What follows belongs to an exercise in optimizing a design on an open flow for small area and a short achievable clock period; a production flow would make more cautious choices. At most, simulation tests tie the RTL to the original design; equivalence was not proved. The series may have gaps, and a smaller design here may also do less where the tests do not look. No functional check of the RTL was part of runs 2 to 8. No activity file was given, so power comes from the tool's default toggle rates.

### Sequential cells colored by netlist name, run 1

Other sequential cells in the stronger gray, the rest of the logic in the fainter gray.
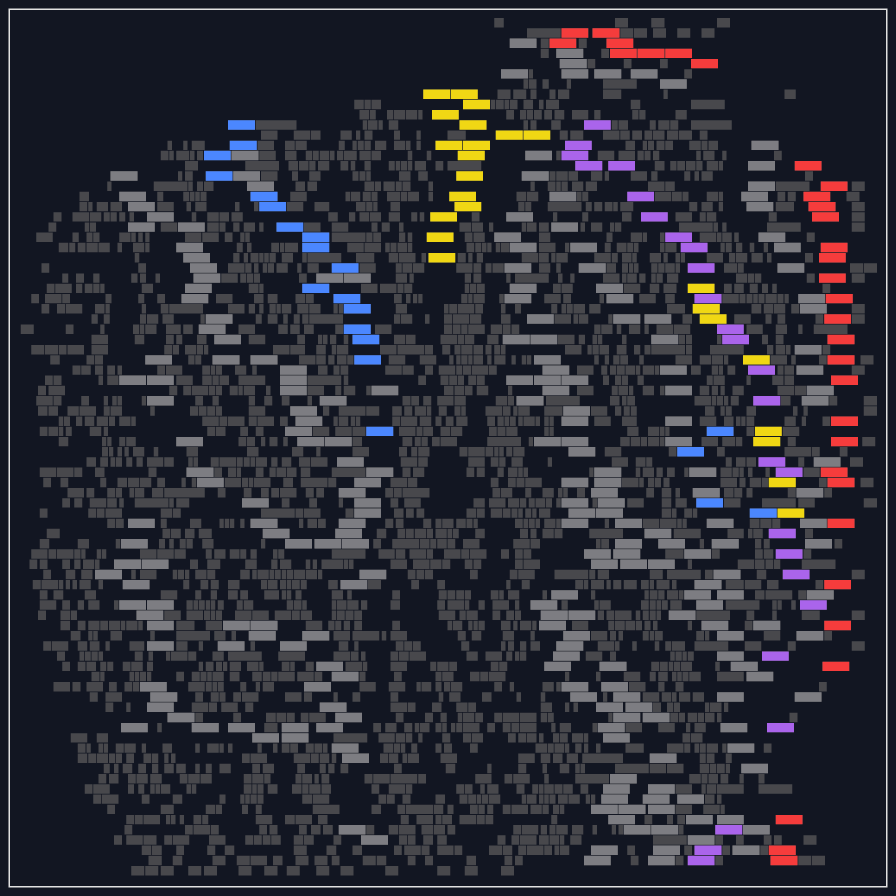
### Cell classes on the final placement, run 1

The bar under the picture is 50 microns long.
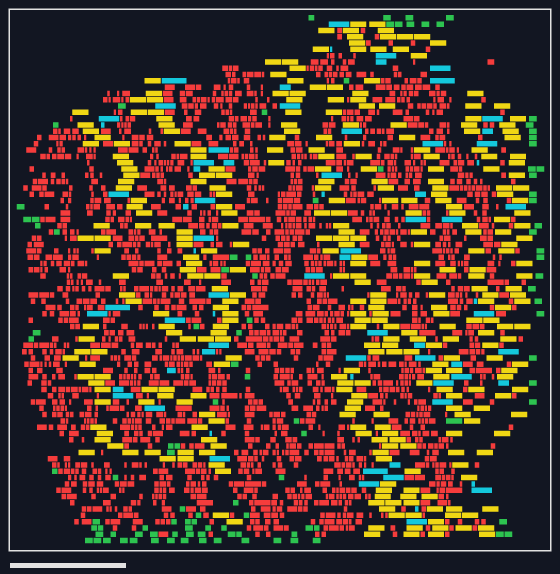
### Layout detail, run 1

The bar under the picture is 20 microns long. Region (33, 150) to (83, 200) microns. Cells in gray, sequential cells in the stronger gray; small squares are vias.
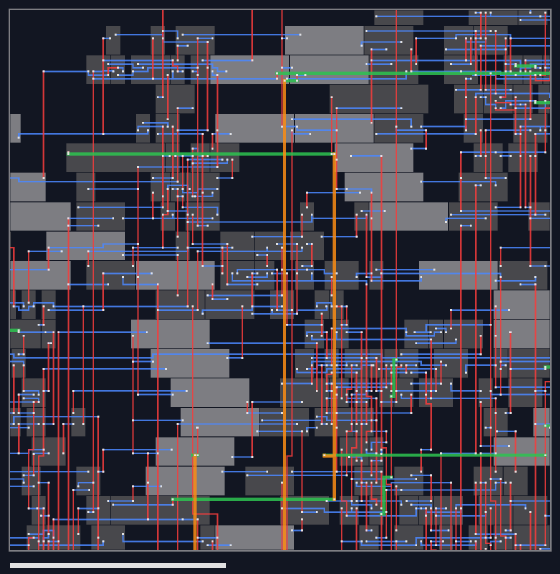
### Clock routing, run 1

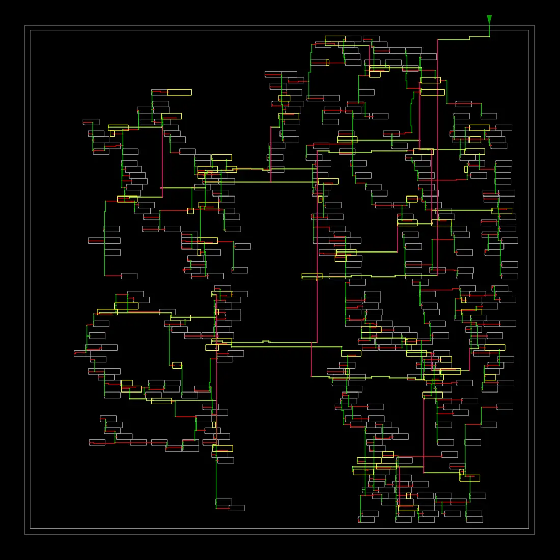
==> flow/design.v <==
module multiplier_logic (
    input  wire        clk,
    input  wire        rst_n,
    input  wire [15:0] a,
    input  wire [15:0] b,
    output reg  [31:0] y
);
     reg[15:0] a_r1,a_r2,a_r3;
     reg[15:0] b_r1,b_r2,b_r3;
    wire [31:0] pp [0:15];
    assign pp[0] = b[0] ? (a << 0) : 32'd0;
    assign pp[1] = b[1] ? (a << 1) : 32'd0;
    assign pp[2] = b[2] ? (a << 2) : 32'd0;
    assign pp[3] = b[3] ? (a << 3) : 32'd0;
    assign pp[4] = b[4] ? (a << 4) : 32'd0;
    assign pp[5] = b[5] ? (a << 5) : 32'd0;
    assign pp[6] = b[6] ? (a << 6) : 32'd0;
    assign pp[7] = b[7] ? (a << 7) : 32'd0;
	 assign pp[8] = b[8] ? (a << 8) : 32'd0;
    assign pp[9] = b[9] ? (a << 9) : 32'd0;
    assign pp[10] = b[10] ? (a << 10) : 32'd0;
    assign pp[11] = b[11] ? (a << 11) : 32'd0;
    assign pp[12] = b[12] ? (a << 12) : 32'd0;
	 assign pp[13] = b[13] ? (a << 13) : 32'd0;
    assign pp[14] = b[14] ? (a << 14) : 32'd0;
    assign pp[15] = b[15] ? (a << 15) : 32'd0;
	 reg [31:0] s1_0, s1_1, s1_2, s1_3, s1_4, s1_5, s1_6, s1_7;
    reg [31:0] s2_0, s2_1, s2_2, s2_3;
    reg [31:0] s3_0, s3_1;
    reg [31:0] s4;
    always @(posedge clk) begin
        if (!rst_n) begin
		  a_r1 <= 32'd0;a_r2 <= 32'd0;a_r3<= 32'd0;
		  b_r1 <= 32'd0;b_r2 <= 32'd0;b_r3<= 32'd0;
		      s1_0 <= 32'd0;
				s1_1 <= 32'd0;
				s1_2 <= 32'd0;
				s1_3 <= 32'd0;
				s1_4 <= 32'd0;
				s1_5 <= 32'd0;
				s1_6 <= 32'd0;
				s1_7 <= 32'd0;
				s2_0 <= 32'd0;
				s2_1 <= 32'd0;
				s2_2 <= 32'd0;
				s2_3 <= 32'd0;
				s3_0 <= 32'd0;
				s3_1 <= 32'd0;
            y  <= 32'd0;
            s4 <= 32'd0;
        end else begin
		     a_r1<=a;
           a_r2<=a_r1; 
           a_r3<=a_r2; 
			  b_r1<=b;
			  b_r2<=b_r1;
			  b_r3<=b_r2;
            s1_0 <= pp[0] + pp[1];
            s1_1 <= pp[2] + pp[3];
            s1_2 <= pp[4] + pp[5];
            s1_3 <= pp[6] + pp[7];
            s1_4 <= pp[8] + pp[9];
            s1_5 <= pp[10] + pp[11];
            s1_6 <= pp[12] + pp[13];
            s1_7 <= pp[14] + pp[15];
            s2_0 <= s1_0 + s1_1;
            s2_1 <= s1_2 + s1_3;
            s2_2 <= s1_4 + s1_5;
            s2_3 <= s1_6 + s1_7;
				s3_0  <= s2_0 + s2_1;
				s3_1  <= s2_2 + s2_3;
				s4    <= s3_0 + s3_1; 
            y  <= s4;
        end
    end
endmodule
==> flow/run.sh <==
#!/bin/bash
# synth_recipe.tcl (not shown) runs the flow's synth.tcl, then flattens the netlist and writes it again
# the make line also repeats each setting of config.mk as NAME=value (left out here)
make -C /OpenROAD-flow-scripts/flow DESIGN_CONFIG=/design/flow/config.mk WORK_HOME=/design/flow/orfs CLKGATE_MAP_FILE= SYNTH_SCRIPT=/design/flow/synth_recipe.tcl finish
==> flow/config.mk <==
export PLATFORM = sky130hd
export DESIGN_NAME = multiplier_logic
export DESIGN_NICKNAME = multiplier_logic
export VERILOG_FILES = /design/flow/design.v
export SDC_FILE = /design/flow/constraint.sdc
export NUM_CORES = 4
export LEC_CHECK = 0
export CAP_MARGIN = 20
export CORE_MARGIN = 2
export CORE_UTILIZATION = 40
export SLEW_MARGIN = 20
==> flow/constraint.sdc <==
create_clock -name core_clock -period 4.5 [get_ports {clk}]
set_input_delay 0.9000 -clock core_clock [delete_from_list [all_inputs] [get_ports {clk}]]
set_output_delay 0.9000 -clock core_clock [all_outputs]
set_load 0.01 [all_outputs]
==> parameters.txt, run 1 <==
Parameter                              Value

Setup path
  Startpoint-to-endpoint class of the critical path    primary input to flop
  Termination of the worst setup path    s1_3[21]
  Worst path required time    4.89 ns
  Cell mode on critical path    sky130_fd_sc_hd__o21ai_0
  Critical path peak fanout    10
  Critical path launch point    a[0]
  Largest stage delay on the critical path    0.64 ns
  Crit path arrival time    4.12 ns
  Crit path max-delay family    compound AO/OA/AOI/OAI gates

Timing
  Maximum achievable frequency    268 MHz
  Final hold slack    0.425 ns
  Worst-case setup margin in the final layout    0.776 ns
  Setup repair after global routing missed its margin    no
  Max Transition Viols Final    0
  Total negative setup slack    0 ns

Worst hold path
  Worst Hold Path Cells    1
  Worst min-delay path endpoint    y[25]

Global routing
  Via count of the first global-routing pass    17,100

Clock network
  Buffer type at the clock tree root    sky130_fd_sc_hd__clkbuf_16
  Post-cts gate resize count    0
  Clock H-tree levels    2
  Clock-pin slew of the registers on the worst-case setup and hold paths    0.06 ns
  # hold bufs at CTS    0

Routing
  Detail-routed via count per cell    5.26

Finish
  Syn-to-layout area delta    13.8%
  Share of cell area taken by multi-input logic gates    57.0%
  Most frequent standard cell in the layout excluding fill and tap cells    sky130_fd_sc_hd__dfxtp_1
  Fill cells    5,127
  Leading cell types in the layout, fill and taps excluded    341 x sky130_fd_sc_hd__dfxtp_1, 335 x sky130_fd_sc_hd__and2_1, 271 x sky130_fd_sc_hd__nor2_1, 236 x sky130_fd_sc_hd__ha_1, 179 x sky130_fd_sc_hd__a21oi_1
  Net total in the final layout    2,830
  Final cell count without fillers    3,263

Yosys
  Number of instances in the synthesized netlist    2,475
  Top cells by area in the synthesized netlist    sky130_fd_sc_hd__dfxtp_1 32%, sky130_fd_sc_hd__ha_1 14%, sky130_fd_sc_hd__and2_1 10%, sky130_fd_sc_hd__nor2_1 4.8%, sky130_fd_sc_hd__a21oi_1 4.3%
  Number of warning messages in the yosys log    1
  Most used standard cells in the synthesized netlist    341 x sky130_fd_sc_hd__dfxtp_1, 335 x sky130_fd_sc_hd__and2_1, 271 x sky130_fd_sc_hd__nor2_1, 236 x sky130_fd_sc_hd__ha_1, 179 x sky130_fd_sc_hd__a21oi_1
  Post-synthesis simple-gate area fraction    23.5%

Pwr
  Reported leakage power    10.7 nW
  Part of the power in registers    39.9%

Outcome
  Result of the run    complete, no violations

Place
  Pre-CTS setup slack    0.260 ns

Flow run
  Max-cap check violation count    0
## Picture notes: 'Sequential cells colored by netlist name'
Blue shows s2_2, sequential cells 21. Red shows y, sequential cells 32. Yellow shows s3_1, sequential cells 24. Purple shows s3_0, sequential cells 26.
Another 238 sequential cells are not colored.
share of cell area taken by flip-flops and latches: 28.5%
register area: 0.00683 sq mm
end-of-flow core utilization: 45.8%
flip-flop and latch power: 3.44 mW

## Picture notes: 'Cell classes on the final placement'
Red shows combinational and other logic, cells 2,058, share of their area 60%. Cyan shows clock drivers and dummy loads, cells 70, share of their area 5.9%. Green shows other buffers and delay cells, cells 105, share of their area 4.2%. Yellow shows flops, cells 341, share of their area 30%.
area of the core region: 0.0522 sq mm
post-route cell area: 0.0239 sq mm

## Picture notes: 'Layout detail'
Green shows metal 3. Red shows metal 2. Blue shows metal 1. Orange shows metal 4.
Most frequent: dfxtp_1 (23), nor2_1 (19), ha_1 (15). Netlist names of flops here include s2_2 (9), s1_5 (8), s1_4 (3). 150 logic cells have their middle in the window. Sequential cells in the window: 23.

## Picture notes: 'Clock routing'
insertion delay to the later sink of the worst-skew pair: 0.56 ns
sinks on the clock net: 341
reported clock group power: 3.30 mW
number of sequential cells: 341
number of CTS-inserted buffers: 39

## Run 2: files that changed since run 1, shown whole
==> flow/design.v <==
module multiplier_logic (
    input  wire        clk,
    input  wire        rst_n,
    input  wire [15:0] a,
    input  wire [15:0] b,
    output reg  [31:0] y
);
  reg r1_a0;
  reg r1_a1;
  reg r1_a2;
  reg r1_a3;
  reg r1_a4;
  reg r1_a5;
  reg r1_a6;
  reg r1_a7;
  reg r1_a8;
  reg r1_a9;
  reg r1_a10;
  reg r1_a11;
  reg r1_a12;
  reg r1_a13;
  reg r1_a14;
  reg r1_a15;
  reg r1_b0;
  reg r1_b1;
  reg r1_b2;
  reg r1_b3;
  reg r1_b4;
  reg r1_b5;
  reg r1_b6;
  reg r1_b7;
  reg r1_b8;
  reg r1_b9;
  reg r1_b10;
  reg r1_b11;
  reg r1_b12;
  reg r1_b13;
  reg r1_b14;
  reg r1_b15;
  reg r2_p1;
  reg r2_s257;
  reg r2_s261;
  reg r2_s267;
  reg r2_c268;
  reg r2_s273;
  reg r2_c272;
  reg r2_s279;
  reg r2_c274;
  reg r2_s285;
  reg r2_s287;
  reg r2_c288;
  reg r2_s297;
  reg r2_c296;
  reg r2_s305;
  reg r2_s307;
  reg r2_c298;
  reg r2_s317;
  reg r2_c308;
  reg r2_s319;
  reg r2_c320;
  reg r2_s331;
  reg r2_s333;
  reg r2_s343;
  reg r2_s345;
  reg r2_c332;
  reg r2_c334;
  reg r2_s347;
  reg r2_s359;
  reg r2_s361;
  reg r2_c348;
  reg r2_s363;
  reg r2_s377;
  reg r2_c364;
  reg r2_s379;
  reg r2_s381;
  reg r2_c380;
  reg r2_c382;
  reg r2_s399;
  reg r2_s401;
  reg r2_s415;
  reg r2_s417;
  reg r2_c400;
  reg r2_s419;
  reg r2_c402;
  reg r2_s421;
  reg r2_s437;
  reg r2_c420;
  reg r2_c422;
  reg r2_s439;
  reg r2_s441;
  reg r2_s453;
  reg r2_s455;
  reg r2_c440;
  reg r2_s457;
  reg r2_c442;
  reg r2_s459;
  reg r2_c458;
  reg r2_c460;
  reg r2_s475;
  reg r2_s477;
  reg r2_s489;
  reg r2_c476;
  reg r2_s491;
  reg r2_c478;
  reg r2_s493;
  reg r2_s503;
  reg r2_s505;
  reg r2_c492;
  reg r2_c494;
  reg r2_s507;
  reg r2_c508;
  reg r2_s519;
  reg r2_s521;
  reg r2_s531;
  reg r2_c520;
  reg r2_c522;
  reg r2_s533;
  reg r2_s539;
  reg r2_s541;
  reg r2_c534;
  reg r2_s543;
  reg r2_c542;
  reg r2_s549;
  reg r2_c544;
  reg r2_s551;
  reg r2_c552;
  reg r2_s559;
  reg r2_s563;
  reg r2_c560;
  reg r2_s565;
  reg r2_c564;
  reg r2_s569;
  reg r2_c566;
  reg r2_s573;
  reg r2_s575;
  reg r2_c574;
  reg r2_p256;
  reg r2_c576;
  reg r3_r2_p1;
  reg r3_r2_s257;
  reg r3_r2_s261;
  reg r3_r2_s267;
  reg r3_s577;
  reg r3_s581;
  reg r3_s585;
  reg r3_s589;
  reg r3_c590;
  reg r3_s593;
  reg r3_c592;
  reg r3_s595;
  reg r3_c594;
  reg r3_c596;
  reg r3_s597;
  reg r3_s599;
  reg r3_s601;
  reg r3_c602;
  reg r3_s605;
  reg r3_c606;
  reg r3_s609;
  reg r3_c610;
  reg r3_s613;
  reg r3_c614;
  reg r3_s619;
  reg r3_s623;
  reg r3_s625;
  reg r3_s633;
  reg r3_s639;
  reg r3_c634;
  reg r3_c640;
  reg r3_s645;
  reg r3_c646;
  reg r3_s651;
  reg r3_c652;
  reg r3_s655;
  reg r3_s659;
  reg r3_c656;
  reg r3_c660;
  reg r3_s663;
  reg r3_c664;
  reg r3_s667;
  reg r3_c668;
  reg r3_s669;
  reg r3_s671;
  reg r3_c670;
  reg r3_c672;
  reg r3_s673;
  reg r3_r2_s573;
  reg r3_c674;
  reg r3_r2_c574;
  reg r3_r2_s575;
  reg r3_r2_c576;
  reg r3_r2_p256;
  wire p1 = r1_a0 & r1_b0;
  wire p2 = r1_a1 & r1_b0;
  wire p3 = r1_a2 & r1_b0;
  wire p4 = r1_a3 & r1_b0;
  wire p5 = r1_a4 & r1_b0;
  wire p6 = r1_a5 & r1_b0;
  wire p7 = r1_a6 & r1_b0;
  wire p8 = r1_a7 & r1_b0;
  wire p9 = r1_a8 & r1_b0;
  wire p10 = r1_a9 & r1_b0;
  wire p11 = r1_a10 & r1_b0;
  wire p12 = r1_a11 & r1_b0;
  wire p13 = r1_a12 & r1_b0;
  wire p14 = r1_a13 & r1_b0;
  wire p15 = r1_a14 & r1_b0;
  wire p16 = r1_a15 & r1_b0;
  wire p17 = r1_a0 & r1_b1;
  wire p18 = r1_a1 & r1_b1;
  wire p19 = r1_a2 & r1_b1;
  wire p20 = r1_a3 & r1_b1;
  wire p21 = r1_a4 & r1_b1;
  wire p22 = r1_a5 & r1_b1;
  wire p23 = r1_a6 & r1_b1;
  wire p24 = r1_a7 & r1_b1;
  wire p25 = r1_a8 & r1_b1;
  wire p26 = r1_a9 & r1_b1;
  wire p27 = r1_a10 & r1_b1;
  wire p28 = r1_a11 & r1_b1;
  wire p29 = r1_a12 & r1_b1;
  wire p30 = r1_a13 & r1_b1;
  wire p31 = r1_a14 & r1_b1;
  wire p32 = r1_a15 & r1_b1;
  wire p33 = r1_a0 & r1_b2;
  wire p34 = r1_a1 & r1_b2;
  wire p35 = r1_a2 & r1_b2;
  wire p36 = r1_a3 & r1_b2;
  wire p37 = r1_a4 & r1_b2;
  wire p38 = r1_a5 & r1_b2;
  wire p39 = r1_a6 & r1_b2;
  wire p40 = r1_a7 & r1_b2;
  wire p41 = r1_a8 & r1_b2;
  wire p42 = r1_a9 & r1_b2;
  wire p43 = r1_a10 & r1_b2;
  wire p44 = r1_a11 & r1_b2;
  wire p45 = r1_a12 & r1_b2;
  wire p46 = r1_a13 & r1_b2;
  wire p47 = r1_a14 & r1_b2;
  wire p48 = r1_a15 & r1_b2;
  wire p49 = r1_a0 & r1_b3;
  wire p50 = r1_a1 & r1_b3;
  wire p51 = r1_a2 & r1_b3;
  wire p52 = r1_a3 & r1_b3;
  wire p53 = r1_a4 & r1_b3;
  wire p54 = r1_a5 & r1_b3;
  wire p55 = r1_a6 & r1_b3;
  wire p56 = r1_a7 & r1_b3;
  wire p57 = r1_a8 & r1_b3;
  wire p58 = r1_a9 & r1_b3;
  wire p59 = r1_a10 & r1_b3;
  wire p60 = r1_a11 & r1_b3;
  wire p61 = r1_a12 & r1_b3;
  wire p62 = r1_a13 & r1_b3;
  wire p63 = r1_a14 & r1_b3;
  wire p64 = r1_a15 & r1_b3;
  wire p65 = r1_a0 & r1_b4;
  wire p66 = r1_a1 & r1_b4;
  wire p67 = r1_a2 & r1_b4;
  wire p68 = r1_a3 & r1_b4;
  wire p69 = r1_a4 & r1_b4;
  wire p70 = r1_a5 & r1_b4;
  wire p71 = r1_a6 & r1_b4;
  wire p72 = r1_a7 & r1_b4;
  wire p73 = r1_a8 & r1_b4;
  wire p74 = r1_a9 & r1_b4;
  wire p75 = r1_a10 & r1_b4;
  wire p76 = r1_a11 & r1_b4;
  wire p77 = r1_a12 & r1_b4;
  wire p78 = r1_a13 & r1_b4;
  wire p79 = r1_a14 & r1_b4;
  wire p80 = r1_a15 & r1_b4;
  wire p81 = r1_a0 & r1_b5;
  wire p82 = r1_a1 & r1_b5;
  wire p83 = r1_a2 & r1_b5;
  wire p84 = r1_a3 & r1_b5;
  wire p85 = r1_a4 & r1_b5;
  wire p86 = r1_a5 & r1_b5;
  wire p87 = r1_a6 & r1_b5;
  wire p88 = r1_a7 & r1_b5;
  wire p89 = r1_a8 & r1_b5;
  wire p90 = r1_a9 & r1_b5;
  wire p91 = r1_a10 & r1_b5;
  wire p92 = r1_a11 & r1_b5;
  wire p93 = r1_a12 & r1_b5;
  wire p94 = r1_a13 & r1_b5;
  wire p95 = r1_a14 & r1_b5;
  wire p96 = r1_a15 & r1_b5;
  wire p97 = r1_a0 & r1_b6;
  wire p98 = r1_a1 & r1_b6;
  wire p99 = r1_a2 & r1_b6;
  wire p100 = r1_a3 & r1_b6;
  wire p101 = r1_a4 & r1_b6;
  wire p102 = r1_a5 & r1_b6;
  wire p103 = r1_a6 & r1_b6;
  wire p104 = r1_a7 & r1_b6;
  wire p105 = r1_a8 & r1_b6;
  wire p106 = r1_a9 & r1_b6;
  wire p107 = r1_a10 & r1_b6;
  wire p108 = r1_a11 & r1_b6;
  wire p109 = r1_a12 & r1_b6;
  wire p110 = r1_a13 & r1_b6;
  wire p111 = r1_a14 & r1_b6;
  wire p112 = r1_a15 & r1_b6;
  wire p113 = r1_a0 & r1_b7;
  wire p114 = r1_a1 & r1_b7;
  wire p115 = r1_a2 & r1_b7;
  wire p116 = r1_a3 & r1_b7;
  wire p117 = r1_a4 & r1_b7;
  wire p118 = r1_a5 & r1_b7;
  wire p119 = r1_a6 & r1_b7;
  wire p120 = r1_a7 & r1_b7;
  wire p121 = r1_a8 & r1_b7;
  wire p122 = r1_a9 & r1_b7;
  wire p123 = r1_a10 & r1_b7;
  wire p124 = r1_a11 & r1_b7;
  wire p125 = r1_a12 & r1_b7;
  wire p126 = r1_a13 & r1_b7;
  wire p127 = r1_a14 & r1_b7;
  wire p128 = r1_a15 & r1_b7;
  wire p129 = r1_a0 & r1_b8;
  wire p130 = r1_a1 & r1_b8;
  wire p131 = r1_a2 & r1_b8;
  wire p132 = r1_a3 & r1_b8;
  wire p133 = r1_a4 & r1_b8;
  wire p134 = r1_a5 & r1_b8;
  wire p135 = r1_a6 & r1_b8;
  wire p136 = r1_a7 & r1_b8;
  wire p137 = r1_a8 & r1_b8;
  wire p138 = r1_a9 & r1_b8;
  wire p139 = r1_a10 & r1_b8;
  wire p140 = r1_a11 & r1_b8;
  wire p141 = r1_a12 & r1_b8;
  wire p142 = r1_a13 & r1_b8;
  wire p143 = r1_a14 & r1_b8;
  wire p144 = r1_a15 & r1_b8;
  wire p145 = r1_a0 & r1_b9;
  wire p146 = r1_a1 & r1_b9;
  wire p147 = r1_a2 & r1_b9;
  wire p148 = r1_a3 & r1_b9;
  wire p149 = r1_a4 & r1_b9;
  wire p150 = r1_a5 & r1_b9;
  wire p151 = r1_a6 & r1_b9;
  wire p152 = r1_a7 & r1_b9;
  wire p153 = r1_a8 & r1_b9;
  wire p154 = r1_a9 & r1_b9;
  wire p155 = r1_a10 & r1_b9;
  wire p156 = r1_a11 & r1_b9;
  wire p157 = r1_a12 & r1_b9;
  wire p158 = r1_a13 & r1_b9;
  wire p159 = r1_a14 & r1_b9;
  wire p160 = r1_a15 & r1_b9;
  wire p161 = r1_a0 & r1_b10;
  wire p162 = r1_a1 & r1_b10;
  wire p163 = r1_a2 & r1_b10;
  wire p164 = r1_a3 & r1_b10;
  wire p165 = r1_a4 & r1_b10;
  wire p166 = r1_a5 & r1_b10;
  wire p167 = r1_a6 & r1_b10;
  wire p168 = r1_a7 & r1_b10;
  wire p169 = r1_a8 & r1_b10;
  wire p170 = r1_a9 & r1_b10;
  wire p171 = r1_a10 & r1_b10;
  wire p172 = r1_a11 & r1_b10;
  wire p173 = r1_a12 & r1_b10;
  wire p174 = r1_a13 & r1_b10;
  wire p175 = r1_a14 & r1_b10;
  wire p176 = r1_a15 & r1_b10;
  wire p177 = r1_a0 & r1_b11;
  wire p178 = r1_a1 & r1_b11;
  wire p179 = r1_a2 & r1_b11;
  wire p180 = r1_a3 & r1_b11;
  wire p181 = r1_a4 & r1_b11;
  wire p182 = r1_a5 & r1_b11;
  wire p183 = r1_a6 & r1_b11;
  wire p184 = r1_a7 & r1_b11;
  wire p185 = r1_a8 & r1_b11;
  wire p186 = r1_a9 & r1_b11;
  wire p187 = r1_a10 & r1_b11;
  wire p188 = r1_a11 & r1_b11;
  wire p189 = r1_a12 & r1_b11;
  wire p190 = r1_a13 & r1_b11;
  wire p191 = r1_a14 & r1_b11;
  wire p192 = r1_a15 & r1_b11;
  wire p193 = r1_a0 & r1_b12;
  wire p194 = r1_a1 & r1_b12;
  wire p195 = r1_a2 & r1_b12;
  wire p196 = r1_a3 & r1_b12;
  wire p197 = r1_a4 & r1_b12;
  wire p198 = r1_a5 & r1_b12;
  wire p199 = r1_a6 & r1_b12;
  wire p200 = r1_a7 & r1_b12;
  wire p201 = r1_a8 & r1_b12;
  wire p202 = r1_a9 & r1_b12;
  wire p203 = r1_a10 & r1_b12;
  wire p204 = r1_a11 & r1_b12;
  wire p205 = r1_a12 & r1_b12;
  wire p206 = r1_a13 & r1_b12;
  wire p207 = r1_a14 & r1_b12;
  wire p208 = r1_a15 & r1_b12;
  wire p209 = r1_a0 & r1_b13;
  wire p210 = r1_a1 & r1_b13;
  wire p211 = r1_a2 & r1_b13;
  wire p212 = r1_a3 & r1_b13;
  wire p213 = r1_a4 & r1_b13;
  wire p214 = r1_a5 & r1_b13;
  wire p215 = r1_a6 & r1_b13;
  wire p216 = r1_a7 & r1_b13;
  wire p217 = r1_a8 & r1_b13;
  wire p218 = r1_a9 & r1_b13;
  wire p219 = r1_a10 & r1_b13;
  wire p220 = r1_a11 & r1_b13;
  wire p221 = r1_a12 & r1_b13;
  wire p222 = r1_a13 & r1_b13;
  wire p223 = r1_a14 & r1_b13;
  wire p224 = r1_a15 & r1_b13;
  wire p225 = r1_a0 & r1_b14;
  wire p226 = r1_a1 & r1_b14;
  wire p227 = r1_a2 & r1_b14;
  wire p228 = r1_a3 & r1_b14;
  wire p229 = r1_a4 & r1_b14;
  wire p230 = r1_a5 & r1_b14;
  wire p231 = r1_a6 & r1_b14;
  wire p232 = r1_a7 & r1_b14;
  wire p233 = r1_a8 & r1_b14;
  wire p234 = r1_a9 & r1_b14;
  wire p235 = r1_a10 & r1_b14;
  wire p236 = r1_a11 & r1_b14;
  wire p237 = r1_a12 & r1_b14;
  wire p238 = r1_a13 & r1_b14;
  wire p239 = r1_a14 & r1_b14;
  wire p240 = r1_a15 & r1_b14;
  wire p241 = r1_a0 & r1_b15;
  wire p242 = r1_a1 & r1_b15;
  wire p243 = r1_a2 & r1_b15;
  wire p244 = r1_a3 & r1_b15;
  wire p245 = r1_a4 & r1_b15;
  wire p246 = r1_a5 & r1_b15;
  wire p247 = r1_a6 & r1_b15;
  wire p248 = r1_a7 & r1_b15;
  wire p249 = r1_a8 & r1_b15;
  wire p250 = r1_a9 & r1_b15;
  wire p251 = r1_a10 & r1_b15;
  wire p252 = r1_a11 & r1_b15;
  wire p253 = r1_a12 & r1_b15;
  wire p254 = r1_a13 & r1_b15;
  wire p255 = r1_a14 & r1_b15;
  wire p256 = r1_a15 & r1_b15;
  wire s257 = p17 ^ p2;
  wire c258 = p17 & p2;
  wire s259 = p18 ^ p3 ^ p33;
  wire c260 = (p18 & p3) | (p18 & p33) | (p3 & p33);
  wire s261 = c258 ^ s259;
  wire c262 = c258 & s259;
  wire s263 = p19 ^ p34 ^ p4;
  wire c264 = (p19 & p34) | (p19 & p4) | (p34 & p4);
  wire s265 = p49 ^ c260 ^ s263;
  wire c266 = (p49 & c260) | (p49 & s263) | (c260 & s263);
  wire s267 = c262 ^ s265;
  wire c268 = c262 & s265;
  wire s269 = p20 ^ p35 ^ p5;
  wire c270 = (p20 & p35) | (p20 & p5) | (p35 & p5);
  wire s271 = p50 ^ p65 ^ c264;
  wire c272 = (p50 & p65) | (p50 & c264) | (p65 & c264);
  wire s273 = s269 ^ c266 ^ s271;
  wire c274 = (s269 & c266) | (s269 & s271) | (c266 & s271);
  wire s275 = p21 ^ p36 ^ p51;
  wire c276 = (p21 & p36) | (p21 & p51) | (p36 & p51);
  wire s277 = p6 ^ p66 ^ p81;
  wire c278 = (p6 & p66) | (p6 & p81) | (p66 & p81);
  wire s279 = c270 ^ s275 ^ s277;
  wire c280 = (c270 & s275) | (c270 & s277) | (s275 & s277);
  wire s281 = p22 ^ p37 ^ p52;
  wire c282 = (p22 & p37) | (p22 & p52) | (p37 & p52);
  wire s283 = p67 ^ p7 ^ p82;
  wire c284 = (p67 & p7) | (p67 & p82) | (p7 & p82);
  wire s285 = p97 ^ c276 ^ c278;
  wire c286 = (p97 & c276) | (p97 & c278) | (c276 & c278);
  wire s287 = s281 ^ s283 ^ c280;
  wire c288 = (s281 & s283) | (s281 & c280) | (s283 & c280);
  wire s289 = p113 ^ p23 ^ p38;
  wire c290 = (p113 & p23) | (p113 & p38) | (p23 & p38);
  wire s291 = p53 ^ p68 ^ p8;
  wire c292 = (p53 & p68) | (p53 & p8) | (p68 & p8);
  wire s293 = p83 ^ p98 ^ c282;
  wire c294 = (p83 & p98) | (p83 & c282) | (p98 & c282);
  wire s295 = c284 ^ s289 ^ s291;
  wire c296 = (c284 & s289) | (c284 & s291) | (s289 & s291);
  wire s297 = c286 ^ s293 ^ s295;
  wire c298 = (c286 & s293) | (c286 & s295) | (s293 & s295);
  wire s299 = p114 ^ p129 ^ p24;
  wire c300 = (p114 & p129) | (p114 & p24) | (p129 & p24);
  wire s301 = p39 ^ p54 ^ p69;
  wire c302 = (p39 & p54) | (p39 & p69) | (p54 & p69);
  wire s303 = p84 ^ p9 ^ p99;
  wire c304 = (p84 & p9) | (p84 & p99) | (p9 & p99);
  wire s305 = c290 ^ c292 ^ s299;
  wire c306 = (c290 & c292) | (c290 & s299) | (c292 & s299);
  wire s307 = s301 ^ s303 ^ c294;
  wire c308 = (s301 & s303) | (s301 & c294) | (s303 & c294);
  wire s309 = p10 ^ p100 ^ p115;
  wire c310 = (p10 & p100) | (p10 & p115) | (p100 & p115);
  wire s311 = p130 ^ p145 ^ p25;
  wire c312 = (p130 & p145) | (p130 & p25) | (p145 & p25);
  wire s313 = p40 ^ p55 ^ p70;
  wire c314 = (p40 & p55) | (p40 & p70) | (p55 & p70);
  wire s315 = p85 ^ c300 ^ c302;
  wire c316 = (p85 & c300) | (p85 & c302) | (c300 & c302);
  wire s317 = c304 ^ s309 ^ s311;
  wire c318 = (c304 & s309) | (c304 & s311) | (s309 & s311);
  wire s319 = s313 ^ c306 ^ s315;
  wire c320 = (s313 & c306) | (s313 & s315) | (c306 & s315);
  wire s321 = p101 ^ p11 ^ p116;
  wire c322 = (p101 & p11) | (p101 & p116) | (p11 & p116);
  wire s323 = p131 ^ p146 ^ p161;
  wire c324 = (p131 & p146) | (p131 & p161) | (p146 & p161);
  wire s325 = p26 ^ p41 ^ p56;
  wire c326 = (p26 & p41) | (p26 & p56) | (p41 & p56);
  wire s327 = p71 ^ p86 ^ c310;
  wire c328 = (p71 & p86) | (p71 & c310) | (p86 & c310);
  wire s329 = c312 ^ c314 ^ s321;
  wire c330 = (c312 & c314) | (c312 & s321) | (c314 & s321);
  wire s331 = s323 ^ s325 ^ c316;
  wire c332 = (s323 & s325) | (s323 & c316) | (s325 & c316);
  wire s333 = c318 ^ s327 ^ s329;
  wire c334 = (c318 & s327) | (c318 & s329) | (s327 & s329);
  wire s335 = p102 ^ p117 ^ p12;
  wire c336 = (p102 & p117) | (p102 & p12) | (p117 & p12);
  wire s337 = p132 ^ p147 ^ p162;
  wire c338 = (p132 & p147) | (p132 & p162) | (p147 & p162);
  wire s339 = p177 ^ p27 ^ p42;
  wire c340 = (p177 & p27) | (p177 & p42) | (p27 & p42);
  wire s341 = p57 ^ p72 ^ p87;
  wire c342 = (p57 & p72) | (p57 & p87) | (p72 & p87);
  wire s343 = c322 ^ c324 ^ c326;
  wire c344 = (c322 & c324) | (c322 & c326) | (c324 & c326);
  wire s345 = s335 ^ s337 ^ s339;
  wire c346 = (s335 & s337) | (s335 & s339) | (s337 & s339);
  wire s347 = s341 ^ c328 ^ c330;
  wire c348 = (s341 & c328) | (s341 & c330) | (c328 & c330);
  wire s349 = p103 ^ p118 ^ p13;
  wire c350 = (p103 & p118) | (p103 & p13) | (p118 & p13);
  wire s351 = p133 ^ p148 ^ p163;
  wire c352 = (p133 & p148) | (p133 & p163) | (p148 & p163);
  wire s353 = p178 ^ p193 ^ p28;
  wire c354 = (p178 & p193) | (p178 & p28) | (p193 & p28);
  wire s355 = p43 ^ p58 ^ p73;
  wire c356 = (p43 & p58) | (p43 & p73) | (p58 & p73);
  wire s357 = p88 ^ c336 ^ c338;
  wire c358 = (p88 & c336) | (p88 & c338) | (c336 & c338);
  wire s359 = c340 ^ c342 ^ s349;
  wire c360 = (c340 & c342) | (c340 & s349) | (c342 & s349);
  wire s361 = s351 ^ s353 ^ s355;
  wire c362 = (s351 & s353) | (s351 & s355) | (s353 & s355);
  wire s363 = c344 ^ c346 ^ s357;
  wire c364 = (c344 & c346) | (c344 & s357) | (c346 & s357);
  wire s365 = p104 ^ p119 ^ p134;
  wire c366 = (p104 & p119) | (p104 & p134) | (p119 & p134);
  wire s367 = p14 ^ p149 ^ p164;
  wire c368 = (p14 & p149) | (p14 & p164) | (p149 & p164);
  wire s369 = p179 ^ p194 ^ p209;
  wire c370 = (p179 & p194) | (p179 & p209) | (p194 & p209);
  wire s371 = p29 ^ p44 ^ p59;
  wire c372 = (p29 & p44) | (p29 & p59) | (p44 & p59);
  wire s373 = p74 ^ p89 ^ c350;
  wire c374 = (p74 & p89) | (p74 & c350) | (p89 & c350);
  wire s375 = c352 ^ c354 ^ c356;
  wire c376 = (c352 & c354) | (c352 & c356) | (c354 & c356);
  wire s377 = s365 ^ s367 ^ s369;
  wire c378 = (s365 & s367) | (s365 & s369) | (s367 & s369);
  wire s379 = s371 ^ c358 ^ c360;
  wire c380 = (s371 & c358) | (s371 & c360) | (c358 & c360);
  wire s381 = c362 ^ s373 ^ s375;
  wire c382 = (c362 & s373) | (c362 & s375) | (s373 & s375);
  wire s383 = p105 ^ p120 ^ p135;
  wire c384 = (p105 & p120) | (p105 & p135) | (p120 & p135);
  wire s385 = p15 ^ p150 ^ p165;
  wire c386 = (p15 & p150) | (p15 & p165) | (p150 & p165);
  wire s387 = p180 ^ p195 ^ p210;
  wire c388 = (p180 & p195) | (p180 & p210) | (p195 & p210);
  wire s389 = p225 ^ p30 ^ p45;
  wire c390 = (p225 & p30) | (p225 & p45) | (p30 & p45);
  wire s391 = p60 ^ p75 ^ p90;
  wire c392 = (p60 & p75) | (p60 & p90) | (p75 & p90);
  wire s393 = c366 ^ c368 ^ c370;
  wire c394 = (c366 & c368) | (c366 & c370) | (c368 & c370);
  wire s395 = c372 ^ s383 ^ s385;
  wire c396 = (c372 & s383) | (c372 & s385) | (s383 & s385);
  wire s397 = s387 ^ s389 ^ s391;
  wire c398 = (s387 & s389) | (s387 & s391) | (s389 & s391);
  wire s399 = c374 ^ c376 ^ c378;
  wire c400 = (c374 & c376) | (c374 & c378) | (c376 & c378);
  wire s401 = s393 ^ s395 ^ s397;
  wire c402 = (s393 & s395) | (s393 & s397) | (s395 & s397);
  wire s403 = p106 ^ p121 ^ p136;
  wire c404 = (p106 & p121) | (p106 & p136) | (p121 & p136);
  wire s405 = p151 ^ p16 ^ p166;
  wire c406 = (p151 & p16) | (p151 & p166) | (p16 & p166);
  wire s407 = p181 ^ p196 ^ p211;
  wire c408 = (p181 & p196) | (p181 & p211) | (p196 & p211);
  wire s409 = p226 ^ p241 ^ p31;
  wire c410 = (p226 & p241) | (p226 & p31) | (p241 & p31);
  wire s411 = p46 ^ p61 ^ p76;
  wire c412 = (p46 & p61) | (p46 & p76) | (p61 & p76);
  wire s413 = p91 ^ c384 ^ c386;
  wire c414 = (p91 & c384) | (p91 & c386) | (c384 & c386);
  wire s415 = c388 ^ c390 ^ c392;
  wire c416 = (c388 & c390) | (c388 & c392) | (c390 & c392);
  wire s417 = s403 ^ s405 ^ s407;
  wire c418 = (s403 & s405) | (s403 & s407) | (s405 & s407);
  wire s419 = s409 ^ s411 ^ c394;
  wire c420 = (s409 & s411) | (s409 & c394) | (s411 & c394);
  wire s421 = c396 ^ c398 ^ s413;
  wire c422 = (c396 & c398) | (c396 & s413) | (c398 & s413);
  wire s423 = p107 ^ p122 ^ p137;
  wire c424 = (p107 & p122) | (p107 & p137) | (p122 & p137);
  wire s425 = p152 ^ p167 ^ p182;
  wire c426 = (p152 & p167) | (p152 & p182) | (p167 & p182);
  wire s427 = p197 ^ p212 ^ p227;
  wire c428 = (p197 & p212) | (p197 & p227) | (p212 & p227);
  wire s429 = p242 ^ p32 ^ p47;
  wire c430 = (p242 & p32) | (p242 & p47) | (p32 & p47);
  wire s431 = p62 ^ p77 ^ p92;
  wire c432 = (p62 & p77) | (p62 & p92) | (p77 & p92);
  wire s433 = c404 ^ c406 ^ c408;
  wire c434 = (c404 & c406) | (c404 & c408) | (c406 & c408);
  wire s435 = c410 ^ c412 ^ s423;
  wire c436 = (c410 & c412) | (c410 & s423) | (c412 & s423);
  wire s437 = s425 ^ s427 ^ s429;
  wire c438 = (s425 & s427) | (s425 & s429) | (s427 & s429);
  wire s439 = s431 ^ c414 ^ c416;
  wire c440 = (s431 & c414) | (s431 & c416) | (c414 & c416);
  wire s441 = c418 ^ s433 ^ s435;
  wire c442 = (c418 & s433) | (c418 & s435) | (s433 & s435);
  wire s443 = p108 ^ p123 ^ p138;
  wire c444 = (p108 & p123) | (p108 & p138) | (p123 & p138);
  wire s445 = p153 ^ p168 ^ p183;
  wire c446 = (p153 & p168) | (p153 & p183) | (p168 & p183);
  wire s447 = p198 ^ p213 ^ p228;
  wire c448 = (p198 & p213) | (p198 & p228) | (p213 & p228);
  wire s449 = p243 ^ p48 ^ p63;
  wire c450 = (p243 & p48) | (p243 & p63) | (p48 & p63);
  wire s451 = p78 ^ p93 ^ c424;
  wire c452 = (p78 & p93) | (p78 & c424) | (p93 & c424);
  wire s453 = c426 ^ c428 ^ c430;
  wire c454 = (c426 & c428) | (c426 & c430) | (c428 & c430);
  wire s455 = c432 ^ s443 ^ s445;
  wire c456 = (c432 & s443) | (c432 & s445) | (s443 & s445);
  wire s457 = s447 ^ s449 ^ c434;
  wire c458 = (s447 & s449) | (s447 & c434) | (s449 & c434);
  wire s459 = c436 ^ c438 ^ s451;
  wire c460 = (c436 & c438) | (c436 & s451) | (c438 & s451);
  wire s461 = p109 ^ p124 ^ p139;
  wire c462 = (p109 & p124) | (p109 & p139) | (p124 & p139);
  wire s463 = p154 ^ p169 ^ p184;
  wire c464 = (p154 & p169) | (p154 & p184) | (p169 & p184);
  wire s465 = p199 ^ p214 ^ p229;
  wire c466 = (p199 & p214) | (p199 & p229) | (p214 & p229);
  wire s467 = p244 ^ p64 ^ p79;
  wire c468 = (p244 & p64) | (p244 & p79) | (p64 & p79);
  wire s469 = p94 ^ c444 ^ c446;
  wire c470 = (p94 & c444) | (p94 & c446) | (c444 & c446);
  wire s471 = c448 ^ c450 ^ s461;
  wire c472 = (c448 & c450) | (c448 & s461) | (c450 & s461);
  wire s473 = s463 ^ s465 ^ s467;
  wire c474 = (s463 & s465) | (s463 & s467) | (s465 & s467);
  wire s475 = c452 ^ c454 ^ c456;
  wire c476 = (c452 & c454) | (c452 & c456) | (c454 & c456);
  wire s477 = s469 ^ s471 ^ s473;
  wire c478 = (s469 & s471) | (s469 & s473) | (s471 & s473);
  wire s479 = p110 ^ p125 ^ p140;
  wire c480 = (p110 & p125) | (p110 & p140) | (p125 & p140);
  wire s481 = p155 ^ p170 ^ p185;
  wire c482 = (p155 & p170) | (p155 & p185) | (p170 & p185);
  wire s483 = p200 ^ p215 ^ p230;
  wire c484 = (p200 & p215) | (p200 & p230) | (p215 & p230);
  wire s485 = p245 ^ p80 ^ p95;
  wire c486 = (p245 & p80) | (p245 & p95) | (p80 & p95);
  wire s487 = c462 ^ c464 ^ c466;
  wire c488 = (c462 & c464) | (c462 & c466) | (c464 & c466);
  wire s489 = c468 ^ s479 ^ s481;
  wire c490 = (c468 & s479) | (c468 & s481) | (s479 & s481);
  wire s491 = s483 ^ s485 ^ c470;
  wire c492 = (s483 & s485) | (s483 & c470) | (s485 & c470);
  wire s493 = c472 ^ c474 ^ s487;
  wire c494 = (c472 & c474) | (c472 & s487) | (c474 & s487);
  wire s495 = p111 ^ p126 ^ p141;
  wire c496 = (p111 & p126) | (p111 & p141) | (p126 & p141);
  wire s497 = p156 ^ p171 ^ p186;
  wire c498 = (p156 & p171) | (p156 & p186) | (p171 & p186);
  wire s499 = p201 ^ p216 ^ p231;
  wire c500 = (p201 & p216) | (p201 & p231) | (p216 & p231);
  wire s501 = p246 ^ p96 ^ c480;
  wire c502 = (p246 & p96) | (p246 & c480) | (p96 & c480);
  wire s503 = c482 ^ c484 ^ c486;
  wire c504 = (c482 & c484) | (c482 & c486) | (c484 & c486);
  wire s505 = s495 ^ s497 ^ s499;
  wire c506 = (s495 & s497) | (s495 & s499) | (s497 & s499);
  wire s507 = c488 ^ c490 ^ s501;
  wire c508 = (c488 & c490) | (c488 & s501) | (c490 & s501);
  wire s509 = p112 ^ p127 ^ p142;
  wire c510 = (p112 & p127) | (p112 & p142) | (p127 & p142);
  wire s511 = p157 ^ p172 ^ p187;
  wire c512 = (p157 & p172) | (p157 & p187) | (p172 & p187);
  wire s513 = p202 ^ p217 ^ p232;
  wire c514 = (p202 & p217) | (p202 & p232) | (p217 & p232);
  wire s515 = p247 ^ c496 ^ c498;
  wire c516 = (p247 & c496) | (p247 & c498) | (c496 & c498);
  wire s517 = c500 ^ s509 ^ s511;
  wire c518 = (c500 & s509) | (c500 & s511) | (s509 & s511);
  wire s519 = s513 ^ c502 ^ c504;
  wire c520 = (s513 & c502) | (s513 & c504) | (c502 & c504);
  wire s521 = c506 ^ s515 ^ s517;
  wire c522 = (c506 & s515) | (c506 & s517) | (s515 & s517);
  wire s523 = p128 ^ p143 ^ p158;
  wire c524 = (p128 & p143) | (p128 & p158) | (p143 & p158);
  wire s525 = p173 ^ p188 ^ p203;
  wire c526 = (p173 & p188) | (p173 & p203) | (p188 & p203);
  wire s527 = p218 ^ p233 ^ p248;
  wire c528 = (p218 & p233) | (p218 & p248) | (p233 & p248);
  wire s529 = c510 ^ c512 ^ c514;
  wire c530 = (c510 & c512) | (c510 & c514) | (c512 & c514);
  wire s531 = s523 ^ s525 ^ s527;
  wire c532 = (s523 & s525) | (s523 & s527) | (s525 & s527);
  wire s533 = c516 ^ c518 ^ s529;
  wire c534 = (c516 & c518) | (c516 & s529) | (c518 & s529);
  wire s535 = p144 ^ p159 ^ p174;
  wire c536 = (p144 & p159) | (p144 & p174) | (p159 & p174);
  wire s537 = p189 ^ p204 ^ p219;
  wire c538 = (p189 & p204) | (p189 & p219) | (p204 & p219);
  wire s539 = p234 ^ p249 ^ c524;
  wire c540 = (p234 & p249) | (p234 & c524) | (p249 & c524);
  wire s541 = c526 ^ c528 ^ s535;
  wire c542 = (c526 & c528) | (c526 & s535) | (c528 & s535);
  wire s543 = s537 ^ c530 ^ c532;
  wire c544 = (s537 & c530) | (s537 & c532) | (c530 & c532);
  wire s545 = p160 ^ p175 ^ p190;
  wire c546 = (p160 & p175) | (p160 & p190) | (p175 & p190);
  wire s547 = p205 ^ p220 ^ p235;
  wire c548 = (p205 & p220) | (p205 & p235) | (p220 & p235);
  wire s549 = p250 ^ c536 ^ c538;
  wire c550 = (p250 & c536) | (p250 & c538) | (c536 & c538);
  wire s551 = s545 ^ s547 ^ c540;
  wire c552 = (s545 & s547) | (s545 & c540) | (s547 & c540);
  wire s553 = p176 ^ p191 ^ p206;
  wire c554 = (p176 & p191) | (p176 & p206) | (p191 & p206);
  wire s555 = p221 ^ p236 ^ p251;
  wire c556 = (p221 & p236) | (p221 & p251) | (p236 & p251);
  wire s557 = c546 ^ c548 ^ s553;
  wire c558 = (c546 & c548) | (c546 & s553) | (c548 & s553);
  wire s559 = s555 ^ c550 ^ s557;
  wire c560 = (s555 & c550) | (s555 & s557) | (c550 & s557);
  wire s561 = p192 ^ p207 ^ p222;
  wire c562 = (p192 & p207) | (p192 & p222) | (p207 & p222);
  wire s563 = p237 ^ p252 ^ c554;
  wire c564 = (p237 & p252) | (p237 & c554) | (p252 & c554);
  wire s565 = c556 ^ s561 ^ c558;
  wire c566 = (c556 & s561) | (c556 & c558) | (s561 & c558);
  wire s567 = p208 ^ p223 ^ p238;
  wire c568 = (p208 & p223) | (p208 & p238) | (p223 & p238);
  wire s569 = p253 ^ c562 ^ s567;
  wire c570 = (p253 & c562) | (p253 & s567) | (c562 & s567);
  wire s571 = p224 ^ p239 ^ p254;
  wire c572 = (p224 & p239) | (p224 & p254) | (p239 & p254);
  wire s573 = c568 ^ s571 ^ c570;
  wire c574 = (c568 & s571) | (c568 & c570) | (s571 & c570);
  wire s575 = p240 ^ p255 ^ c572;
  wire c576 = (p240 & p255) | (p240 & c572) | (p255 & c572);
  wire s577 = r2_c268 ^ r2_s273;
  wire c578 = r2_c268 & r2_s273;
  wire s579 = r2_c272 ^ r2_c274 ^ r2_s279;
  wire c580 = (r2_c272 & r2_c274) | (r2_c272 & r2_s279) | (r2_c274 & r2_s279);
  wire s581 = c578 ^ s579;
  wire c582 = c578 & s579;
  wire s583 = r2_s285 ^ r2_s287 ^ c580;
  wire c584 = (r2_s285 & r2_s287) | (r2_s285 & c580) | (r2_s287 & c580);
  wire s585 = c582 ^ s583;
  wire c586 = c582 & s583;
  wire s587 = r2_c288 ^ r2_s297 ^ c584;
  wire c588 = (r2_c288 & r2_s297) | (r2_c288 & c584) | (r2_s297 & c584);
  wire s589 = c586 ^ s587;
  wire c590 = c586 & s587;
  wire s591 = r2_c296 ^ r2_c298 ^ r2_s305;
  wire c592 = (r2_c296 & r2_c298) | (r2_c296 & r2_s305) | (r2_c298 & r2_s305);
  wire s593 = r2_s307 ^ s591 ^ c588;
  wire c594 = (r2_s307 & s591) | (r2_s307 & c588) | (s591 & c588);
  wire s595 = r2_c308 ^ r2_s317 ^ r2_s319;
  wire c596 = (r2_c308 & r2_s317) | (r2_c308 & r2_s319) | (r2_s317 & r2_s319);
  wire s597 = r2_c320 ^ r2_s331 ^ r2_s333;
  wire c598 = (r2_c320 & r2_s331) | (r2_c320 & r2_s333) | (r2_s331 & r2_s333);
  wire s599 = r2_c332 ^ r2_c334 ^ r2_s343;
  wire c600 = (r2_c332 & r2_c334) | (r2_c332 & r2_s343) | (r2_c334 & r2_s343);
  wire s601 = r2_s345 ^ r2_s347 ^ c598;
  wire c602 = (r2_s345 & r2_s347) | (r2_s345 & c598) | (r2_s347 & c598);
  wire s603 = r2_c348 ^ r2_s359 ^ r2_s361;
  wire c604 = (r2_c348 & r2_s359) | (r2_c348 & r2_s361) | (r2_s359 & r2_s361);
  wire s605 = r2_s363 ^ c600 ^ s603;
  wire c606 = (r2_s363 & c600) | (r2_s363 & s603) | (c600 & s603);
  wire s607 = r2_c364 ^ r2_s377 ^ r2_s379;
  wire c608 = (r2_c364 & r2_s377) | (r2_c364 & r2_s379) | (r2_s377 & r2_s379);
  wire s609 = r2_s381 ^ c604 ^ s607;
  wire c610 = (r2_s381 & c604) | (r2_s381 & s607) | (c604 & s607);
  wire s611 = r2_c380 ^ r2_c382 ^ r2_s399;
  wire c612 = (r2_c380 & r2_c382) | (r2_c380 & r2_s399) | (r2_c382 & r2_s399);
  wire s613 = r2_s401 ^ c608 ^ s611;
  wire c614 = (r2_s401 & c608) | (r2_s401 & s611) | (c608 & s611);
  wire s615 = r2_c400 ^ r2_c402 ^ r2_s415;
  wire c616 = (r2_c400 & r2_c402) | (r2_c400 & r2_s415) | (r2_c402 & r2_s415);
  wire s617 = r2_s417 ^ r2_s419 ^ r2_s421;
  wire c618 = (r2_s417 & r2_s419) | (r2_s417 & r2_s421) | (r2_s419 & r2_s421);
  wire s619 = c612 ^ s615 ^ s617;
  wire c620 = (c612 & s615) | (c612 & s617) | (s615 & s617);
  wire s621 = r2_c420 ^ r2_c422 ^ r2_s437;
  wire c622 = (r2_c420 & r2_c422) | (r2_c420 & r2_s437) | (r2_c422 & r2_s437);
  wire s623 = r2_s439 ^ r2_s441 ^ c616;
  wire c624 = (r2_s439 & r2_s441) | (r2_s439 & c616) | (r2_s441 & c616);
  wire s625 = c618 ^ s621 ^ c620;
  wire c626 = (c618 & s621) | (c618 & c620) | (s621 & c620);
  wire s627 = r2_c440 ^ r2_c442 ^ r2_s453;
  wire c628 = (r2_c440 & r2_c442) | (r2_c440 & r2_s453) | (r2_c442 & r2_s453);
  wire s629 = r2_s455 ^ r2_s457 ^ r2_s459;
  wire c630 = (r2_s455 & r2_s457) | (r2_s455 & r2_s459) | (r2_s457 & r2_s459);
  wire s631 = c622 ^ s627 ^ s629;
  wire c632 = (c622 & s627) | (c622 & s629) | (s627 & s629);
  wire s633 = c624 ^ s631 ^ c626;
  wire c634 = (c624 & s631) | (c624 & c626) | (s631 & c626);
  wire s635 = r2_c458 ^ r2_c460 ^ r2_s475;
  wire c636 = (r2_c458 & r2_c460) | (r2_c458 & r2_s475) | (r2_c460 & r2_s475);
  wire s637 = r2_s477 ^ c628 ^ c630;
  wire c638 = (r2_s477 & c628) | (r2_s477 & c630) | (c628 & c630);
  wire s639 = s635 ^ c632 ^ s637;
  wire c640 = (s635 & c632) | (s635 & s637) | (c632 & s637);
  wire s641 = r2_c476 ^ r2_c478 ^ r2_s489;
  wire c642 = (r2_c476 & r2_c478) | (r2_c476 & r2_s489) | (r2_c478 & r2_s489);
  wire s643 = r2_s491 ^ r2_s493 ^ c636;
  wire c644 = (r2_s491 & r2_s493) | (r2_s491 & c636) | (r2_s493 & c636);
  wire s645 = s641 ^ c638 ^ s643;
  wire c646 = (s641 & c638) | (s641 & s643) | (c638 & s643);
  wire s647 = r2_c492 ^ r2_c494 ^ r2_s503;
  wire c648 = (r2_c492 & r2_c494) | (r2_c492 & r2_s503) | (r2_c494 & r2_s503);
  wire s649 = r2_s505 ^ r2_s507 ^ c642;
  wire c650 = (r2_s505 & r2_s507) | (r2_s505 & c642) | (r2_s507 & c642);
  wire s651 = s647 ^ c644 ^ s649;
  wire c652 = (s647 & c644) | (s647 & s649) | (c644 & s649);
  wire s653 = r2_c508 ^ r2_s519 ^ r2_s521;
  wire c654 = (r2_c508 & r2_s519) | (r2_c508 & r2_s521) | (r2_s519 & r2_s521);
  wire s655 = c648 ^ s653 ^ c650;
  wire c656 = (c648 & s653) | (c648 & c650) | (s653 & c650);
  wire s657 = r2_c520 ^ r2_c522 ^ r2_s531;
  wire c658 = (r2_c520 & r2_c522) | (r2_c520 & r2_s531) | (r2_c522 & r2_s531);
  wire s659 = r2_s533 ^ c654 ^ s657;
  wire c660 = (r2_s533 & c654) | (r2_s533 & s657) | (c654 & s657);
  wire s661 = r2_c534 ^ r2_s539 ^ r2_s541;
  wire c662 = (r2_c534 & r2_s539) | (r2_c534 & r2_s541) | (r2_s539 & r2_s541);
  wire s663 = r2_s543 ^ c658 ^ s661;
  wire c664 = (r2_s543 & c658) | (r2_s543 & s661) | (c658 & s661);
  wire s665 = r2_c542 ^ r2_c544 ^ r2_s549;
  wire c666 = (r2_c542 & r2_c544) | (r2_c542 & r2_s549) | (r2_c544 & r2_s549);
  wire s667 = r2_s551 ^ c662 ^ s665;
  wire c668 = (r2_s551 & c662) | (r2_s551 & s665) | (c662 & s665);
  wire s669 = r2_c552 ^ r2_s559 ^ c666;
  wire c670 = (r2_c552 & r2_s559) | (r2_c552 & c666) | (r2_s559 & c666);
  wire s671 = r2_c560 ^ r2_s563 ^ r2_s565;
  wire c672 = (r2_c560 & r2_s563) | (r2_c560 & r2_s565) | (r2_s563 & r2_s565);
  wire s673 = r2_c564 ^ r2_c566 ^ r2_s569;
  wire c674 = (r2_c564 & r2_c566) | (r2_c564 & r2_s569) | (r2_c566 & r2_s569);
  wire s675 = r3_c592 ^ r3_c594;
  wire c676 = r3_c592 & r3_c594;
  wire s677 = r3_c596 ^ r3_s597;
  wire c678 = r3_c596 & r3_s597;
  wire s679 = r3_s599 ^ r3_s601;
  wire c680 = r3_s599 & r3_s601;
  wire s681 = r3_c602 ^ r3_s605;
  wire c682 = r3_c602 & r3_s605;
  wire s683 = r3_c606 ^ r3_s609;
  wire c684 = r3_c606 & r3_s609;
  wire s685 = r3_c610 ^ r3_s613;
  wire c686 = r3_c610 & r3_s613;
  wire s687 = r3_c614 ^ r3_s619;
  wire c688 = r3_c614 & r3_s619;
  wire s689 = r3_s623 ^ r3_s625;
  wire c690 = r3_s623 & r3_s625;
  wire [31:0] ra = {1'b0, r3_r2_c576, r3_r2_c574, r3_c674, r3_c672, r3_c670, r3_c668, r3_c664, r3_c660, r3_c656, r3_c652, r3_c646, r3_c640, r3_c634, r3_s633, c688, c686, c684, c682, c680, c678, c676, r3_s595, r3_c590, r3_s589, r3_s585, r3_s581, r3_s577, r3_r2_s267, r3_r2_s261, r3_r2_s257, r3_r2_p1};
  wire [31:0] rb = {1'b0, r3_r2_p256, r3_r2_s575, r3_r2_s573, r3_s673, r3_s671, r3_s669, r3_s667, r3_s663, r3_s659, r3_s655, r3_s651, r3_s645, r3_s639, c690, s689, s687, s685, s683, s681, s679, s677, s675, r3_s593, 1'b0, 1'b0, 1'b0, 1'b0, 1'b0, 1'b0, 1'b0, 1'b0};
  wire [31:0] prod = ra + rb;
  reg [31:0] q4;
  always @(posedge clk) q4 <= prod;
  always @(posedge clk) begin
    r1_a0 <= a[0];
    r1_a1 <= a[1];
    r1_a2 <= a[2];
    r1_a3 <= a[3];
    r1_a4 <= a[4];
    r1_a5 <= a[5];
    r1_a6 <= a[6];
    r1_a7 <= a[7];
    r1_a8 <= a[8];
    r1_a9 <= a[9];
    r1_a10 <= a[10];
    r1_a11 <= a[11];
    r1_a12 <= a[12];
    r1_a13 <= a[13];
    r1_a14 <= a[14];
    r1_a15 <= a[15];
    r1_b0 <= b[0];
    r1_b1 <= b[1];
    r1_b2 <= b[2];
    r1_b3 <= b[3];
    r1_b4 <= b[4];
    r1_b5 <= b[5];
    r1_b6 <= b[6];
    r1_b7 <= b[7];
    r1_b8 <= b[8];
    r1_b9 <= b[9];
    r1_b10 <= b[10];
    r1_b11 <= b[11];
    r1_b12 <= b[12];
    r1_b13 <= b[13];
    r1_b14 <= b[14];
    r1_b15 <= b[15];
    r2_p1 <= p1;
    r2_s257 <= s257;
    r2_s261 <= s261;
    r2_s267 <= s267;
    r2_c268 <= c268;
    r2_s273 <= s273;
    r2_c272 <= c272;
    r2_s279 <= s279;
    r2_c274 <= c274;
    r2_s285 <= s285;
    r2_s287 <= s287;
    r2_c288 <= c288;
    r2_s297 <= s297;
    r2_c296 <= c296;
    r2_s305 <= s305;
    r2_s307 <= s307;
    r2_c298 <= c298;
    r2_s317 <= s317;
    r2_c308 <= c308;
    r2_s319 <= s319;
    r2_c320 <= c320;
    r2_s331 <= s331;
    r2_s333 <= s333;
    r2_s343 <= s343;
    r2_s345 <= s345;
    r2_c332 <= c332;
    r2_c334 <= c334;
    r2_s347 <= s347;
    r2_s359 <= s359;
    r2_s361 <= s361;
    r2_c348 <= c348;
    r2_s363 <= s363;
    r2_s377 <= s377;
    r2_c364 <= c364;
    r2_s379 <= s379;
    r2_s381 <= s381;
    r2_c380 <= c380;
    r2_c382 <= c382;
    r2_s399 <= s399;
    r2_s401 <= s401;
    r2_s415 <= s415;
    r2_s417 <= s417;
    r2_c400 <= c400;
    r2_s419 <= s419;
    r2_c402 <= c402;
    r2_s421 <= s421;
    r2_s437 <= s437;
    r2_c420 <= c420;
    r2_c422 <= c422;
    r2_s439 <= s439;
    r2_s441 <= s441;
    r2_s453 <= s453;
    r2_s455 <= s455;
    r2_c440 <= c440;
    r2_s457 <= s457;
    r2_c442 <= c442;
    r2_s459 <= s459;
    r2_c458 <= c458;
    r2_c460 <= c460;
    r2_s475 <= s475;
    r2_s477 <= s477;
    r2_s489 <= s489;
    r2_c476 <= c476;
    r2_s491 <= s491;
    r2_c478 <= c478;
    r2_s493 <= s493;
    r2_s503 <= s503;
    r2_s505 <= s505;
    r2_c492 <= c492;
    r2_c494 <= c494;
    r2_s507 <= s507;
    r2_c508 <= c508;
    r2_s519 <= s519;
    r2_s521 <= s521;
    r2_s531 <= s531;
    r2_c520 <= c520;
    r2_c522 <= c522;
    r2_s533 <= s533;
    r2_s539 <= s539;
    r2_s541 <= s541;
    r2_c534 <= c534;
    r2_s543 <= s543;
    r2_c542 <= c542;
    r2_s549 <= s549;
    r2_c544 <= c544;
    r2_s551 <= s551;
    r2_c552 <= c552;
    r2_s559 <= s559;
    r2_s563 <= s563;
    r2_c560 <= c560;
    r2_s565 <= s565;
    r2_c564 <= c564;
    r2_s569 <= s569;
    r2_c566 <= c566;
    r2_s573 <= s573;
    r2_s575 <= s575;
    r2_c574 <= c574;
    r2_p256 <= p256;
    r2_c576 <= c576;
    r3_r2_p1 <= r2_p1;
    r3_r2_s257 <= r2_s257;
    r3_r2_s261 <= r2_s261;
    r3_r2_s267 <= r2_s267;
    r3_s577 <= s577;
    r3_s581 <= s581;
    r3_s585 <= s585;
    r3_s589 <= s589;
    r3_c590 <= c590;
    r3_s593 <= s593;
    r3_c592 <= c592;
    r3_s595 <= s595;
    r3_c594 <= c594;
    r3_c596 <= c596;
    r3_s597 <= s597;
    r3_s599 <= s599;
    r3_s601 <= s601;
    r3_c602 <= c602;
    r3_s605 <= s605;
    r3_c606 <= c606;
    r3_s609 <= s609;
    r3_c610 <= c610;
    r3_s613 <= s613;
    r3_c614 <= c614;
    r3_s619 <= s619;
    r3_s623 <= s623;
    r3_s625 <= s625;
    r3_s633 <= s633;
    r3_s639 <= s639;
    r3_c634 <= c634;
    r3_c640 <= c640;
    r3_s645 <= s645;
    r3_c646 <= c646;
    r3_s651 <= s651;
    r3_c652 <= c652;
    r3_s655 <= s655;
    r3_s659 <= s659;
    r3_c656 <= c656;
    r3_c660 <= c660;
    r3_s663 <= s663;
    r3_c664 <= c664;
    r3_s667 <= s667;
    r3_c668 <= c668;
    r3_s669 <= s669;
    r3_s671 <= s671;
    r3_c670 <= c670;
    r3_c672 <= c672;
    r3_s673 <= s673;
    r3_r2_s573 <= r2_s573;
    r3_c674 <= c674;
    r3_r2_c574 <= r2_c574;
    r3_r2_s575 <= r2_s575;
    r3_r2_c576 <= r2_c576;
    r3_r2_p256 <= r2_p256;
  end
  reg [3:0] v;
  always @(posedge clk) begin
    if (!rst_n) begin
      v <= 4'd0;
      y <= 32'd0;
    end else begin
      v <= {v[2:0], 1'b1};
      y <= v[3] ? q4 : 32'd0;
    end
  end
endmodule
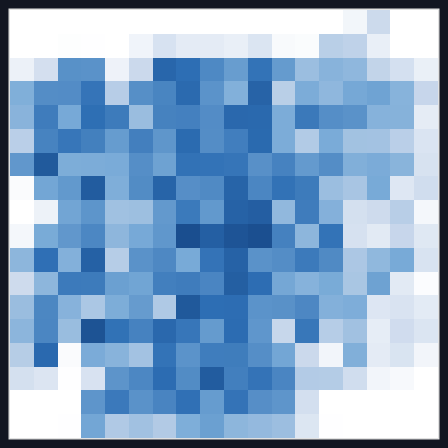
*Cell density map, run 2*
The die is cut into 18 by 18 equal tiles; white is low, dark blue is high, 0 to 100% covered.
The fullest tile reaches 88%. 13% of the tiles are nearly empty. The mean over all tiles is 42%.
area of the core region: 0.0316 sq mm
initial cell density of the core: 40.7%
end-of-flow core utilization: 46.7%

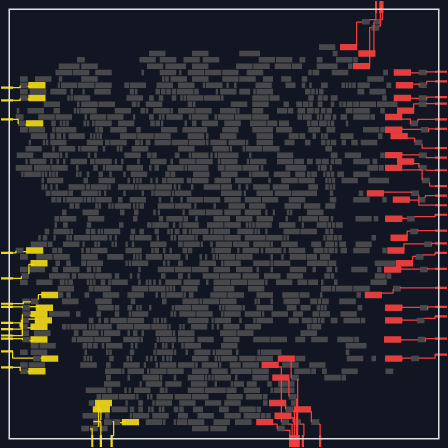
*I/O nets highlighted, run 2*
Red shows y, direction output, end cells 32, buffers 32, wire 486 microns. Yellow shows a, direction input, end cells 16, buffers 16, wire 166 microns.
number of buffers inserted by port buffering: 65
# IOs: 66

==> run 2 against run 1 <==
Effect of this change: still clean on timing, DRC and antenna; power decreased by 2.7%; utilization is 0.88 points higher; register-to-register slack lost 0.14 ns; via count is 57% lower; wire length shrank 51%; sequential share of layout area increased by 5.9 points; synthesized area fell by 39%; non-clock buffer count is 40 lower.
==> parameters.txt, run 2 <==
Parameter                              Value

Yosys
  Post-synthesis simple-gate area fraction    13.3% (-10 points)
  Mux contribution to synthesized area    0%
  Number of warning messages in the yosys log    1 (unchanged)
  Top cells by area in the synthesized netlist    sky130_fd_sc_hd__dfxtp_1 39%, sky130_fd_sc_hd__fa_1 32%, sky130_fd_sc_hd__and2_1 6.3%, sky130_fd_sc_hd__inv_1 5.9%, sky130_fd_sc_hd__nand2_1 4.3%
  Number of instances in the synthesized netlist    1,152 (-53%)
  Most used standard cells in the synthesized netlist    253 x sky130_fd_sc_hd__dfxtp_1, 203 x sky130_fd_sc_hd__fa_1, 203 x sky130_fd_sc_hd__inv_1, 148 x sky130_fd_sc_hd__nand2_1, 129 x sky130_fd_sc_hd__and2_1
  Number of flops mapped to enable cells by yosys    0

Setup path
  Termination of the worst setup path    r2_s441
  Depth of the worst register-to-register path    5
  Crit path max-delay family    adder cells
  Crit path arrival time    3.10 ns (-1.02 ns)
  Largest stage delay on the critical path    0.78 ns (+0.14 ns)
  Critical path launch point    r1_b8
  Critical path peak fanout    16 (+6)
  Worst path required time    4.89 ns (about the same)
  Cell mode on critical path    sky130_fd_sc_hd__fa_1
  Crit path launch type    flop
  Cell at the slowest stage of the critical path    sky130_fd_sc_hd__dfxtp_1

Pwr
  Reported leakage power    6.97 nW (-35%)
  Flip-flop and latch power    3.23 mW (-6.1%)
  Reported clock group power    2.16 mW (-35%)
  Part of the power in registers    38.5% (-1.4 points)

Worst hold path
  Worst min-delay path endpoint    q4[3]
  Worst Hold Path Cells    0 (-1)

Finish
  Post-route cell area    0.0147 sq mm (-38%)
  Share of cell area taken by multi-input logic gates    46.5% (-10 points)
  Number of sequential cells    253 (-26%)
  Register area    0.00506 sq mm (-26%)
  Share of cell area taken by flip-flops and latches    34.4% (+5.9 points)
  Final cell count without fillers    1,625 (-50%)
  Net total in the final layout    1,480 (-48%)
  Most frequent standard cell in the layout excluding fill and tap cells    sky130_fd_sc_hd__dfxtp_1
  Syn-to-layout area delta    14.7%
  Fill cells    2,868 (-44%)

Outcome
  Result of the run    complete, no violations

Clock network
  Insertion delay to the later sink of the worst-skew pair    0.52 ns (-0.04 ns)
  Post-cts gate resize count    0 (unchanged)
  Buffer type at the clock tree root    sky130_fd_sc_hd__clkbuf_16
  Clock-pin slew of the registers on the worst-case setup and hold paths    0.06 ns (about the same)
  Clock H-tree levels    1 (-1)
  Number of CTS-inserted buffers    27 (-31%)

Timing
  Max Transition Viols Final    0 (unchanged)
  Total negative setup slack    0 ns (unchanged)
  Worst-case setup margin in the final layout    1.79 ns (+1.01 ns)
  Maximum achievable frequency    369 MHz (+37%)
  Final hold slack    0.324 ns (-0.102 ns)

Place
  Placed instance area    0.0138 sq mm
  Pre-CTS setup slack    1.78 ns (+1.52 ns)

Global routing
  Via count of the first global-routing pass    7,970 (-54%)

Routing
  Detail-routed via count per cell    4.54 (-14%)
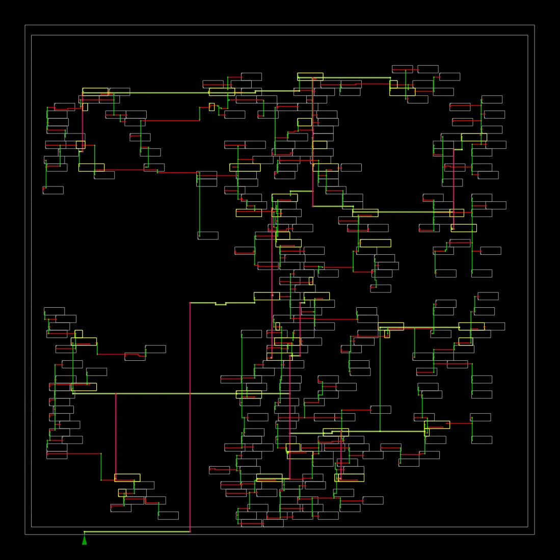
*Clock routing, run 2*
number of clock buffer instances in the layout: 36
sinks on the clock net: 253

==> inputs of run 3 (changes only) <==
--- a/flow/config.mk
+++ b/flow/config.mk
@@ -5,7 +5,9 @@
 export SDC_FILE = /design/flow/constraint.sdc
 export NUM_CORES = 4
 export LEC_CHECK = 0
+export ABC_CLOCK_PERIOD_IN_PS = 1600
 export CAP_MARGIN = 20
 export CORE_MARGIN = 2
 export CORE_UTILIZATION = 40
+export SETUP_SLACK_MARGIN = 2.5
 export SLEW_MARGIN = 20
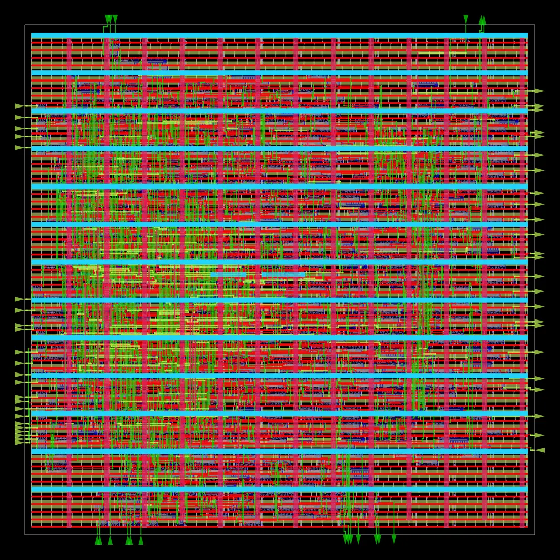
*Finished layout with every layer on, run 3*
WL final: 29.2 mm
end-of-flow core utilization: 53.5%
final cell count without fillers: 1,756
post-route cell area: 0.0169 sq mm
Die X: 183 microns

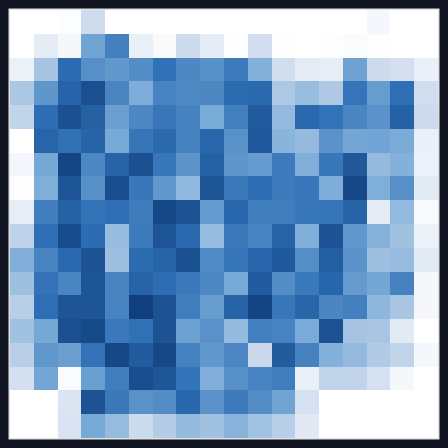
*Cell density map, run 3*
The die is cut into 18 by 18 equal tiles; white is low, dark blue is high, 0 to 100% covered.
The fullest tile reaches 94%. The mean over all tiles is 49%. The densest ninth of the die: center. 13% of the tiles are nearly empty. The emptiest ninth of the die: south-east. 22% of the tiles are over 75% full.

==> run 3 against run 2 <==
Effect of this change: synthesized area unchanged; utilization up 6.8 points; wire length up 13%; fmax is 18% higher; non-clock buffer count increased by 126; critical path type unchanged; highest routed layer is now met5.
==> parameters.txt, run 3 <==
Parameter                              Value

Yosys
  Number of warning messages in the yosys log    1 (unchanged)
  Mux contribution to synthesized area    0% (unchanged)
  Largest family of logic cells by synthesized area    adder cells
  Post-synthesis simple-gate area fraction    13.3% (unchanged)
  Area fraction of the dominant cell type after synthesis    39.4%
  Top cells by area in the synthesized netlist    sky130_fd_sc_hd__dfxtp_1 39%, sky130_fd_sc_hd__fa_1 32%, sky130_fd_sc_hd__and2_1 6.3%, sky130_fd_sc_hd__inv_1 5.9%, sky130_fd_sc_hd__nand2_1 4.3%
  Number of flops mapped to enable cells by yosys    0 (unchanged)
  Area fraction in compound gates after synthesis    3.53%
  Top cell type by total area after synthesis    sky130_fd_sc_hd__dfxtp_1
  Number of instances in the synthesized netlist    1,152 (unchanged)
  Most used standard cells in the synthesized netlist    253 x sky130_fd_sc_hd__dfxtp_1, 203 x sky130_fd_sc_hd__fa_1, 203 x sky130_fd_sc_hd__inv_1, 148 x sky130_fd_sc_hd__nand2_1, 129 x sky130_fd_sc_hd__and2_1
  Async set-reset flop share out of synthesis    0%
  Post-Syn Area    0.0128 sq mm
  Adder-cell share of the synthesized area    35.4%
  Most instantiated library cell after synthesis    sky130_fd_sc_hd__dfxtp_1
  Register bit count reported by yosys    253

Clock network
  Sinks on the clock net    253 (unchanged)
  Post-CTS setup buffer count    108
  Post-cts gate resize count    262 (+262)
  Buffer type at the clock tree root    sky130_fd_sc_hd__clkbuf_16
  CTS tree    yes
  Insertion delay to the later sink of the worst-skew pair    0.56 ns (+0.04 ns)
  Clock H-tree levels    1 (unchanged)
  Clock-pin slew of the registers on the worst-case setup and hold paths    0.07 ns (about the same)
  Number of CTS-inserted buffers    28 (+3.7%)

Place
  Placed instance area    0.0141 sq mm (+2.3%)
  Number of buffers inserted by port buffering    65 (unchanged)
  Placed cell count    1,578
  Placer Congestion    0.875
  Pre-CTS setup slack    2.08 ns (+0.301 ns)

Pwr
  Part of the power in registers    32.0% (-6.5 points)
  Pwr/cell area    600 mW/mm^2
  Flip-flop and latch power    3.24 mW (about the same)
  Reported clock group power    2.62 mW (+21%)
  Fraction of power consumed by combinational cells    42.1%
  Reported leakage power    7.83 nW (+12%)
  Worst vdd rail ir drop    0.390 mV

Global routing
  Overflow after GRT    0
  Fraction of met2 tracks used by global routing    26.6%
  First-pass GRT wire length    46.2 mm
  Antenna violations before repair    2
  Via count of the first global-routing pass    8,649 (+8.5%)
  Most used routing layer in global routing    met2

Timing
  Max Transition Viols Final    0 (unchanged)
  Maximum achievable frequency    434 MHz (+18%)
  Slew of the pin with the lowest slew margin    0.948 ns
  Worst-case setup margin in the final layout    2.20 ns (+0.408 ns)
  Final hold slack    0.323 ns (-0.000581 ns)
  Total negative setup slack    0 ns (unchanged)
  Setup repair after global routing missed its margin    yes
  Worst relative slew slack    36.6%
  Clock skew after layout    0.0155 ns

Floorplan
  Die area    0.0336 sq mm
  # IOs    66 (unchanged)
  Area of the core region    0.0316 sq mm (unchanged)
  Initial cell density of the core    40.7% (unchanged)

Finish
  Syn-to-layout area delta    31.5%
  Fill cells    2,662 (-7.2%)
  Number of clock buffer instances in the layout    33 (-8.3%)
  Net total in the final layout    1,607 (+8.6%)
  Clock Network Area Fraction    6.50%
  Registers with the highest flip-flop counts    q4 x32, y x32, v x4
  Share of cell area taken by flip-flops and latches    30.8% (-3.6 points)
  Cell type taking the most area    multi-input gates
  Number of antenna cells inserted    0
  Number of sequential cells    253 (unchanged)
  Share of post-route cells with drive strength above 1    36.8%
  Register area    0.00519 sq mm (+2.6%)
  Leading cell types in the layout, fill and taps excluded    213 x sky130_fd_sc_hd__dfxtp_1, 160 x sky130_fd_sc_hd__inv_1, 113 x sky130_fd_sc_hd__fa_1, 110 x sky130_fd_sc_hd__nand2_1, 100 x sky130_fd_sc_hd__and2_1
  Share of cell area taken by multi-input logic gates    45.5% (-1.0 points)
  Most frequent standard cell in the layout excluding fill and tap cells    sky130_fd_sc_hd__dfxtp_1

Setup path
  Cell at the slowest stage of the critical path    sky130_fd_sc_hd__fa_2
  Worst path required time    4.94 ns (+0.05 ns)
  R2R Path Start    r1_a12
  Critical path capture point type    flop
  Buf+Inv Stages, Crit Path    2
  Crit path max-delay family    adder cells
  Depth of the worst register-to-register path    6 (+1)
  Critical path peak fanout    8 (-8)
  Crit path launch type    flop
  Crit path arrival time    2.74 ns (-0.36 ns)
  Largest stage delay on the critical path    0.55 ns (-0.23 ns)
  Termination of the worst setup path    r2_s477
  Cell mode on critical path    sky130_fd_sc_hd__fa_1
  Critical path launch point    r1_a12

Routing
  Detail-routed via count per cell    4.59 (+1.1%)
  Met3 WL post-DR    2.22 mm
  First-iteration detailed-routing DRC count    577

Outcome
  Result of the run    complete, no violations

Worst hold path
  Worst Hold Path Cells    0 (unchanged)
  Worst min-delay path endpoint    q4[2]
  Worst min-delay path class    flop to flop
  Beginning of the worst hold path    r3_r2_s261
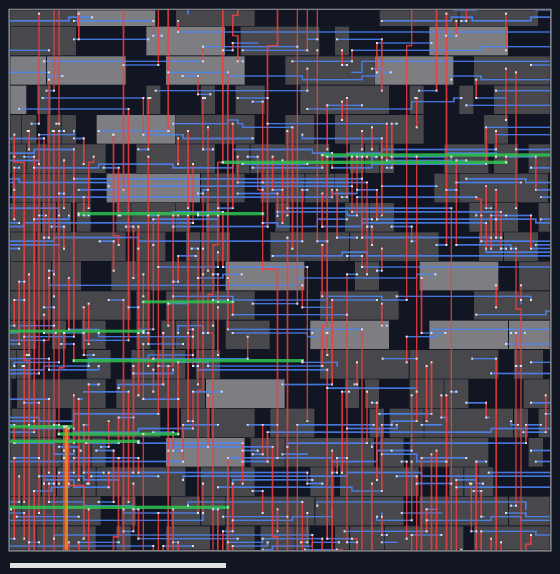
*Layout detail, run 3*
The bar under the picture is 20 microns long. Region (21, 112) to (71, 162) microns. Cells in gray, sequential cells in the stronger gray; small squares are vias.
Blue shows metal 1. Green shows metal 3. Red shows metal 2. Orange shows metal 4.
Most frequent: inv_1 (22), fa_1 (21), fa_2 (19). 158 logic cells have their middle in the window. Sequential cells in the window: 15.

==> run 4: too many edits to list; what changed since run 3 <==
flow/design.v: 1085 -> 1089 lines; modules unchanged: 0
  multiplier_logic: edited, 1085 -> 1085 lines
  mult_fa: new, 4 lines
==> module mult_fa as of run 4 <==
module mult_fa (input wire x, input wire y, input wire z, output wire s, output wire c);
  assign s = x ^ y ^ z;
  assign c = (x & y) | (x & z) | (y & z);
endmodule
--- a/flow/config.mk
+++ b/flow/config.mk
@@ -6,8 +6,8 @@
 export NUM_CORES = 4
 export LEC_CHECK = 0
-export ABC_CLOCK_PERIOD_IN_PS = 1600
 export CAP_MARGIN = 20
 export CORE_MARGIN = 2
 export CORE_UTILIZATION = 40
-export SETUP_SLACK_MARGIN = 2.5
 export SLEW_MARGIN = 20
+export SYNTH_HIERARCHICAL = 1
+export SYNTH_MINIMUM_KEEP_SIZE = 0
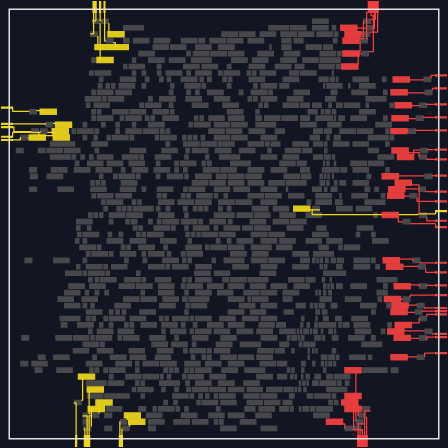
*I/O nets highlighted, run 4*
Red shows y, direction output, end cells 32, buffers 32, wire 434 microns. Yellow shows a, direction input, end cells 16, buffers 16, wire 288 microns.

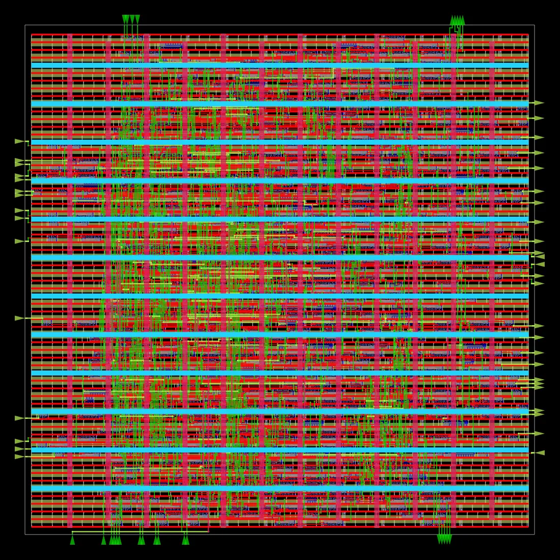
*Finished layout with every layer on, run 4*
Die X: 180 microns
y dimension of the die: 180 microns
Std-Cell Rows: 64

==> run 4 against run 3 <==
Effect of this change: combinational power down 32%; worst setup slack worse by 0.36 ns; utilization down 6.6 points; clock power down 13%; sequential cell count unchanged; critical path type unchanged; largest power group is now registers; highest routed layer is now met4.
==> parameters.txt, run 4 <==
Parameter                              Value

Timing
  Max Transition Viols Final    0 (unchanged)
  Final hold slack    0.326 ns (+0.00288 ns)
  Setup-violating endpoint count in the final report    0
  Slew of the pin with the lowest slew margin    0.920 ns (-0.0282 ns)
  Worst-case setup margin in the final layout    1.84 ns (-0.357 ns)
  Setup repair after global routing missed its margin    no
  Total negative setup slack    0 ns (unchanged)
  Maximum achievable frequency    376 MHz (-13%)
  Worst relative slew slack    38.5% (+1.9 points)

Clock network
  Number of CTS-inserted buffers    27 (-3.6%)
  Buffers from clock root to sink, at most    3
  Post-CTS setup buffer count    0 (-100%)
  Buffer type at the clock tree root    sky130_fd_sc_hd__clkbuf_16
  Clock H-tree levels    1 (unchanged)
  Post-cts gate resize count    0 (-100%)
  Sinks on the clock net    253 (unchanged)
  # hold bufs at CTS    0
  CTS tree    yes
  Clock-pin slew of the registers on the worst-case setup and hold paths    0.06 ns (about the same)

Place
  Number of buffers inserted by port buffering    65 (unchanged)
  Pre-CTS setup slack    1.82 ns (-0.255 ns)
  Placed instance area    0.0134 sq mm (-5.2%)
  Placer Congestion    0.822 (-6.0%)
  Placed cell count    1,375 (-13%)

Yosys
  Adder-cell share of the synthesized area    36.6% (+1.2 points)
  Most instantiated library cell after synthesis    sky130_fd_sc_hd__and2_1
  Register bit count reported by yosys    253 (unchanged)
  Number of warning messages in the yosys log    7 (+6)
  Most used standard cells in the synthesized netlist    261 x sky130_fd_sc_hd__and2_1, 253 x sky130_fd_sc_hd__dfxtp_1, 203 x sky130_fd_sc_hd__fa_1, 39 x sky130_fd_sc_hd__clkbuf_1, 38 x sky130_fd_sc_hd__ha_1
  Mux contribution to synthesized area    0% (unchanged)
  Async set-reset flop share out of synthesis    0% (unchanged)
  Area fraction in compound gates after synthesis    3.35% (-0.18 points)
  Top cell type by total area after synthesis    sky130_fd_sc_hd__dfxtp_1
  Number of instances in the synthesized netlist    954 (-17%)
  Average instance area after synthesis    13.0 sq um
  Number of flops mapped to enable cells by yosys    0 (unchanged)
  Largest family of logic cells by synthesized area    adder cells
  Post-Syn Area    0.0124 sq mm (-3.3%)
  Top cells by area in the synthesized netlist    sky130_fd_sc_hd__dfxtp_1 41%, sky130_fd_sc_hd__fa_1 33%, sky130_fd_sc_hd__and2_1 13%, sky130_fd_sc_hd__ha_1 3.8%, sky130_fd_sc_hd__and3_1 1.6%
  Post-synthesis simple-gate area fraction    16.5% (+3.2 points)
  Area fraction of the dominant cell type after synthesis    40.8% (+1.3 points)

Global routing
  Most used routing layer in global routing    met2
  Met1 global-route usage    23.0%
  First-pass GRT wire length    41.5 mm (-10%)
  Antenna violations before repair    0 (-2)
  Fraction of met2 tracks used by global routing    24.9% (-1.7 points)
  Overflow after GRT    0 (unchanged)
  Pin count of the biggest net entering global routing    37
  GRT met3 Usage    3.15%
  Via count of the first global-routing pass    7,619 (-12%)

Routing
  Detail-routed via count per cell    4.75 (+3.5%)
  Met3 WL post-DR    1.61 mm (-28%)
  WL final    25.6 mm (-12%)
  Met2 WL    11.2 mm
  Detailed-routing iteration count for the pre-antenna-repair pass    4
  First-iteration detailed-routing DRC count    384 (-33%)
  Post-route met1 wirelength    12.2 mm

Finish
  Final cell count without fillers    1,425 (-19%)
  Share of post-route cells with drive strength above 1    5.64% (-31 points)
  End-of-flow core utilization    46.9% (-6.6 points)
  Cell type taking the most area    multi-input gates
  Clock Network Area Fraction    6.54% (+0.040 points)
  Post-route cell area    0.0144 sq mm (-15%)
  Share of cell area taken by flip-flops and latches    35.3% (+4.5 points)
  Syn-to-layout area delta    15.6%
  Share of cell area taken by multi-input logic gates    50.0% (+4.5 points)
  Number of antenna cells inserted    0 (unchanged)
  Net total in the final layout    1,283 (-20%)
  Registers with the highest flip-flop counts    q4 x32, y x32, v x4
  Register area    0.00506 sq mm (-2.5%)
  Fill cells    2,769 (+4.0%)
  Multi-input gate count    653
  Most frequent standard cell in the layout excluding fill and tap cells    sky130_fd_sc_hd__and2_1
  Leading cell types in the layout, fill and taps excluded    261 x sky130_fd_sc_hd__and2_1, 253 x sky130_fd_sc_hd__dfxtp_1, 203 x sky130_fd_sc_hd__fa_1, 65 x sky130_fd_sc_hd__clkdlybuf4s50_1, 38 x sky130_fd_sc_hd__ha_1

Setup path
  Crit path max-delay family    adder cells
  Critical path peak fanout    16 (+8)
  Cell at the slowest stage of the critical path    sky130_fd_sc_hd__dfxtp_1
  Crit path launch type    flop
  Depth of the worst register-to-register path    4 (-2)
  Critical path capture point type    flop
  Largest stage delay on the critical path    0.83 ns (+0.28 ns)
  Cell mode on critical path    sky130_fd_sc_hd__fa_1
  Worst reg2reg endpoint    r2_c478
  Buf+Inv Stages, Crit Path    0 (-2)
  R2R Path Start    r1_b8
  Critical path launch point    r1_b8
  Worst reg2reg setup slack    1.84 ns
  Worst path required time    4.89 ns (-0.05 ns)
  Termination of the worst setup path    r2_c478
  Crit path arrival time    3.05 ns (+0.31 ns)

Pwr
  Worst vdd rail ir drop    0.291 mV (-26%)
  Power drawn by the combinational cells    2.91 mW
  Reported leakage power    6.15 nW (-21%)
  Flip-flop and latch power    3.27 mW (about the same)
  Portion of total power attributed to the clock network    26.9%
  Fraction of power consumed by combinational cells    34.4% (-7.7 points)
  Internal power of the cells    5.66 mW
  Pwr/cell area    588 mW/mm^2 (-1.9%)
  Part of the power in registers    38.7% (+6.7 points)

Floorplan
  # IOs    66 (unchanged)
  Die area    0.0325 sq mm (-3.2%)
  Initial cell density of the core    40.6% (-0.10 points)
  Area of the core region    0.0306 sq mm (-3.1%)

Worst hold path
  Beginning of the worst hold path    r3_r2_s257
  Worst min-delay path endpoint    q4[1]
  Worst min-delay path class    flop to flop
  Worst Hold Path Cells    0 (unchanged)

Outcome
  Result of the run    complete, no violations
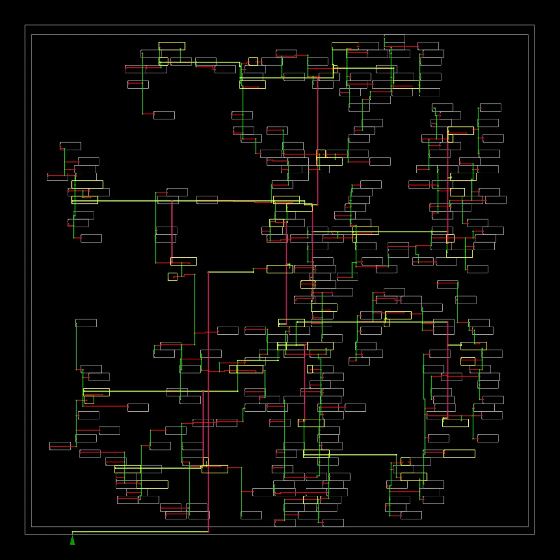
*Clock routing, run 4*
number of clock buffer instances in the layout: 34
clock skew after layout: 0.0187 ns
insertion delay to the later sink of the worst-skew pair: 0.54 ns
number of sequential cells: 253
reported clock group power: 2.27 mW

==> inputs of run 5 (changes only) <==
--- a/flow/config.mk
+++ b/flow/config.mk
@@ -8,6 +8,7 @@
 export CAP_MARGIN = 20
 export CORE_MARGIN = 2
 export CORE_UTILIZATION = 40
+export SETUP_SLACK_MARGIN = 2.1
 export SLEW_MARGIN = 20
 export SYNTH_HIERARCHICAL = 1
 export SYNTH_MINIMUM_KEEP_SIZE = 0
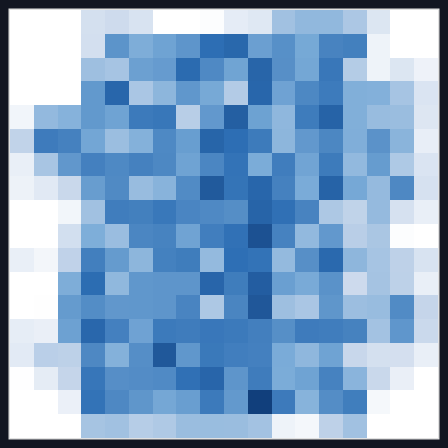
*Cell density map, run 5*
The die is cut into 18 by 18 equal tiles; white is low, dark blue is high, 0 to 100% covered.
The fullest tile reaches 94%. The densest ninth of the die: center. 13% of the tiles are nearly empty. The mean over all tiles is 43%. The emptiest ninth of the die: north-west. 7.4% of the tiles are over 75% full.
area of the core region: 0.0306 sq mm
initial cell density of the core: 40.6%

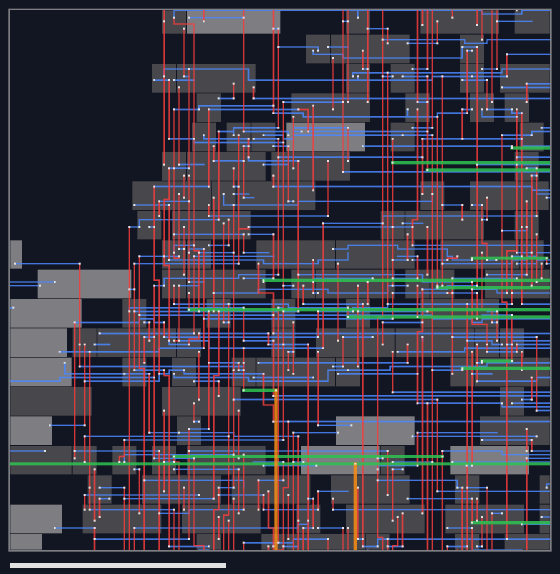
*Layout detail, run 5*
The bar under the picture is 20 microns long. Region (20, 110) to (70, 160) microns. Cells in gray, sequential cells in the stronger gray; small squares are vias.
Green shows metal 3. Red shows metal 2. Blue shows metal 1. Orange shows metal 4.
106 logic cells have their middle in the window. Most frequent: and2_1 (58), fa_1 (36). Sequential cells in the window: 10.

==> run 5 against run 4 <==
Effect of this change: count of clock-buffer cells in the layout unchanged; fmax increased by 12%; sequential cell count unchanged; clock skew hardly changed; largest cell class unchanged; largest power group unchanged; critical path type unchanged; worst setup slack improved by 0.29 ns.
==> parameters.txt, run 5 <==
Parameter                              Value

Timing
  Worst relative slew slack    38.3% (-0.18 points)
  Setup repair after global routing missed its margin    yes
  Worst-case setup margin in the final layout    2.13 ns (+0.288 ns)

Finish
  Number of sequential cells    253 (unchanged)
  Leading cell types in the layout, fill and taps excluded    261 x sky130_fd_sc_hd__and2_1, 218 x sky130_fd_sc_hd__dfxtp_1, 201 x sky130_fd_sc_hd__fa_1, 65 x sky130_fd_sc_hd__clkdlybuf4s50_1, 33 x sky130_fd_sc_hd__ha_1
  Most frequent standard cell in the layout excluding fill and tap cells    sky130_fd_sc_hd__and2_1
  Multi-input gate count    653 (unchanged)
  Syn-to-layout area delta    17.0%
  End-of-flow core utilization    47.5% (+0.58 points)
  Share of cell area taken by multi-input logic gates    49.8% (-0.19 points)
  Fill cells    2,765 (-0.14%)

Floorplan
  # IOs    66 (unchanged)
  Y dimension of the die    180 microns (unchanged)

Clock network
  Number of CTS-inserted buffers    27 (unchanged)
  CTS tree    yes
  Clock-pin slew of the registers on the worst-case setup and hold paths    0.06 ns (about the same)
  Insertion delay to the later sink of the worst-skew pair    0.53 ns (about the same)

Setup path
  Critical path peak fanout    3 (-13)
  Worst reg2reg endpoint    q4[28]
  Crit path arrival time    2.78 ns (-0.27 ns)
  Depth of the worst register-to-register path    10 (+6)
  Buf+Inv Stages, Crit Path    1 (+1)
  Critical path capture point type    flop

Yosys
  Number of instances in the synthesized netlist    954 (unchanged)
  Largest family of logic cells by synthesized area    adder cells
  Mux contribution to synthesized area    0% (unchanged)
  Area fraction in compound gates after synthesis    3.35% (unchanged)
  Number of flops mapped to enable cells by yosys    0 (unchanged)
  Post-Syn Area    0.0124 sq mm (unchanged)
  Top cells by area in the synthesized netlist    sky130_fd_sc_hd__dfxtp_1 41%, sky130_fd_sc_hd__fa_1 33%, sky130_fd_sc_hd__and2_1 13%, sky130_fd_sc_hd__ha_1 3.8%, sky130_fd_sc_hd__and3_1 1.6%
  Top cell type by total area after synthesis    sky130_fd_sc_hd__dfxtp_1
  Most instantiated library cell after synthesis    sky130_fd_sc_hd__and2_1

Worst hold path
  Worst min-delay path endpoint    q4[3]
  Beginning of the worst hold path    r3_r2_s267

Routing
  Detail-routed via count per cell    4.75 (about the same)
  Detailed-routing iteration count for the pre-antenna-repair pass    4 (unchanged)

Pwr
  Reported leakage power    6.17 nW (+0.36%)
  Flip-flop and latch power    3.27 mW (about the same)

Global routing
  GRT met3 Usage    3.15% (unchanged)
  Pin count of the biggest net entering global routing    37 (unchanged)
  Fraction of met2 tracks used by global routing    25.1% (+0.17 points)
  Met1 global-route usage    23.0% (about the same)

Place
  Pre-CTS setup slack    1.82 ns (unchanged)

Outcome
  Result of the run    complete, no violations
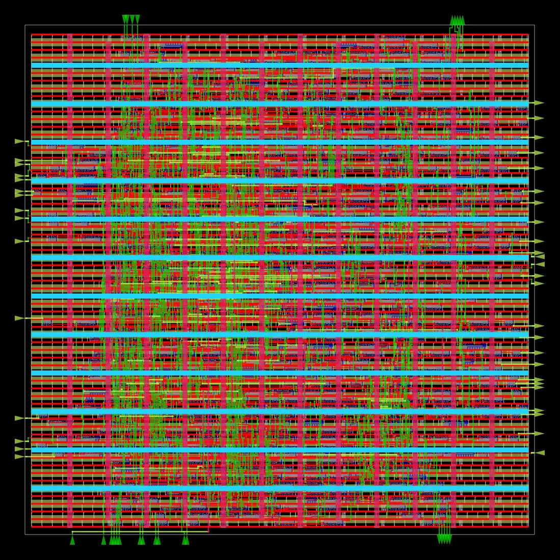
*Finished layout with every layer on, run 5*
WL final: 25.7 mm
post-route cell area: 0.0145 sq mm

## Run 6: large edit since run 5, in outline
flow/design.v: 1089 -> 927 lines; modules unchanged: 1
  multiplier_logic: edited, 1085 -> 923 lines
--- a/flow/config.mk
+++ b/flow/config.mk
@@ -9,5 +9,7 @@
 export CORE_MARGIN = 2
 export CORE_UTILIZATION = 40
-export SETUP_SLACK_MARGIN = 2.1
+export CTS_CLUSTER_DIAMETER = 60
+export CTS_CLUSTER_SIZE = 50
+export SETUP_SLACK_MARGIN = 2.6
 export SLEW_MARGIN = 20
 export SYNTH_HIERARCHICAL = 1
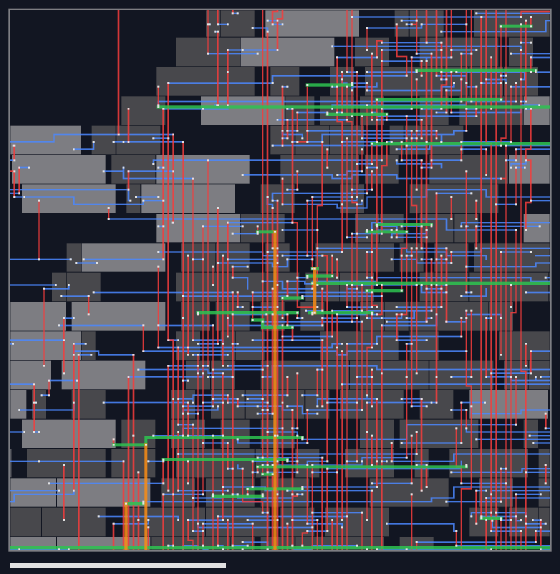
*Layout detail, run 6*
The bar under the picture is 20 microns long. Region (21, 113) to (71, 163) microns. Cells in gray, sequential cells in the stronger gray; small squares are vias.
Green shows metal 3. Orange shows metal 4. Red shows metal 2. Blue shows metal 1.
Most frequent: xnor2_1 (28), o22ai_1 (21), fa_1 (12). Sequential cells in the window: 18. 137 logic cells have their middle in the window.

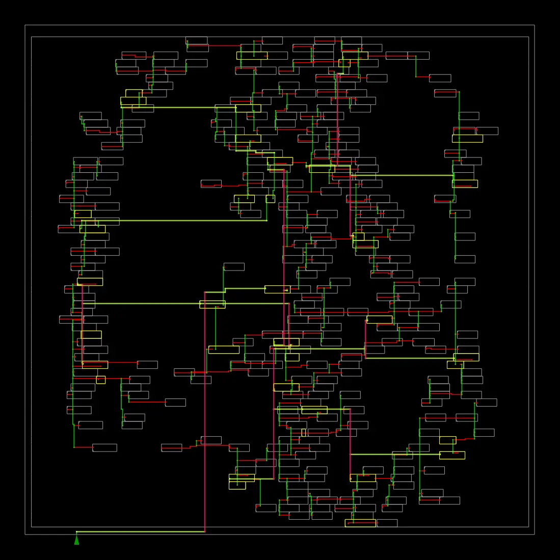
*Clock routing, run 6*
sinks on the clock net: 298
number of clock buffer instances in the layout: 23
reported clock group power: 2.15 mW
number of CTS-inserted buffers: 21

==> run 6 against run 5 <==
Effect of this change: die area rose by 4.0%; worst setup slack improved by 0.33 ns; critical endpoint is now r2_s309; combinational power grew 31%; synthesized area increased by 4.1%; global-route usage is 0.23 points higher; synthesized cell count up 14%; utilization grew 2.9 points.
==> parameters.txt, run 6 <==
Parameter                              Value

Yosys
  Top cells by area in the synthesized netlist    sky130_fd_sc_hd__dfxtp_1 46%, sky130_fd_sc_hd__fa_1 18%, sky130_fd_sc_hd__xnor2_1 10%, sky130_fd_sc_hd__ha_1 4.8%, sky130_fd_sc_hd__a22oi_1 3.5%
  Number of instances in the synthesized netlist    1,086 (+14%)
  Adder-cell share of the synthesized area    22.8%
  Largest family of logic cells by synthesized area    adder cells
  Most used DFF post-synth    sky130_fd_sc_hd__dfxtp_1
  Most instantiated library cell after synthesis    sky130_fd_sc_hd__dfxtp_1
  Top cell type by total area after synthesis    sky130_fd_sc_hd__dfxtp_1
  Average instance area after synthesis    11.9 sq um
  Mux contribution to synthesized area    0.387% (+0.39 points)
  Post-Syn Area    0.0129 sq mm (+4.1%)
  Xor/xnor cell area share of the yosys netlist    10.7%
  Number of flops mapped to enable cells by yosys    0 (unchanged)
  Area fraction in compound gates after synthesis    10.7% (+7.4 points)

Worst hold path
  Beginning of the worst hold path    r2_s289
  Worst min-delay path endpoint    r3_r2_s289

Setup path
  Buf+Inv Stages, Crit Path    4 (+3)
  Termination of the worst setup path    r2_s309
  Crit path arrival time    2.53 ns (-0.25 ns)
  Worst reg2reg endpoint    r2_s309
  Cell at the slowest stage of the critical path    sky130_fd_sc_hd__fa_2
  Depth of the worst register-to-register path    8 (-2)
  Critical path peak fanout    6 (+3)
  Critical path capture point type    flop

Finish
  Number of sequential cells    298 (+18%)
  Clock Network Area Fraction    5.16%
  Area share of buffers outside the clock network    6.68%
  Registers with the highest flip-flop counts    y x32, r4_plo x17
  Post-route cell area    0.0160 sq mm (+10%)
  Share of cell area taken by multi-input logic gates    45.1% (-4.7 points)
  Cell type taking the most area    multi-input gates
  Leading cell types in the layout, fill and taps excluded    225 x sky130_fd_sc_hd__dfxtp_1, 126 x sky130_fd_sc_hd__xnor2_1, 81 x sky130_fd_sc_hd__fa_1, 45 x sky130_fd_sc_hd__a22oi_1, 45 x sky130_fd_sc_hd__ha_1
  Most frequent standard cell in the layout excluding fill and tap cells    sky130_fd_sc_hd__dfxtp_1
  Syn-to-layout area delta    23.7%
  Multi-input gate count    679 (+4.0%)
  Fill cells    2,744 (-0.76%)

Global routing
  Fraction of met2 tracks used by global routing    24.8% (-0.27 points)
  First-pass GRT wire length    44.0 mm
  Via count of the first global-routing pass    7,970
  Met1 global-route usage    24.4% (+1.4 points)
  Pin count of the biggest net entering global routing    35 (-5.4%)
  GRT met3 Usage    2.63% (-0.52 points)

Clock network
  Clock-pin slew of the registers on the worst-case setup and hold paths    0.10 ns (+0.04 ns)
  CTS tree    yes
  Insertion delay to the later sink of the worst-skew pair    0.54 ns (about the same)

Timing
  Worst-case setup margin in the final layout    2.46 ns (+0.329 ns)
  Setup repair after global routing missed its margin    yes
  Worst relative slew slack    65.4% (+27 points)
  Time the final worst path needs with I/O delays and setup    2.04 ns

Routing
  Detailed-routing iteration count for the pre-antenna-repair pass    5 (+1)
  DRC violations left    0
  Detail-routed via count per cell    5.01 (+5.5%)
  WL final    28.0 mm (+9.0%)
  Met3 WL post-DR    1.82 mm

Floorplan
  Die area    0.0338 sq mm
  # IOs    66 (unchanged)
  Y dimension of the die    184 microns (+2.0%)

Pwr
  Internal power of the cells    6.50 mW
  Flip-flop and latch power    3.97 mW (+21%)
  Reported leakage power    6.31 nW (+2.2%)

Place
  Placed instance area    0.0139 sq mm
  Pre-CTS setup slack    1.78 ns (-0.0424 ns)

Outcome
  Result of the run    complete, no violations
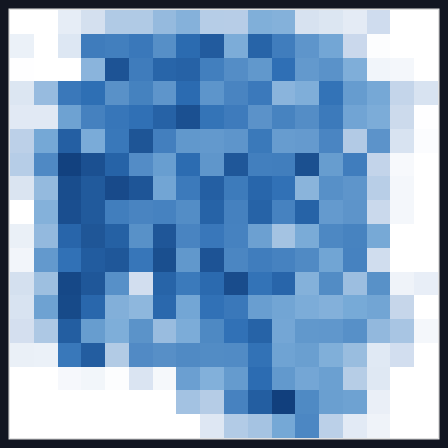
*Cell density map, run 6*
The die is cut into 18 by 18 equal tiles; white is low, dark blue is high, 0 to 100% covered.
The densest ninth of the die: center. The fullest tile reaches 94%. The mean over all tiles is 46%. 16% of the tiles are over 75% full. 15% of the tiles are nearly empty. The emptiest ninth of the die: south-west.
area of the core region: 0.0317 sq mm
end-of-flow core utilization: 50.4%
initial cell density of the core: 40.8%

==> inputs of run 7 (changes only) <==
--- a/flow/config.mk
+++ b/flow/config.mk
@@ -10,7 +10,7 @@
 export CORE_UTILIZATION = 40
 export CTS_CLUSTER_DIAMETER = 60
 export CTS_CLUSTER_SIZE = 50
-export SETUP_SLACK_MARGIN = 2.6
+export SETUP_SLACK_MARGIN = 2.5
 export SLEW_MARGIN = 20
 export SYNTH_HIERARCHICAL = 1
 export SYNTH_MINIMUM_KEEP_SIZE = 0
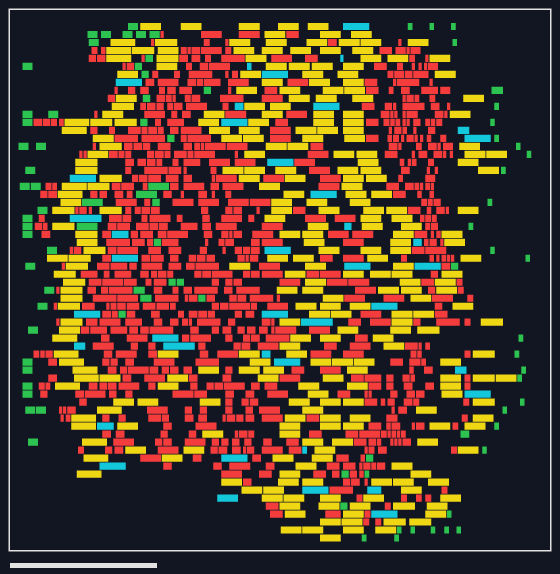
*Cell classes on the final placement, run 7*
The bar under the picture is 50 microns long.
Yellow shows flops, cells 298, share of their area 41%. Green shows other buffers and delay cells, cells 88, share of their area 4.9%. Red shows combinational and other logic, cells 725, share of their area 49%. Cyan shows clock drivers and dummy loads, cells 40, share of their area 5.5%.
post-route cell area: 0.0153 sq mm
Std-Cell Rows: 65
share of cell area taken by flip-flops and latches: 39.7%
end-of-flow core utilization: 48.3%

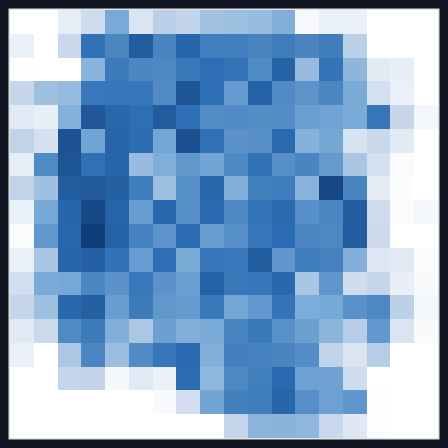
*Cell density map, run 7*
The die is cut into 18 by 18 equal tiles; white is low, dark blue is high, 0 to 100% covered.
14% of the tiles are over 75% full. 15% of the tiles are nearly empty. The fullest tile reaches 94%. The mean over all tiles is 44%.

==> run 7 against run 6 <==
Effect of this change: still clean; sequential power hardly changed; critical path type unchanged; worst hold slack better by 0.0011 ns; die area is the same.
==> parameters.txt, run 7 <==
Parameter                              Value

Outcome
  Result of the run    complete, no violations

Routing
  Detailed-routing iteration count for the pre-antenna-repair pass    7 (+2)
  Post-route met1 wirelength    13.1 mm
  First-iteration detailed-routing DRC count    657
  Met3 WL post-DR    1.81 mm (-0.50%)
  WL final    27.3 mm (-2.7%)
  DRC violations left    0 (unchanged)
  Detail-routed via count per cell    5.04 (+0.72%)

Finish
  Share of cell area taken by multi-input logic gates    45.5% (+0.39 points)
  Most frequent standard cell in the layout excluding fill and tap cells    sky130_fd_sc_hd__dfxtp_1
  Fill cells    2,846 (+3.7%)
  Buffers, non-clock    88
  Area share of buffers outside the clock network    4.74% (-1.9 points)
  Number of clock buffer instances in the layout    25 (+8.7%)
  Cell type taking the most area    multi-input gates
  Syn-to-layout area delta    18.5%
  Leading cell types in the layout, fill and taps excluded    247 x sky130_fd_sc_hd__dfxtp_1, 136 x sky130_fd_sc_hd__xnor2_1, 95 x sky130_fd_sc_hd__fa_1, 60 x sky130_fd_sc_hd__a22oi_1, 49 x sky130_fd_sc_hd__ha_1
  Multi-input gate count    679 (unchanged)
  Final cell count without fillers    1,553
  Register with the highest flop count    y
  Number of sequential cells    298 (unchanged)
  Clock Network Area Fraction    5.31% (+0.15 points)
  Registers with the highest flip-flop counts    y x32, r4_plo x17

Yosys
  Number of instances in the synthesized netlist    1,086 (unchanged)
  Largest family of logic cells by synthesized area    adder cells
  Post-Syn Area    0.0129 sq mm (unchanged)
  Top cells by area in the synthesized netlist    sky130_fd_sc_hd__dfxtp_1 46%, sky130_fd_sc_hd__fa_1 18%, sky130_fd_sc_hd__xnor2_1 10%, sky130_fd_sc_hd__ha_1 4.8%, sky130_fd_sc_hd__a22oi_1 3.5%
  Adder-cell share of the synthesized area    22.8% (unchanged)
  Top cell type by total area after synthesis    sky130_fd_sc_hd__dfxtp_1
  Average instance area after synthesis    11.9 sq um (unchanged)
  Mux contribution to synthesized area    0.387% (unchanged)
  Most instantiated library cell after synthesis    sky130_fd_sc_hd__dfxtp_1
  Most used DFF post-synth    sky130_fd_sc_hd__dfxtp_1
  Number of flops mapped to enable cells by yosys    0 (unchanged)
  Xor/xnor cell area share of the yosys netlist    10.7% (unchanged)

Place
  Pre-CTS setup slack    1.78 ns (-0.00203 ns)
  Placed instance area    0.0138 sq mm (-0.30%)
  Placer Congestion    0.887

Global routing
  Fraction of met2 tracks used by global routing    25.0% (+0.15 points)
  GRT met3 Usage    2.73% (+0.099 points)
  Via count of the first global-routing pass    8,010 (+0.50%)
  Overflow after GRT    0
  Met1 global-route usage    23.7% (-0.64 points)
  Pin count of the biggest net entering global routing    26 (-26%)
  Most used routing layer in global routing    met2
  First-pass GRT wire length    43.7 mm (-0.60%)

Timing
  Total negative setup slack    0 ns
  Final hold violation count    0
  Time the final worst path needs with I/O delays and setup    2.20 ns (+0.163 ns)
  Slew of the pin with the lowest slew margin    0.590 ns
  Worst-case setup margin in the final layout    2.30 ns (-0.163 ns)
  Clock skew after layout    0.0180 ns
  Worst relative slew slack    60.7% (-4.7 points)
  Setup repair after global routing missed its margin    yes

Clock network
  Sinks on the clock net    298 (unchanged)
  Clock-pin slew of the registers on the worst-case setup and hold paths    0.09 ns (about the same)
  Insertion delay to the later sink of the worst-skew pair    0.54 ns (about the same)
  CTS tree    yes

Pwr
  Reported leakage power    6.05 nW (-4.1%)
  Reported clock group power    2.16 mW (about the same)
  Worst vdd rail ir drop    0.284 mV
  Flip-flop and latch power    3.97 mW (about the same)

Setup path
  Worst reg2reg endpoint    r2_s313
  Cell at the slowest stage of the critical path    sky130_fd_sc_hd__fa_2
  Crit path arrival time    2.63 ns (+0.10 ns)
  Termination of the worst setup path    r2_s313
  Worst reg2reg setup slack    2.30 ns
  Buf+Inv Stages, Crit Path    1 (-3)
  Critical path peak fanout    6 (unchanged)
  Crit path max-delay family    adder cells
  Depth of the worst register-to-register path    5 (-3)
  Critical path capture point type    flop
  Cell-by-cell listing of the critical path    clkinvlp_4 -> o22ai_1 -> xnor2_1 -> fa_2 -> fa_1
  Crit path launch type    flop

Worst hold path
  Worst min-delay path endpoint    r4_ha[15]
  Beginning of the worst hold path    r3_c466

Floorplan
  Die area    0.0338 sq mm (unchanged)
  Area of the core region    0.0317 sq mm (unchanged)
  Y dimension of the die    184 microns (unchanged)
  Initial cell density of the core    40.8% (unchanged)
  # IOs    66 (unchanged)
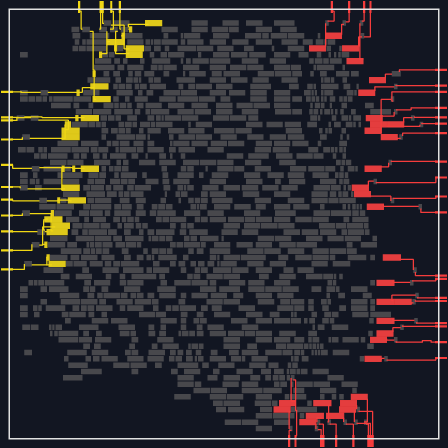
*I/O nets highlighted, run 7*
Red shows y, direction output, end cells 32, buffers 32, wire 667 microns. Yellow shows a, direction input, end cells 32, buffers 16, wire 427 microns.

==> inputs of run 8 (changes only) <==
--- a/flow/design.v
+++ b/flow/design.v
@@ -21,22 +21,6 @@
   reg r1_a13;
   reg r1_a14;
   reg r1_a15;
-  reg r1_an0;
-  reg r1_an1;
-  reg r1_an2;
-  reg r1_an3;
-  reg r1_an4;
-  reg r1_an5;
-  reg r1_an6;
-  reg r1_an7;
-  reg r1_an8;
-  reg r1_an9;
-  reg r1_an10;
-  reg r1_an11;
-  reg r1_an12;
-  reg r1_an13;
-  reg r1_an14;
-  reg r1_an15;
   reg r1_b15;
   reg r1_one1;
   reg r1_two2;
@@ -319,80 +303,80 @@
   wire p98 = ((r1_one10 & 1'b0) | (r1_two11 & r1_a15)) ^ r1_neg12;
   wire ns99 = ~r1_neg12;
   wire ng100 = r1_neg12;
-  wire p101 = ((r1_one13 & ~r1_an0) | (r1_two14 & 1'b0)) ^ r1_neg15;
-  wire p102 = ((r1_one13 & ~r1_an1) | (r1_two14 & ~r1_an0)) ^ r1_neg15;
-  wire p103 = ((r1_one13 & ~r1_an2) | (r1_two14 & ~r1_an1)) ^ r1_neg15;
-  wire p104 = ((r1_one13 & ~r1_an3) | (r1_two14 & ~r1_an2)) ^ r1_neg15;
-  wire p105 = ((r1_one13 & ~r1_an4) | (r1_two14 & ~r1_an3)) ^ r1_neg15;
-  wire p106 = ((r1_one13 & ~r1_an5) | (r1_two14 & ~r1_an4)) ^ r1_neg15;
-  wire p107 = ((r1_one13 & ~r1_an6) | (r1_two14 & ~r1_an5)) ^ r1_neg15;
-  wire p108 = ((r1_one13 & ~r1_an7) | (r1_two14 & ~r1_an6)) ^ r1_neg15;
-  wire p109 = ((r1_one13 & ~r1_an8) | (r1_two14 & ~r1_an7)) ^ r1_neg15;
-  wire p110 = ((r1_one13 & ~r1_an9) | (r1_two14 & ~r1_an8)) ^ r1_neg15;
-  wire p111 = ((r1_one13 & ~r1_an10) | (r1_two14 & ~r1_an9)) ^ r1_neg15;
-  wire p112 = ((r1_one13 & ~r1_an11) | (r1_two14 & ~r1_an10)) ^ r1_neg15;
-  wire p113 = ((r1_one13 & ~r1_an12) | (r1_two14 & ~r1_an11)) ^ r1_neg15;
-  wire p114 = ((r1_one13 & ~r1_an13) | (r1_two14 & ~r1_an12)) ^ r1_neg15;
-  wire p115 = ((r1_one13 & ~r1_an14) | (r1_two14 & ~r1_an13)) ^ r1_neg15;
-  wire p116 = ((r1_one13 & ~r1_an15) | (r1_two14 & ~r1_an14)) ^ r1_neg15;
-  wire p117 = ((r1_one13 & 1'b0) | (r1_two14 & ~r1_an15)) ^ r1_neg15;
+  wire p101 = ((r1_one13 & r1_a0) | (r1_two14 & 1'b0)) ^ r1_neg15;
+  wire p102 = ((r1_one13 & r1_a1) | (r1_two14 & r1_a0)) ^ r1_neg15;
+  wire p103 = ((r1_one13 & r1_a2) | (r1_two14 & r1_a1)) ^ r1_neg15;
+  wire p104 = ((r1_one13 & r1_a3) | (r1_two14 & r1_a2)) ^ r1_neg15;
+  wire p105 = ((r1_one13 & r1_a4) | (r1_two14 & r1_a3)) ^ r1_neg15;
+  wire p106 = ((r1_one13 & r1_a5) | (r1_two14 & r1_a4)) ^ r1_neg15;
+  wire p107 = ((r1_one13 & r1_a6) | (r1_two14 & r1_a5)) ^ r1_neg15;
+  wire p108 = ((r1_one13 & r1_a7) | (r1_two14 & r1_a6)) ^ r1_neg15;
+  wire p109 = ((r1_one13 & r1_a8) | (r1_two14 & r1_a7)) ^ r1_neg15;
+  wire p110 = ((r1_one13 & r1_a9) | (r1_two14 & r1_a8)) ^ r1_neg15;
+  wire p111 = ((r1_one13 & r1_a10) | (r1_two14 & r1_a9)) ^ r1_neg15;
+  wire p112 = ((r1_one13 & r1_a11) | (r1_two14 & r1_a10)) ^ r1_neg15;
+  wire p113 = ((r1_one13 & r1_a12) | (r1_two14 & r1_a11)) ^ r1_neg15;
+  wire p114 = ((r1_one13 & r1_a13) | (r1_two14 & r1_a12)) ^ r1_neg15;
+  wire p115 = ((r1_one13 & r1_a14) | (r1_two14 & r1_a13)) ^ r1_neg15;
+  wire p116 = ((r1_one13 & r1_a15) | (r1_two14 & r1_a14)) ^ r1_neg15;
+  wire p117 = ((r1_one13 & 1'b0) | (r1_two14 & r1_a15)) ^ r1_neg15;
   wire ns118 = ~r1_neg15;
   wire ng119 = r1_neg15;
-  wire p120 = ((r1_one16 & ~r1_an0) | (r1_two17 & 1'b0)) ^ r1_neg18;
-  wire p121 = ((r1_one16 & ~r1_an1) | (r1_two17 & ~r1_an0)) ^ r1_neg18;
-  wire p122 = ((r1_one16 & ~r1_an2) | (r1_two17 & ~r1_an1)) ^ r1_neg18;
-  wire p123 = ((r1_one16 & ~r1_an3) | (r1_two17 & ~r1_an2)) ^ r1_neg18;
-  wire p124 = ((r1_one16 & ~r1_an4) | (r1_two17 & ~r1_an3)) ^ r1_neg18;
-  wire p125 = ((r1_one16 & ~r1_an5) | (r1_two17 & ~r1_an4)) ^ r1_neg18;
-  wire p126 = ((r1_one16 & ~r1_an6) | (r1_two17 & ~r1_an5)) ^ r1_neg18;
-  wire p127 = ((r1_one16 & ~r1_an7) | (r1_two17 & ~r1_an6)) ^ r1_neg18;
-  wire p128 = ((r1_one16 & ~r1_an8) | (r1_two17 & ~r1_an7)) ^ r1_neg18;
-  wire p129 = ((r1_one16 & ~r1_an9) | (r1_two17 & ~r1_an8)) ^ r1_neg18;
-  wire p130 = ((r1_one16 & ~r1_an10) | (r1_two17 & ~r1_an9)) ^ r1_neg18;
-  wire p131 = ((r1_one16 & ~r1_an11) | (r1_two17 & ~r1_an10)) ^ r1_neg18;
-  wire p132 = ((r1_one16 & ~r1_an12) | (r1_two17 & ~r1_an11)) ^ r1_neg18;
-  wire p133 = ((r1_one16 & ~r1_an13) | (r1_two17 & ~r1_an12)) ^ r1_neg18;
-  wire p134 = ((r1_one16 & ~r1_an14) | (r1_two17 & ~r1_an13)) ^ r1_neg18;
-  wire p135 = ((r1_one16 & ~r1_an15) | (r1_two17 & ~r1_an14)) ^ r1_neg18;
-  wire p136 = ((r1_one16 & 1'b0) | (r1_two17 & ~r1_an15)) ^ r1_neg18;
+  wire p120 = ((r1_one16 & r1_a0) | (r1_two17 & 1'b0)) ^ r1_neg18;
+  wire p121 = ((r1_one16 & r1_a1) | (r1_two17 & r1_a0)) ^ r1_neg18;
+  wire p122 = ((r1_one16 & r1_a2) | (r1_two17 & r1_a1)) ^ r1_neg18;
+  wire p123 = ((r1_one16 & r1_a3) | (r1_two17 & r1_a2)) ^ r1_neg18;
+  wire p124 = ((r1_one16 & r1_a4) | (r1_two17 & r1_a3)) ^ r1_neg18;
+  wire p125 = ((r1_one16 & r1_a5) | (r1_two17 & r1_a4)) ^ r1_neg18;
+  wire p126 = ((r1_one16 & r1_a6) | (r1_two17 & r1_a5)) ^ r1_neg18;
+  wire p127 = ((r1_one16 & r1_a7) | (r1_two17 & r1_a6)) ^ r1_neg18;
+  wire p128 = ((r1_one16 & r1_a8) | (r1_two17 & r1_a7)) ^ r1_neg18;
+  wire p129 = ((r1_one16 & r1_a9) | (r1_two17 & r1_a8)) ^ r1_neg18;
+  wire p130 = ((r1_one16 & r1_a10) | (r1_two17 & r1_a9)) ^ r1_neg18;
+  wire p131 = ((r1_one16 & r1_a11) | (r1_two17 & r1_a10)) ^ r1_neg18;
+  wire p132 = ((r1_one16 & r1_a12) | (r1_two17 & r1_a11)) ^ r1_neg18;
+  wire p133 = ((r1_one16 & r1_a13) | (r1_two17 & r1_a12)) ^ r1_neg18;
+  wire p134 = ((r1_one16 & r1_a14) | (r1_two17 & r1_a13)) ^ r1_neg18;
+  wire p135 = ((r1_one16 & r1_a15) | (r1_two17 & r1_a14)) ^ r1_neg18;
+  wire p136 = ((r1_one16 & 1'b0) | (r1_two17 & r1_a15)) ^ r1_neg18;
   wire ns137 = ~r1_neg18;
   wire ng138 = r1_neg18;
-  wire p139 = ((r1_one19 & ~r1_an0) | (r1_two20 & 1'b0)) ^ r1_neg21;
-  wire p140 = ((r1_one19 & ~r1_an1) | (r1_two20 & ~r1_an0)) ^ r1_neg21;
-  wire p141 = ((r1_one19 & ~r1_an2) | (r1_two20 & ~r1_an1)) ^ r1_neg21;
-  wire p142 = ((r1_one19 & ~r1_an3) | (r1_two20 & ~r1_an2)) ^ r1_neg21;
-  wire p143 = ((r1_one19 & ~r1_an4) | (r1_two20 & ~r1_an3)) ^ r1_neg21;
-  wire p144 = ((r1_one19 & ~r1_an5) | (r1_two20 & ~r1_an4)) ^ r1_neg21;
-  wire p145 = ((r1_one19 & ~r1_an6) | (r1_two20 & ~r1_an5)) ^ r1_neg21;
-  wire p146 = ((r1_one19 & ~r1_an7) | (r1_two20 & ~r1_an6)) ^ r1_neg21;
-  wire p147 = ((r1_one19 & ~r1_an8) | (r1_two20 & ~r1_an7)) ^ r1_neg21;
-  wire p148 = ((r1_one19 & ~r1_an9) | (r1_two20 & ~r1_an8)) ^ r1_neg21;
-  wire p149 = ((r1_one19 & ~r1_an10) | (r1_two20 & ~r1_an9)) ^ r1_neg21;
-  wire p150 = ((r1_one19 & ~r1_an11) | (r1_two20 & ~r1_an10)) ^ r1_neg21;
-  wire p151 = ((r1_one19 & ~r1_an12) | (r1_two20 & ~r1_an11)) ^ r1_neg21;
-  wire p152 = ((r1_one19 & ~r1_an13) | (r1_two20 & ~r1_an12)) ^ r1_neg21;
-  wire p153 = ((r1_one19 & ~r1_an14) | (r1_two20 & ~r1_an13)) ^ r1_neg21;
-  wire p154 = ((r1_one19 & ~r1_an15) | (r1_two20 & ~r1_an14)) ^ r1_neg21;
-  wire p155 = ((r1_one19 & 1'b0) | (r1_two20 & ~r1_an15)) ^ r1_neg21;
+  wire p139 = ((r1_one19 & r1_a0) | (r1_two20 & 1'b0)) ^ r1_neg21;
+  wire p140 = ((r1_one19 & r1_a1) | (r1_two20 & r1_a0)) ^ r1_neg21;
+  wire p141 = ((r1_one19 & r1_a2) | (r1_two20 & r1_a1)) ^ r1_neg21;
+  wire p142 = ((r1_one19 & r1_a3) | (r1_two20 & r1_a2)) ^ r1_neg21;
+  wire p143 = ((r1_one19 & r1_a4) | (r1_two20 & r1_a3)) ^ r1_neg21;
+  wire p144 = ((r1_one19 & r1_a5) | (r1_two20 & r1_a4)) ^ r1_neg21;
+  wire p145 = ((r1_one19 & r1_a6) | (r1_two20 & r1_a5)) ^ r1_neg21;
+  wire p146 = ((r1_one19 & r1_a7) | (r1_two20 & r1_a6)) ^ r1_neg21;
+  wire p147 = ((r1_one19 & r1_a8) | (r1_two20 & r1_a7)) ^ r1_neg21;
+  wire p148 = ((r1_one19 & r1_a9) | (r1_two20 & r1_a8)) ^ r1_neg21;
+  wire p149 = ((r1_one19 & r1_a10) | (r1_two20 & r1_a9)) ^ r1_neg21;
+  wire p150 = ((r1_one19 & r1_a11) | (r1_two20 & r1_a10)) ^ r1_neg21;
+  wire p151 = ((r1_one19 & r1_a12) | (r1_two20 & r1_a11)) ^ r1_neg21;
+  wire p152 = ((r1_one19 & r1_a13) | (r1_two20 & r1_a12)) ^ r1_neg21;
+  wire p153 = ((r1_one19 & r1_a14) | (r1_two20 & r1_a13)) ^ r1_neg21;
+  wire p154 = ((r1_one19 & r1_a15) | (r1_two20 & r1_a14)) ^ r1_neg21;
+  wire p155 = ((r1_one19 & 1'b0) | (r1_two20 & r1_a15)) ^ r1_neg21;
   wire ns156 = ~r1_neg21;
   wire ng157 = r1_neg21;
-  wire p158 = ((r1_one22 & ~r1_an0) | (r1_two23 & 1'b0)) ^ r1_neg24;
-  wire p159 = ((r1_one22 & ~r1_an1) | (r1_two23 & ~r1_an0)) ^ r1_neg24;
-  wire p160 = ((r1_one22 & ~r1_an2) | (r1_two23 & ~r1_an1)) ^ r1_neg24;
-  wire p161 = ((r1_one22 & ~r1_an3) | (r1_two23 & ~r1_an2)) ^ r1_neg24;
-  wire p162 = ((r1_one22 & ~r1_an4) | (r1_two23 & ~r1_an3)) ^ r1_neg24;
-  wire p163 = ((r1_one22 & ~r1_an5) | (r1_two23 & ~r1_an4)) ^ r1_neg24;
-  wire p164 = ((r1_one22 & ~r1_an6) | (r1_two23 & ~r1_an5)) ^ r1_neg24;
-  wire p165 = ((r1_one22 & ~r1_an7) | (r1_two23 & ~r1_an6)) ^ r1_neg24;
-  wire p166 = ((r1_one22 & ~r1_an8) | (r1_two23 & ~r1_an7)) ^ r1_neg24;
-  wire p167 = ((r1_one22 & ~r1_an9) | (r1_two23 & ~r1_an8)) ^ r1_neg24;
-  wire p168 = ((r1_one22 & ~r1_an10) | (r1_two23 & ~r1_an9)) ^ r1_neg24;
-  wire p169 = ((r1_one22 & ~r1_an11) | (r1_two23 & ~r1_an10)) ^ r1_neg24;
-  wire p170 = ((r1_one22 & ~r1_an12) | (r1_two23 & ~r1_an11)) ^ r1_neg24;
-  wire p171 = ((r1_one22 & ~r1_an13) | (r1_two23 & ~r1_an12)) ^ r1_neg24;
-  wire p172 = ((r1_one22 & ~r1_an14) | (r1_two23 & ~r1_an13)) ^ r1_neg24;
-  wire p173 = ((r1_one22 & ~r1_an15) | (r1_two23 & ~r1_an14)) ^ r1_neg24;
-  wire p174 = ((r1_one22 & 1'b0) | (r1_two23 & ~r1_an15)) ^ r1_neg24;
+  wire p158 = ((r1_one22 & r1_a0) | (r1_two23 & 1'b0)) ^ r1_neg24;
+  wire p159 = ((r1_one22 & r1_a1) | (r1_two23 & r1_a0)) ^ r1_neg24;
+  wire p160 = ((r1_one22 & r1_a2) | (r1_two23 & r1_a1)) ^ r1_neg24;
+  wire p161 = ((r1_one22 & r1_a3) | (r1_two23 & r1_a2)) ^ r1_neg24;
+  wire p162 = ((r1_one22 & r1_a4) | (r1_two23 & r1_a3)) ^ r1_neg24;
+  wire p163 = ((r1_one22 & r1_a5) | (r1_two23 & r1_a4)) ^ r1_neg24;
+  wire p164 = ((r1_one22 & r1_a6) | (r1_two23 & r1_a5)) ^ r1_neg24;
+  wire p165 = ((r1_one22 & r1_a7) | (r1_two23 & r1_a6)) ^ r1_neg24;
+  wire p166 = ((r1_one22 & r1_a8) | (r1_two23 & r1_a7)) ^ r1_neg24;
+  wire p167 = ((r1_one22 & r1_a9) | (r1_two23 & r1_a8)) ^ r1_neg24;
+  wire p168 = ((r1_one22 & r1_a10) | (r1_two23 & r1_a9)) ^ r1_neg24;
+  wire p169 = ((r1_one22 & r1_a11) | (r1_two23 & r1_a10)) ^ r1_neg24;
+  wire p170 = ((r1_one22 & r1_a12) | (r1_two23 & r1_a11)) ^ r1_neg24;
+  wire p171 = ((r1_one22 & r1_a13) | (r1_two23 & r1_a12)) ^ r1_neg24;
+  wire p172 = ((r1_one22 & r1_a14) | (r1_two23 & r1_a13)) ^ r1_neg24;
+  wire p173 = ((r1_one22 & r1_a15) | (r1_two23 & r1_a14)) ^ r1_neg24;
+  wire p174 = ((r1_one22 & 1'b0) | (r1_two23 & r1_a15)) ^ r1_neg24;
   wire ns175 = ~r1_neg24;
   wire ng176 = r1_neg24;
   wire p177 = r1_a0 & r1_b15;
@@ -711,22 +695,6 @@
     r1_a13 <= a[13];
     r1_a14 <= a[14];
     r1_a15 <= a[15];
-    r1_an0 <= ~a[0];
-    r1_an1 <= ~a[1];
-    r1_an2 <= ~a[2];
-    r1_an3 <= ~a[3];
-    r1_an4 <= ~a[4];
-    r1_an5 <= ~a[5];
-    r1_an6 <= ~a[6];
-    r1_an7 <= ~a[7];
-    r1_an8 <= ~a[8];
-    r1_an9 <= ~a[9];
-    r1_an10 <= ~a[10];
-    r1_an11 <= ~a[11];
-    r1_an12 <= ~a[12];
-    r1_an13 <= ~a[13];
-    r1_an14 <= ~a[14];
-    r1_an15 <= ~a[15];
     r1_b15 <= b[15];
     r1_one1 <= one1;
     r1_two2 <= two2;
--- a/flow/config.mk
+++ b/flow/config.mk
@@ -10,7 +10,7 @@
 export CORE_UTILIZATION = 40
 export CTS_CLUSTER_DIAMETER = 60
 export CTS_CLUSTER_SIZE = 50
-export SETUP_SLACK_MARGIN = 2.5
+export SETUP_SLACK_MARGIN = 2.55
 export SLEW_MARGIN = 20
 export SYNTH_HIERARCHICAL = 1
 export SYNTH_MINIMUM_KEEP_SIZE = 0
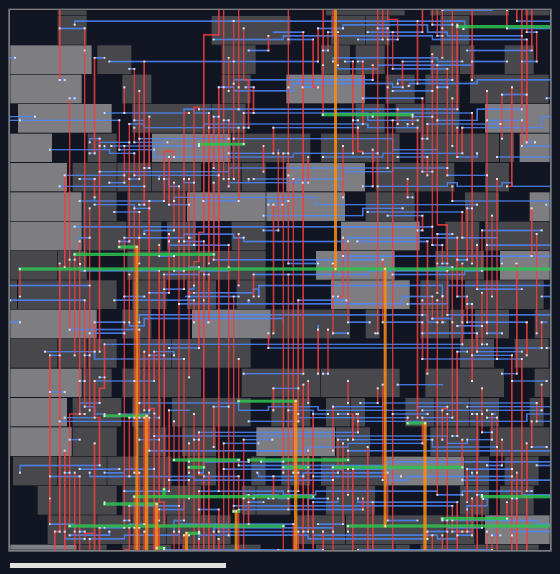
*Layout detail, run 8*
The bar under the picture is 20 microns long. Region (20, 111) to (70, 161) microns. Cells in gray, sequential cells in the stronger gray; small squares are vias.
Red shows metal 2. Green shows metal 3. Orange shows metal 4. Blue shows metal 1.
Most frequent: xnor2_1 (25), a22oi_1 (18), fa_1 (17). Sequential cells in the window: 24. 138 logic cells have their middle in the window.

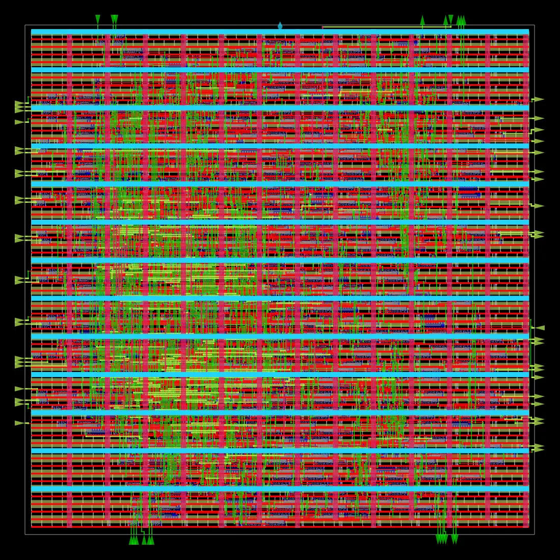
*Finished layout with every layer on, run 8*
y dimension of the die: 182 microns
final cell count without fillers: 1,572
WL final: 29.0 mm
die area: 0.0331 sq mm
Die X: 182 microns

==> run 8 against run 7 <==
Effect of this change: count of clock-buffer cells in the layout is 2 lower; largest power group unchanged; largest cell class unchanged; critical path depth unchanged; critical path type unchanged; worst hold slack improved by 0.0010 ns; synthesized cell count decreased by 1.7%; still clean; sequential cell count fell by 16; global-route usage rose by 0.84 points; via count increased by 2.9%; worst setup slack improved by 0.20 ns.
==> parameters.txt, run 8 <==
Parameter                              Value

Outcome
  Result of the run    complete, no violations

Worst hold path
  Worst min-delay path endpoint    r3_r2_s353
  Beginning of the worst hold path    r2_s353

Timing
  Worst relative slew slack    65.5% (+4.8 points)
  Final hold violation count    0 (unchanged)
  Total negative setup slack    0 ns (unchanged)
  Worst-case setup margin in the final layout    2.50 ns (+0.200 ns)
  Setup repair after global routing missed its margin    yes
  Slew of the pin with the lowest slew margin    0.517 ns (-0.0729 ns)
  Time the final worst path needs with I/O delays and setup    2.00 ns (-0.200 ns)

Yosys
  Average instance area after synthesis    11.9 sq um (-0.41%)
  Top cell type by total area after synthesis    sky130_fd_sc_hd__dfxtp_1
  Register bit count reported by yosys    282
  Adder-cell share of the synthesized area    23.3% (+0.48 points)
  Most used DFF post-synth    sky130_fd_sc_hd__dfxtp_1
  Post-Syn Area    0.0127 sq mm (-2.1%)
  Number of flops mapped to enable cells by yosys    0 (unchanged)
  Post-synthesis simple-gate area fraction    5.42%
  Mux contribution to synthesized area    0.158% (-0.23 points)
  Number of instances in the synthesized netlist    1,068 (-1.7%)
  Largest family of logic cells by synthesized area    adder cells
  Top cells by area in the synthesized netlist    sky130_fd_sc_hd__dfxtp_1 45%, sky130_fd_sc_hd__fa_1 18%, sky130_fd_sc_hd__xnor2_1 10%, sky130_fd_sc_hd__a22oi_1 7.2%, sky130_fd_sc_hd__ha_1 4.9%
  Xor/xnor cell area share of the yosys netlist    11.1% (+0.43 points)

Finish
  Registers with the highest flip-flop counts    y x32, r4_plo x17
  Clock Network Area Fraction    5.86% (+0.55 points)
  Multi-input gate count    687 (+1.2%)
  Most frequent standard cell in the layout excluding fill and tap cells    sky130_fd_sc_hd__dfxtp_1
  Leading cell types in the layout, fill and taps excluded    234 x sky130_fd_sc_hd__dfxtp_1, 138 x sky130_fd_sc_hd__xnor2_1, 106 x sky130_fd_sc_hd__fa_1, 81 x sky130_fd_sc_hd__a22oi_1, 51 x sky130_fd_sc_hd__buf_4
  Register with the highest flop count    y
  Area share of buffers outside the clock network    8.27% (+3.5 points)
  Fill cells    2,835 (-0.39%)
  Cell type taking the most area    multi-input gates
  End-of-flow core utilization    49.6% (+1.3 points)
  Number of clock buffer instances in the layout    23 (-8.0%)
  Post-route cell area    0.0156 sq mm (+1.6%)
  Share of cell area taken by flip-flops and latches    37.3% (-2.4 points)
  Syn-to-layout area delta    23.0%

Routing
  Post-route met1 wirelength    13.5 mm (+3.0%)
  First-iteration detailed-routing DRC count    531 (-19%)
  Detailed-routing iteration count for the pre-antenna-repair pass    5 (-2)
  Met3 WL post-DR    2.19 mm (+21%)
  Detail-routed via count per cell    5.13 (+1.7%)

Setup path
  Number of stages on the worst setup path    5
  Cell at the slowest stage of the critical path    sky130_fd_sc_hd__fa_1
  Crit path arrival time    2.41 ns (-0.22 ns)
  Worst reg2reg endpoint    r2_s301
  Critical path launch point    r1_one16
  Cell-by-cell listing of the critical path    buf_12 -> a22oi_1 -> xnor2_1 -> fa_1 -> fa_1
  Critical path peak fanout    5 (-1)
  Crit path max-delay family    adder cells
  Depth of the worst register-to-register path    5 (unchanged)
  Termination of the worst setup path    r2_s301
  Worst reg2reg setup slack    2.50 ns (+0.20 ns)
  Crit path launch type    flop

Global routing
  First-pass GRT wire length    44.9 mm (+2.7%)
  Most used routing layer in global routing    met2
  Fraction of met2 tracks used by global routing    26.5% (+1.5 points)
  Pin count of the biggest net entering global routing    30 (+15%)
  GRT met3 Usage    3.49% (+0.76 points)
  Via count of the first global-routing pass    8,196 (+2.3%)
  Overflow after GRT    0 (unchanged)

Clock network
  # hold bufs at CTS    0
  Clock-pin slew of the registers on the worst-case setup and hold paths    0.09 ns (about the same)
  CTS tree    yes
  Insertion delay to the later sink of the worst-skew pair    0.55 ns (about the same)

Floorplan
  Area of the core region    0.0314 sq mm (-1.0%)
  Std-Cell Rows    65 (unchanged)
  Initial cell density of the core    40.3% (-0.43 points)
  # IOs    66 (unchanged)

Pwr
  Flip-flop and latch power    3.84 mW (-3%)
  Worst vdd rail ir drop    0.341 mV (+20%)

Place
  Placed instance area    0.0136 sq mm (-1.5%)
  Placer Congestion    0.811 (-8.6%)
  Pre-CTS setup slack    1.86 ns (+0.0848 ns)
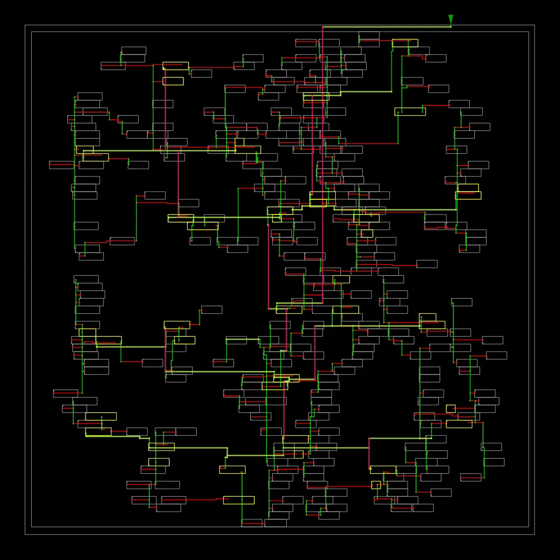
*Clock routing, run 8*
number of sequential cells: 282
clock skew after layout: 0.0183 ns
sinks on the clock net: 282
reported clock group power: 2.25 mW

-- re-timing with driven ports --
No port has a modelled driver above. Below, the same layouts with a new extraction and two added sets of constraints. Step 1 assumes that a clkbuf_16 drives the clock port and a buf_2 every other input. Step 2 moves the port delays by t, midway between the first and last clock arrival at a register: inputs arrive t later, outputs are due t later. That takes back most of the time a late clock gives input paths. a / b / c = no drivers / after step 1 / after step 2; a / b = the first two.
run | shift t [ns] | setup WS [ns] | worst hold slack (ns)
run 1 | 0.602 | 0.776 / 0.805 / 0.203 | 0.425 / 0.425 / 0.425
run 2 | 0.567 | 1.790 / 1.790 / 1.790 | 0.324 / 0.324 / 0.324
run 3 | 0.609 | 2.198 / 2.198 / 2.098 | 0.323 / 0.323 / 0.323
run 4 | 0.573 | 1.841 / 1.841 / 1.841 | 0.326 / 0.326 / 0.326
run 5 | 0.572 | 2.129 / 2.129 / 2.118 | 0.326 / 0.326 / 0.326
run 6 | 0.578 | 2.458 / 2.458 / 2.417 | 0.322 / 0.322 / 0.322
run 7 | 0.580 | 2.296 / 2.296 / 2.075 | 0.323 / 0.323 / 0.323
run 8 | 0.584 | 2.496 / 2.496 / 2.489 | 0.325 / 0.325 / 0.325
After both steps every run listed still meets setup and hold. The setup slack of run 1, which loses most, moves by +0.029 ns with the drivers and by -0.573 ns with both steps.
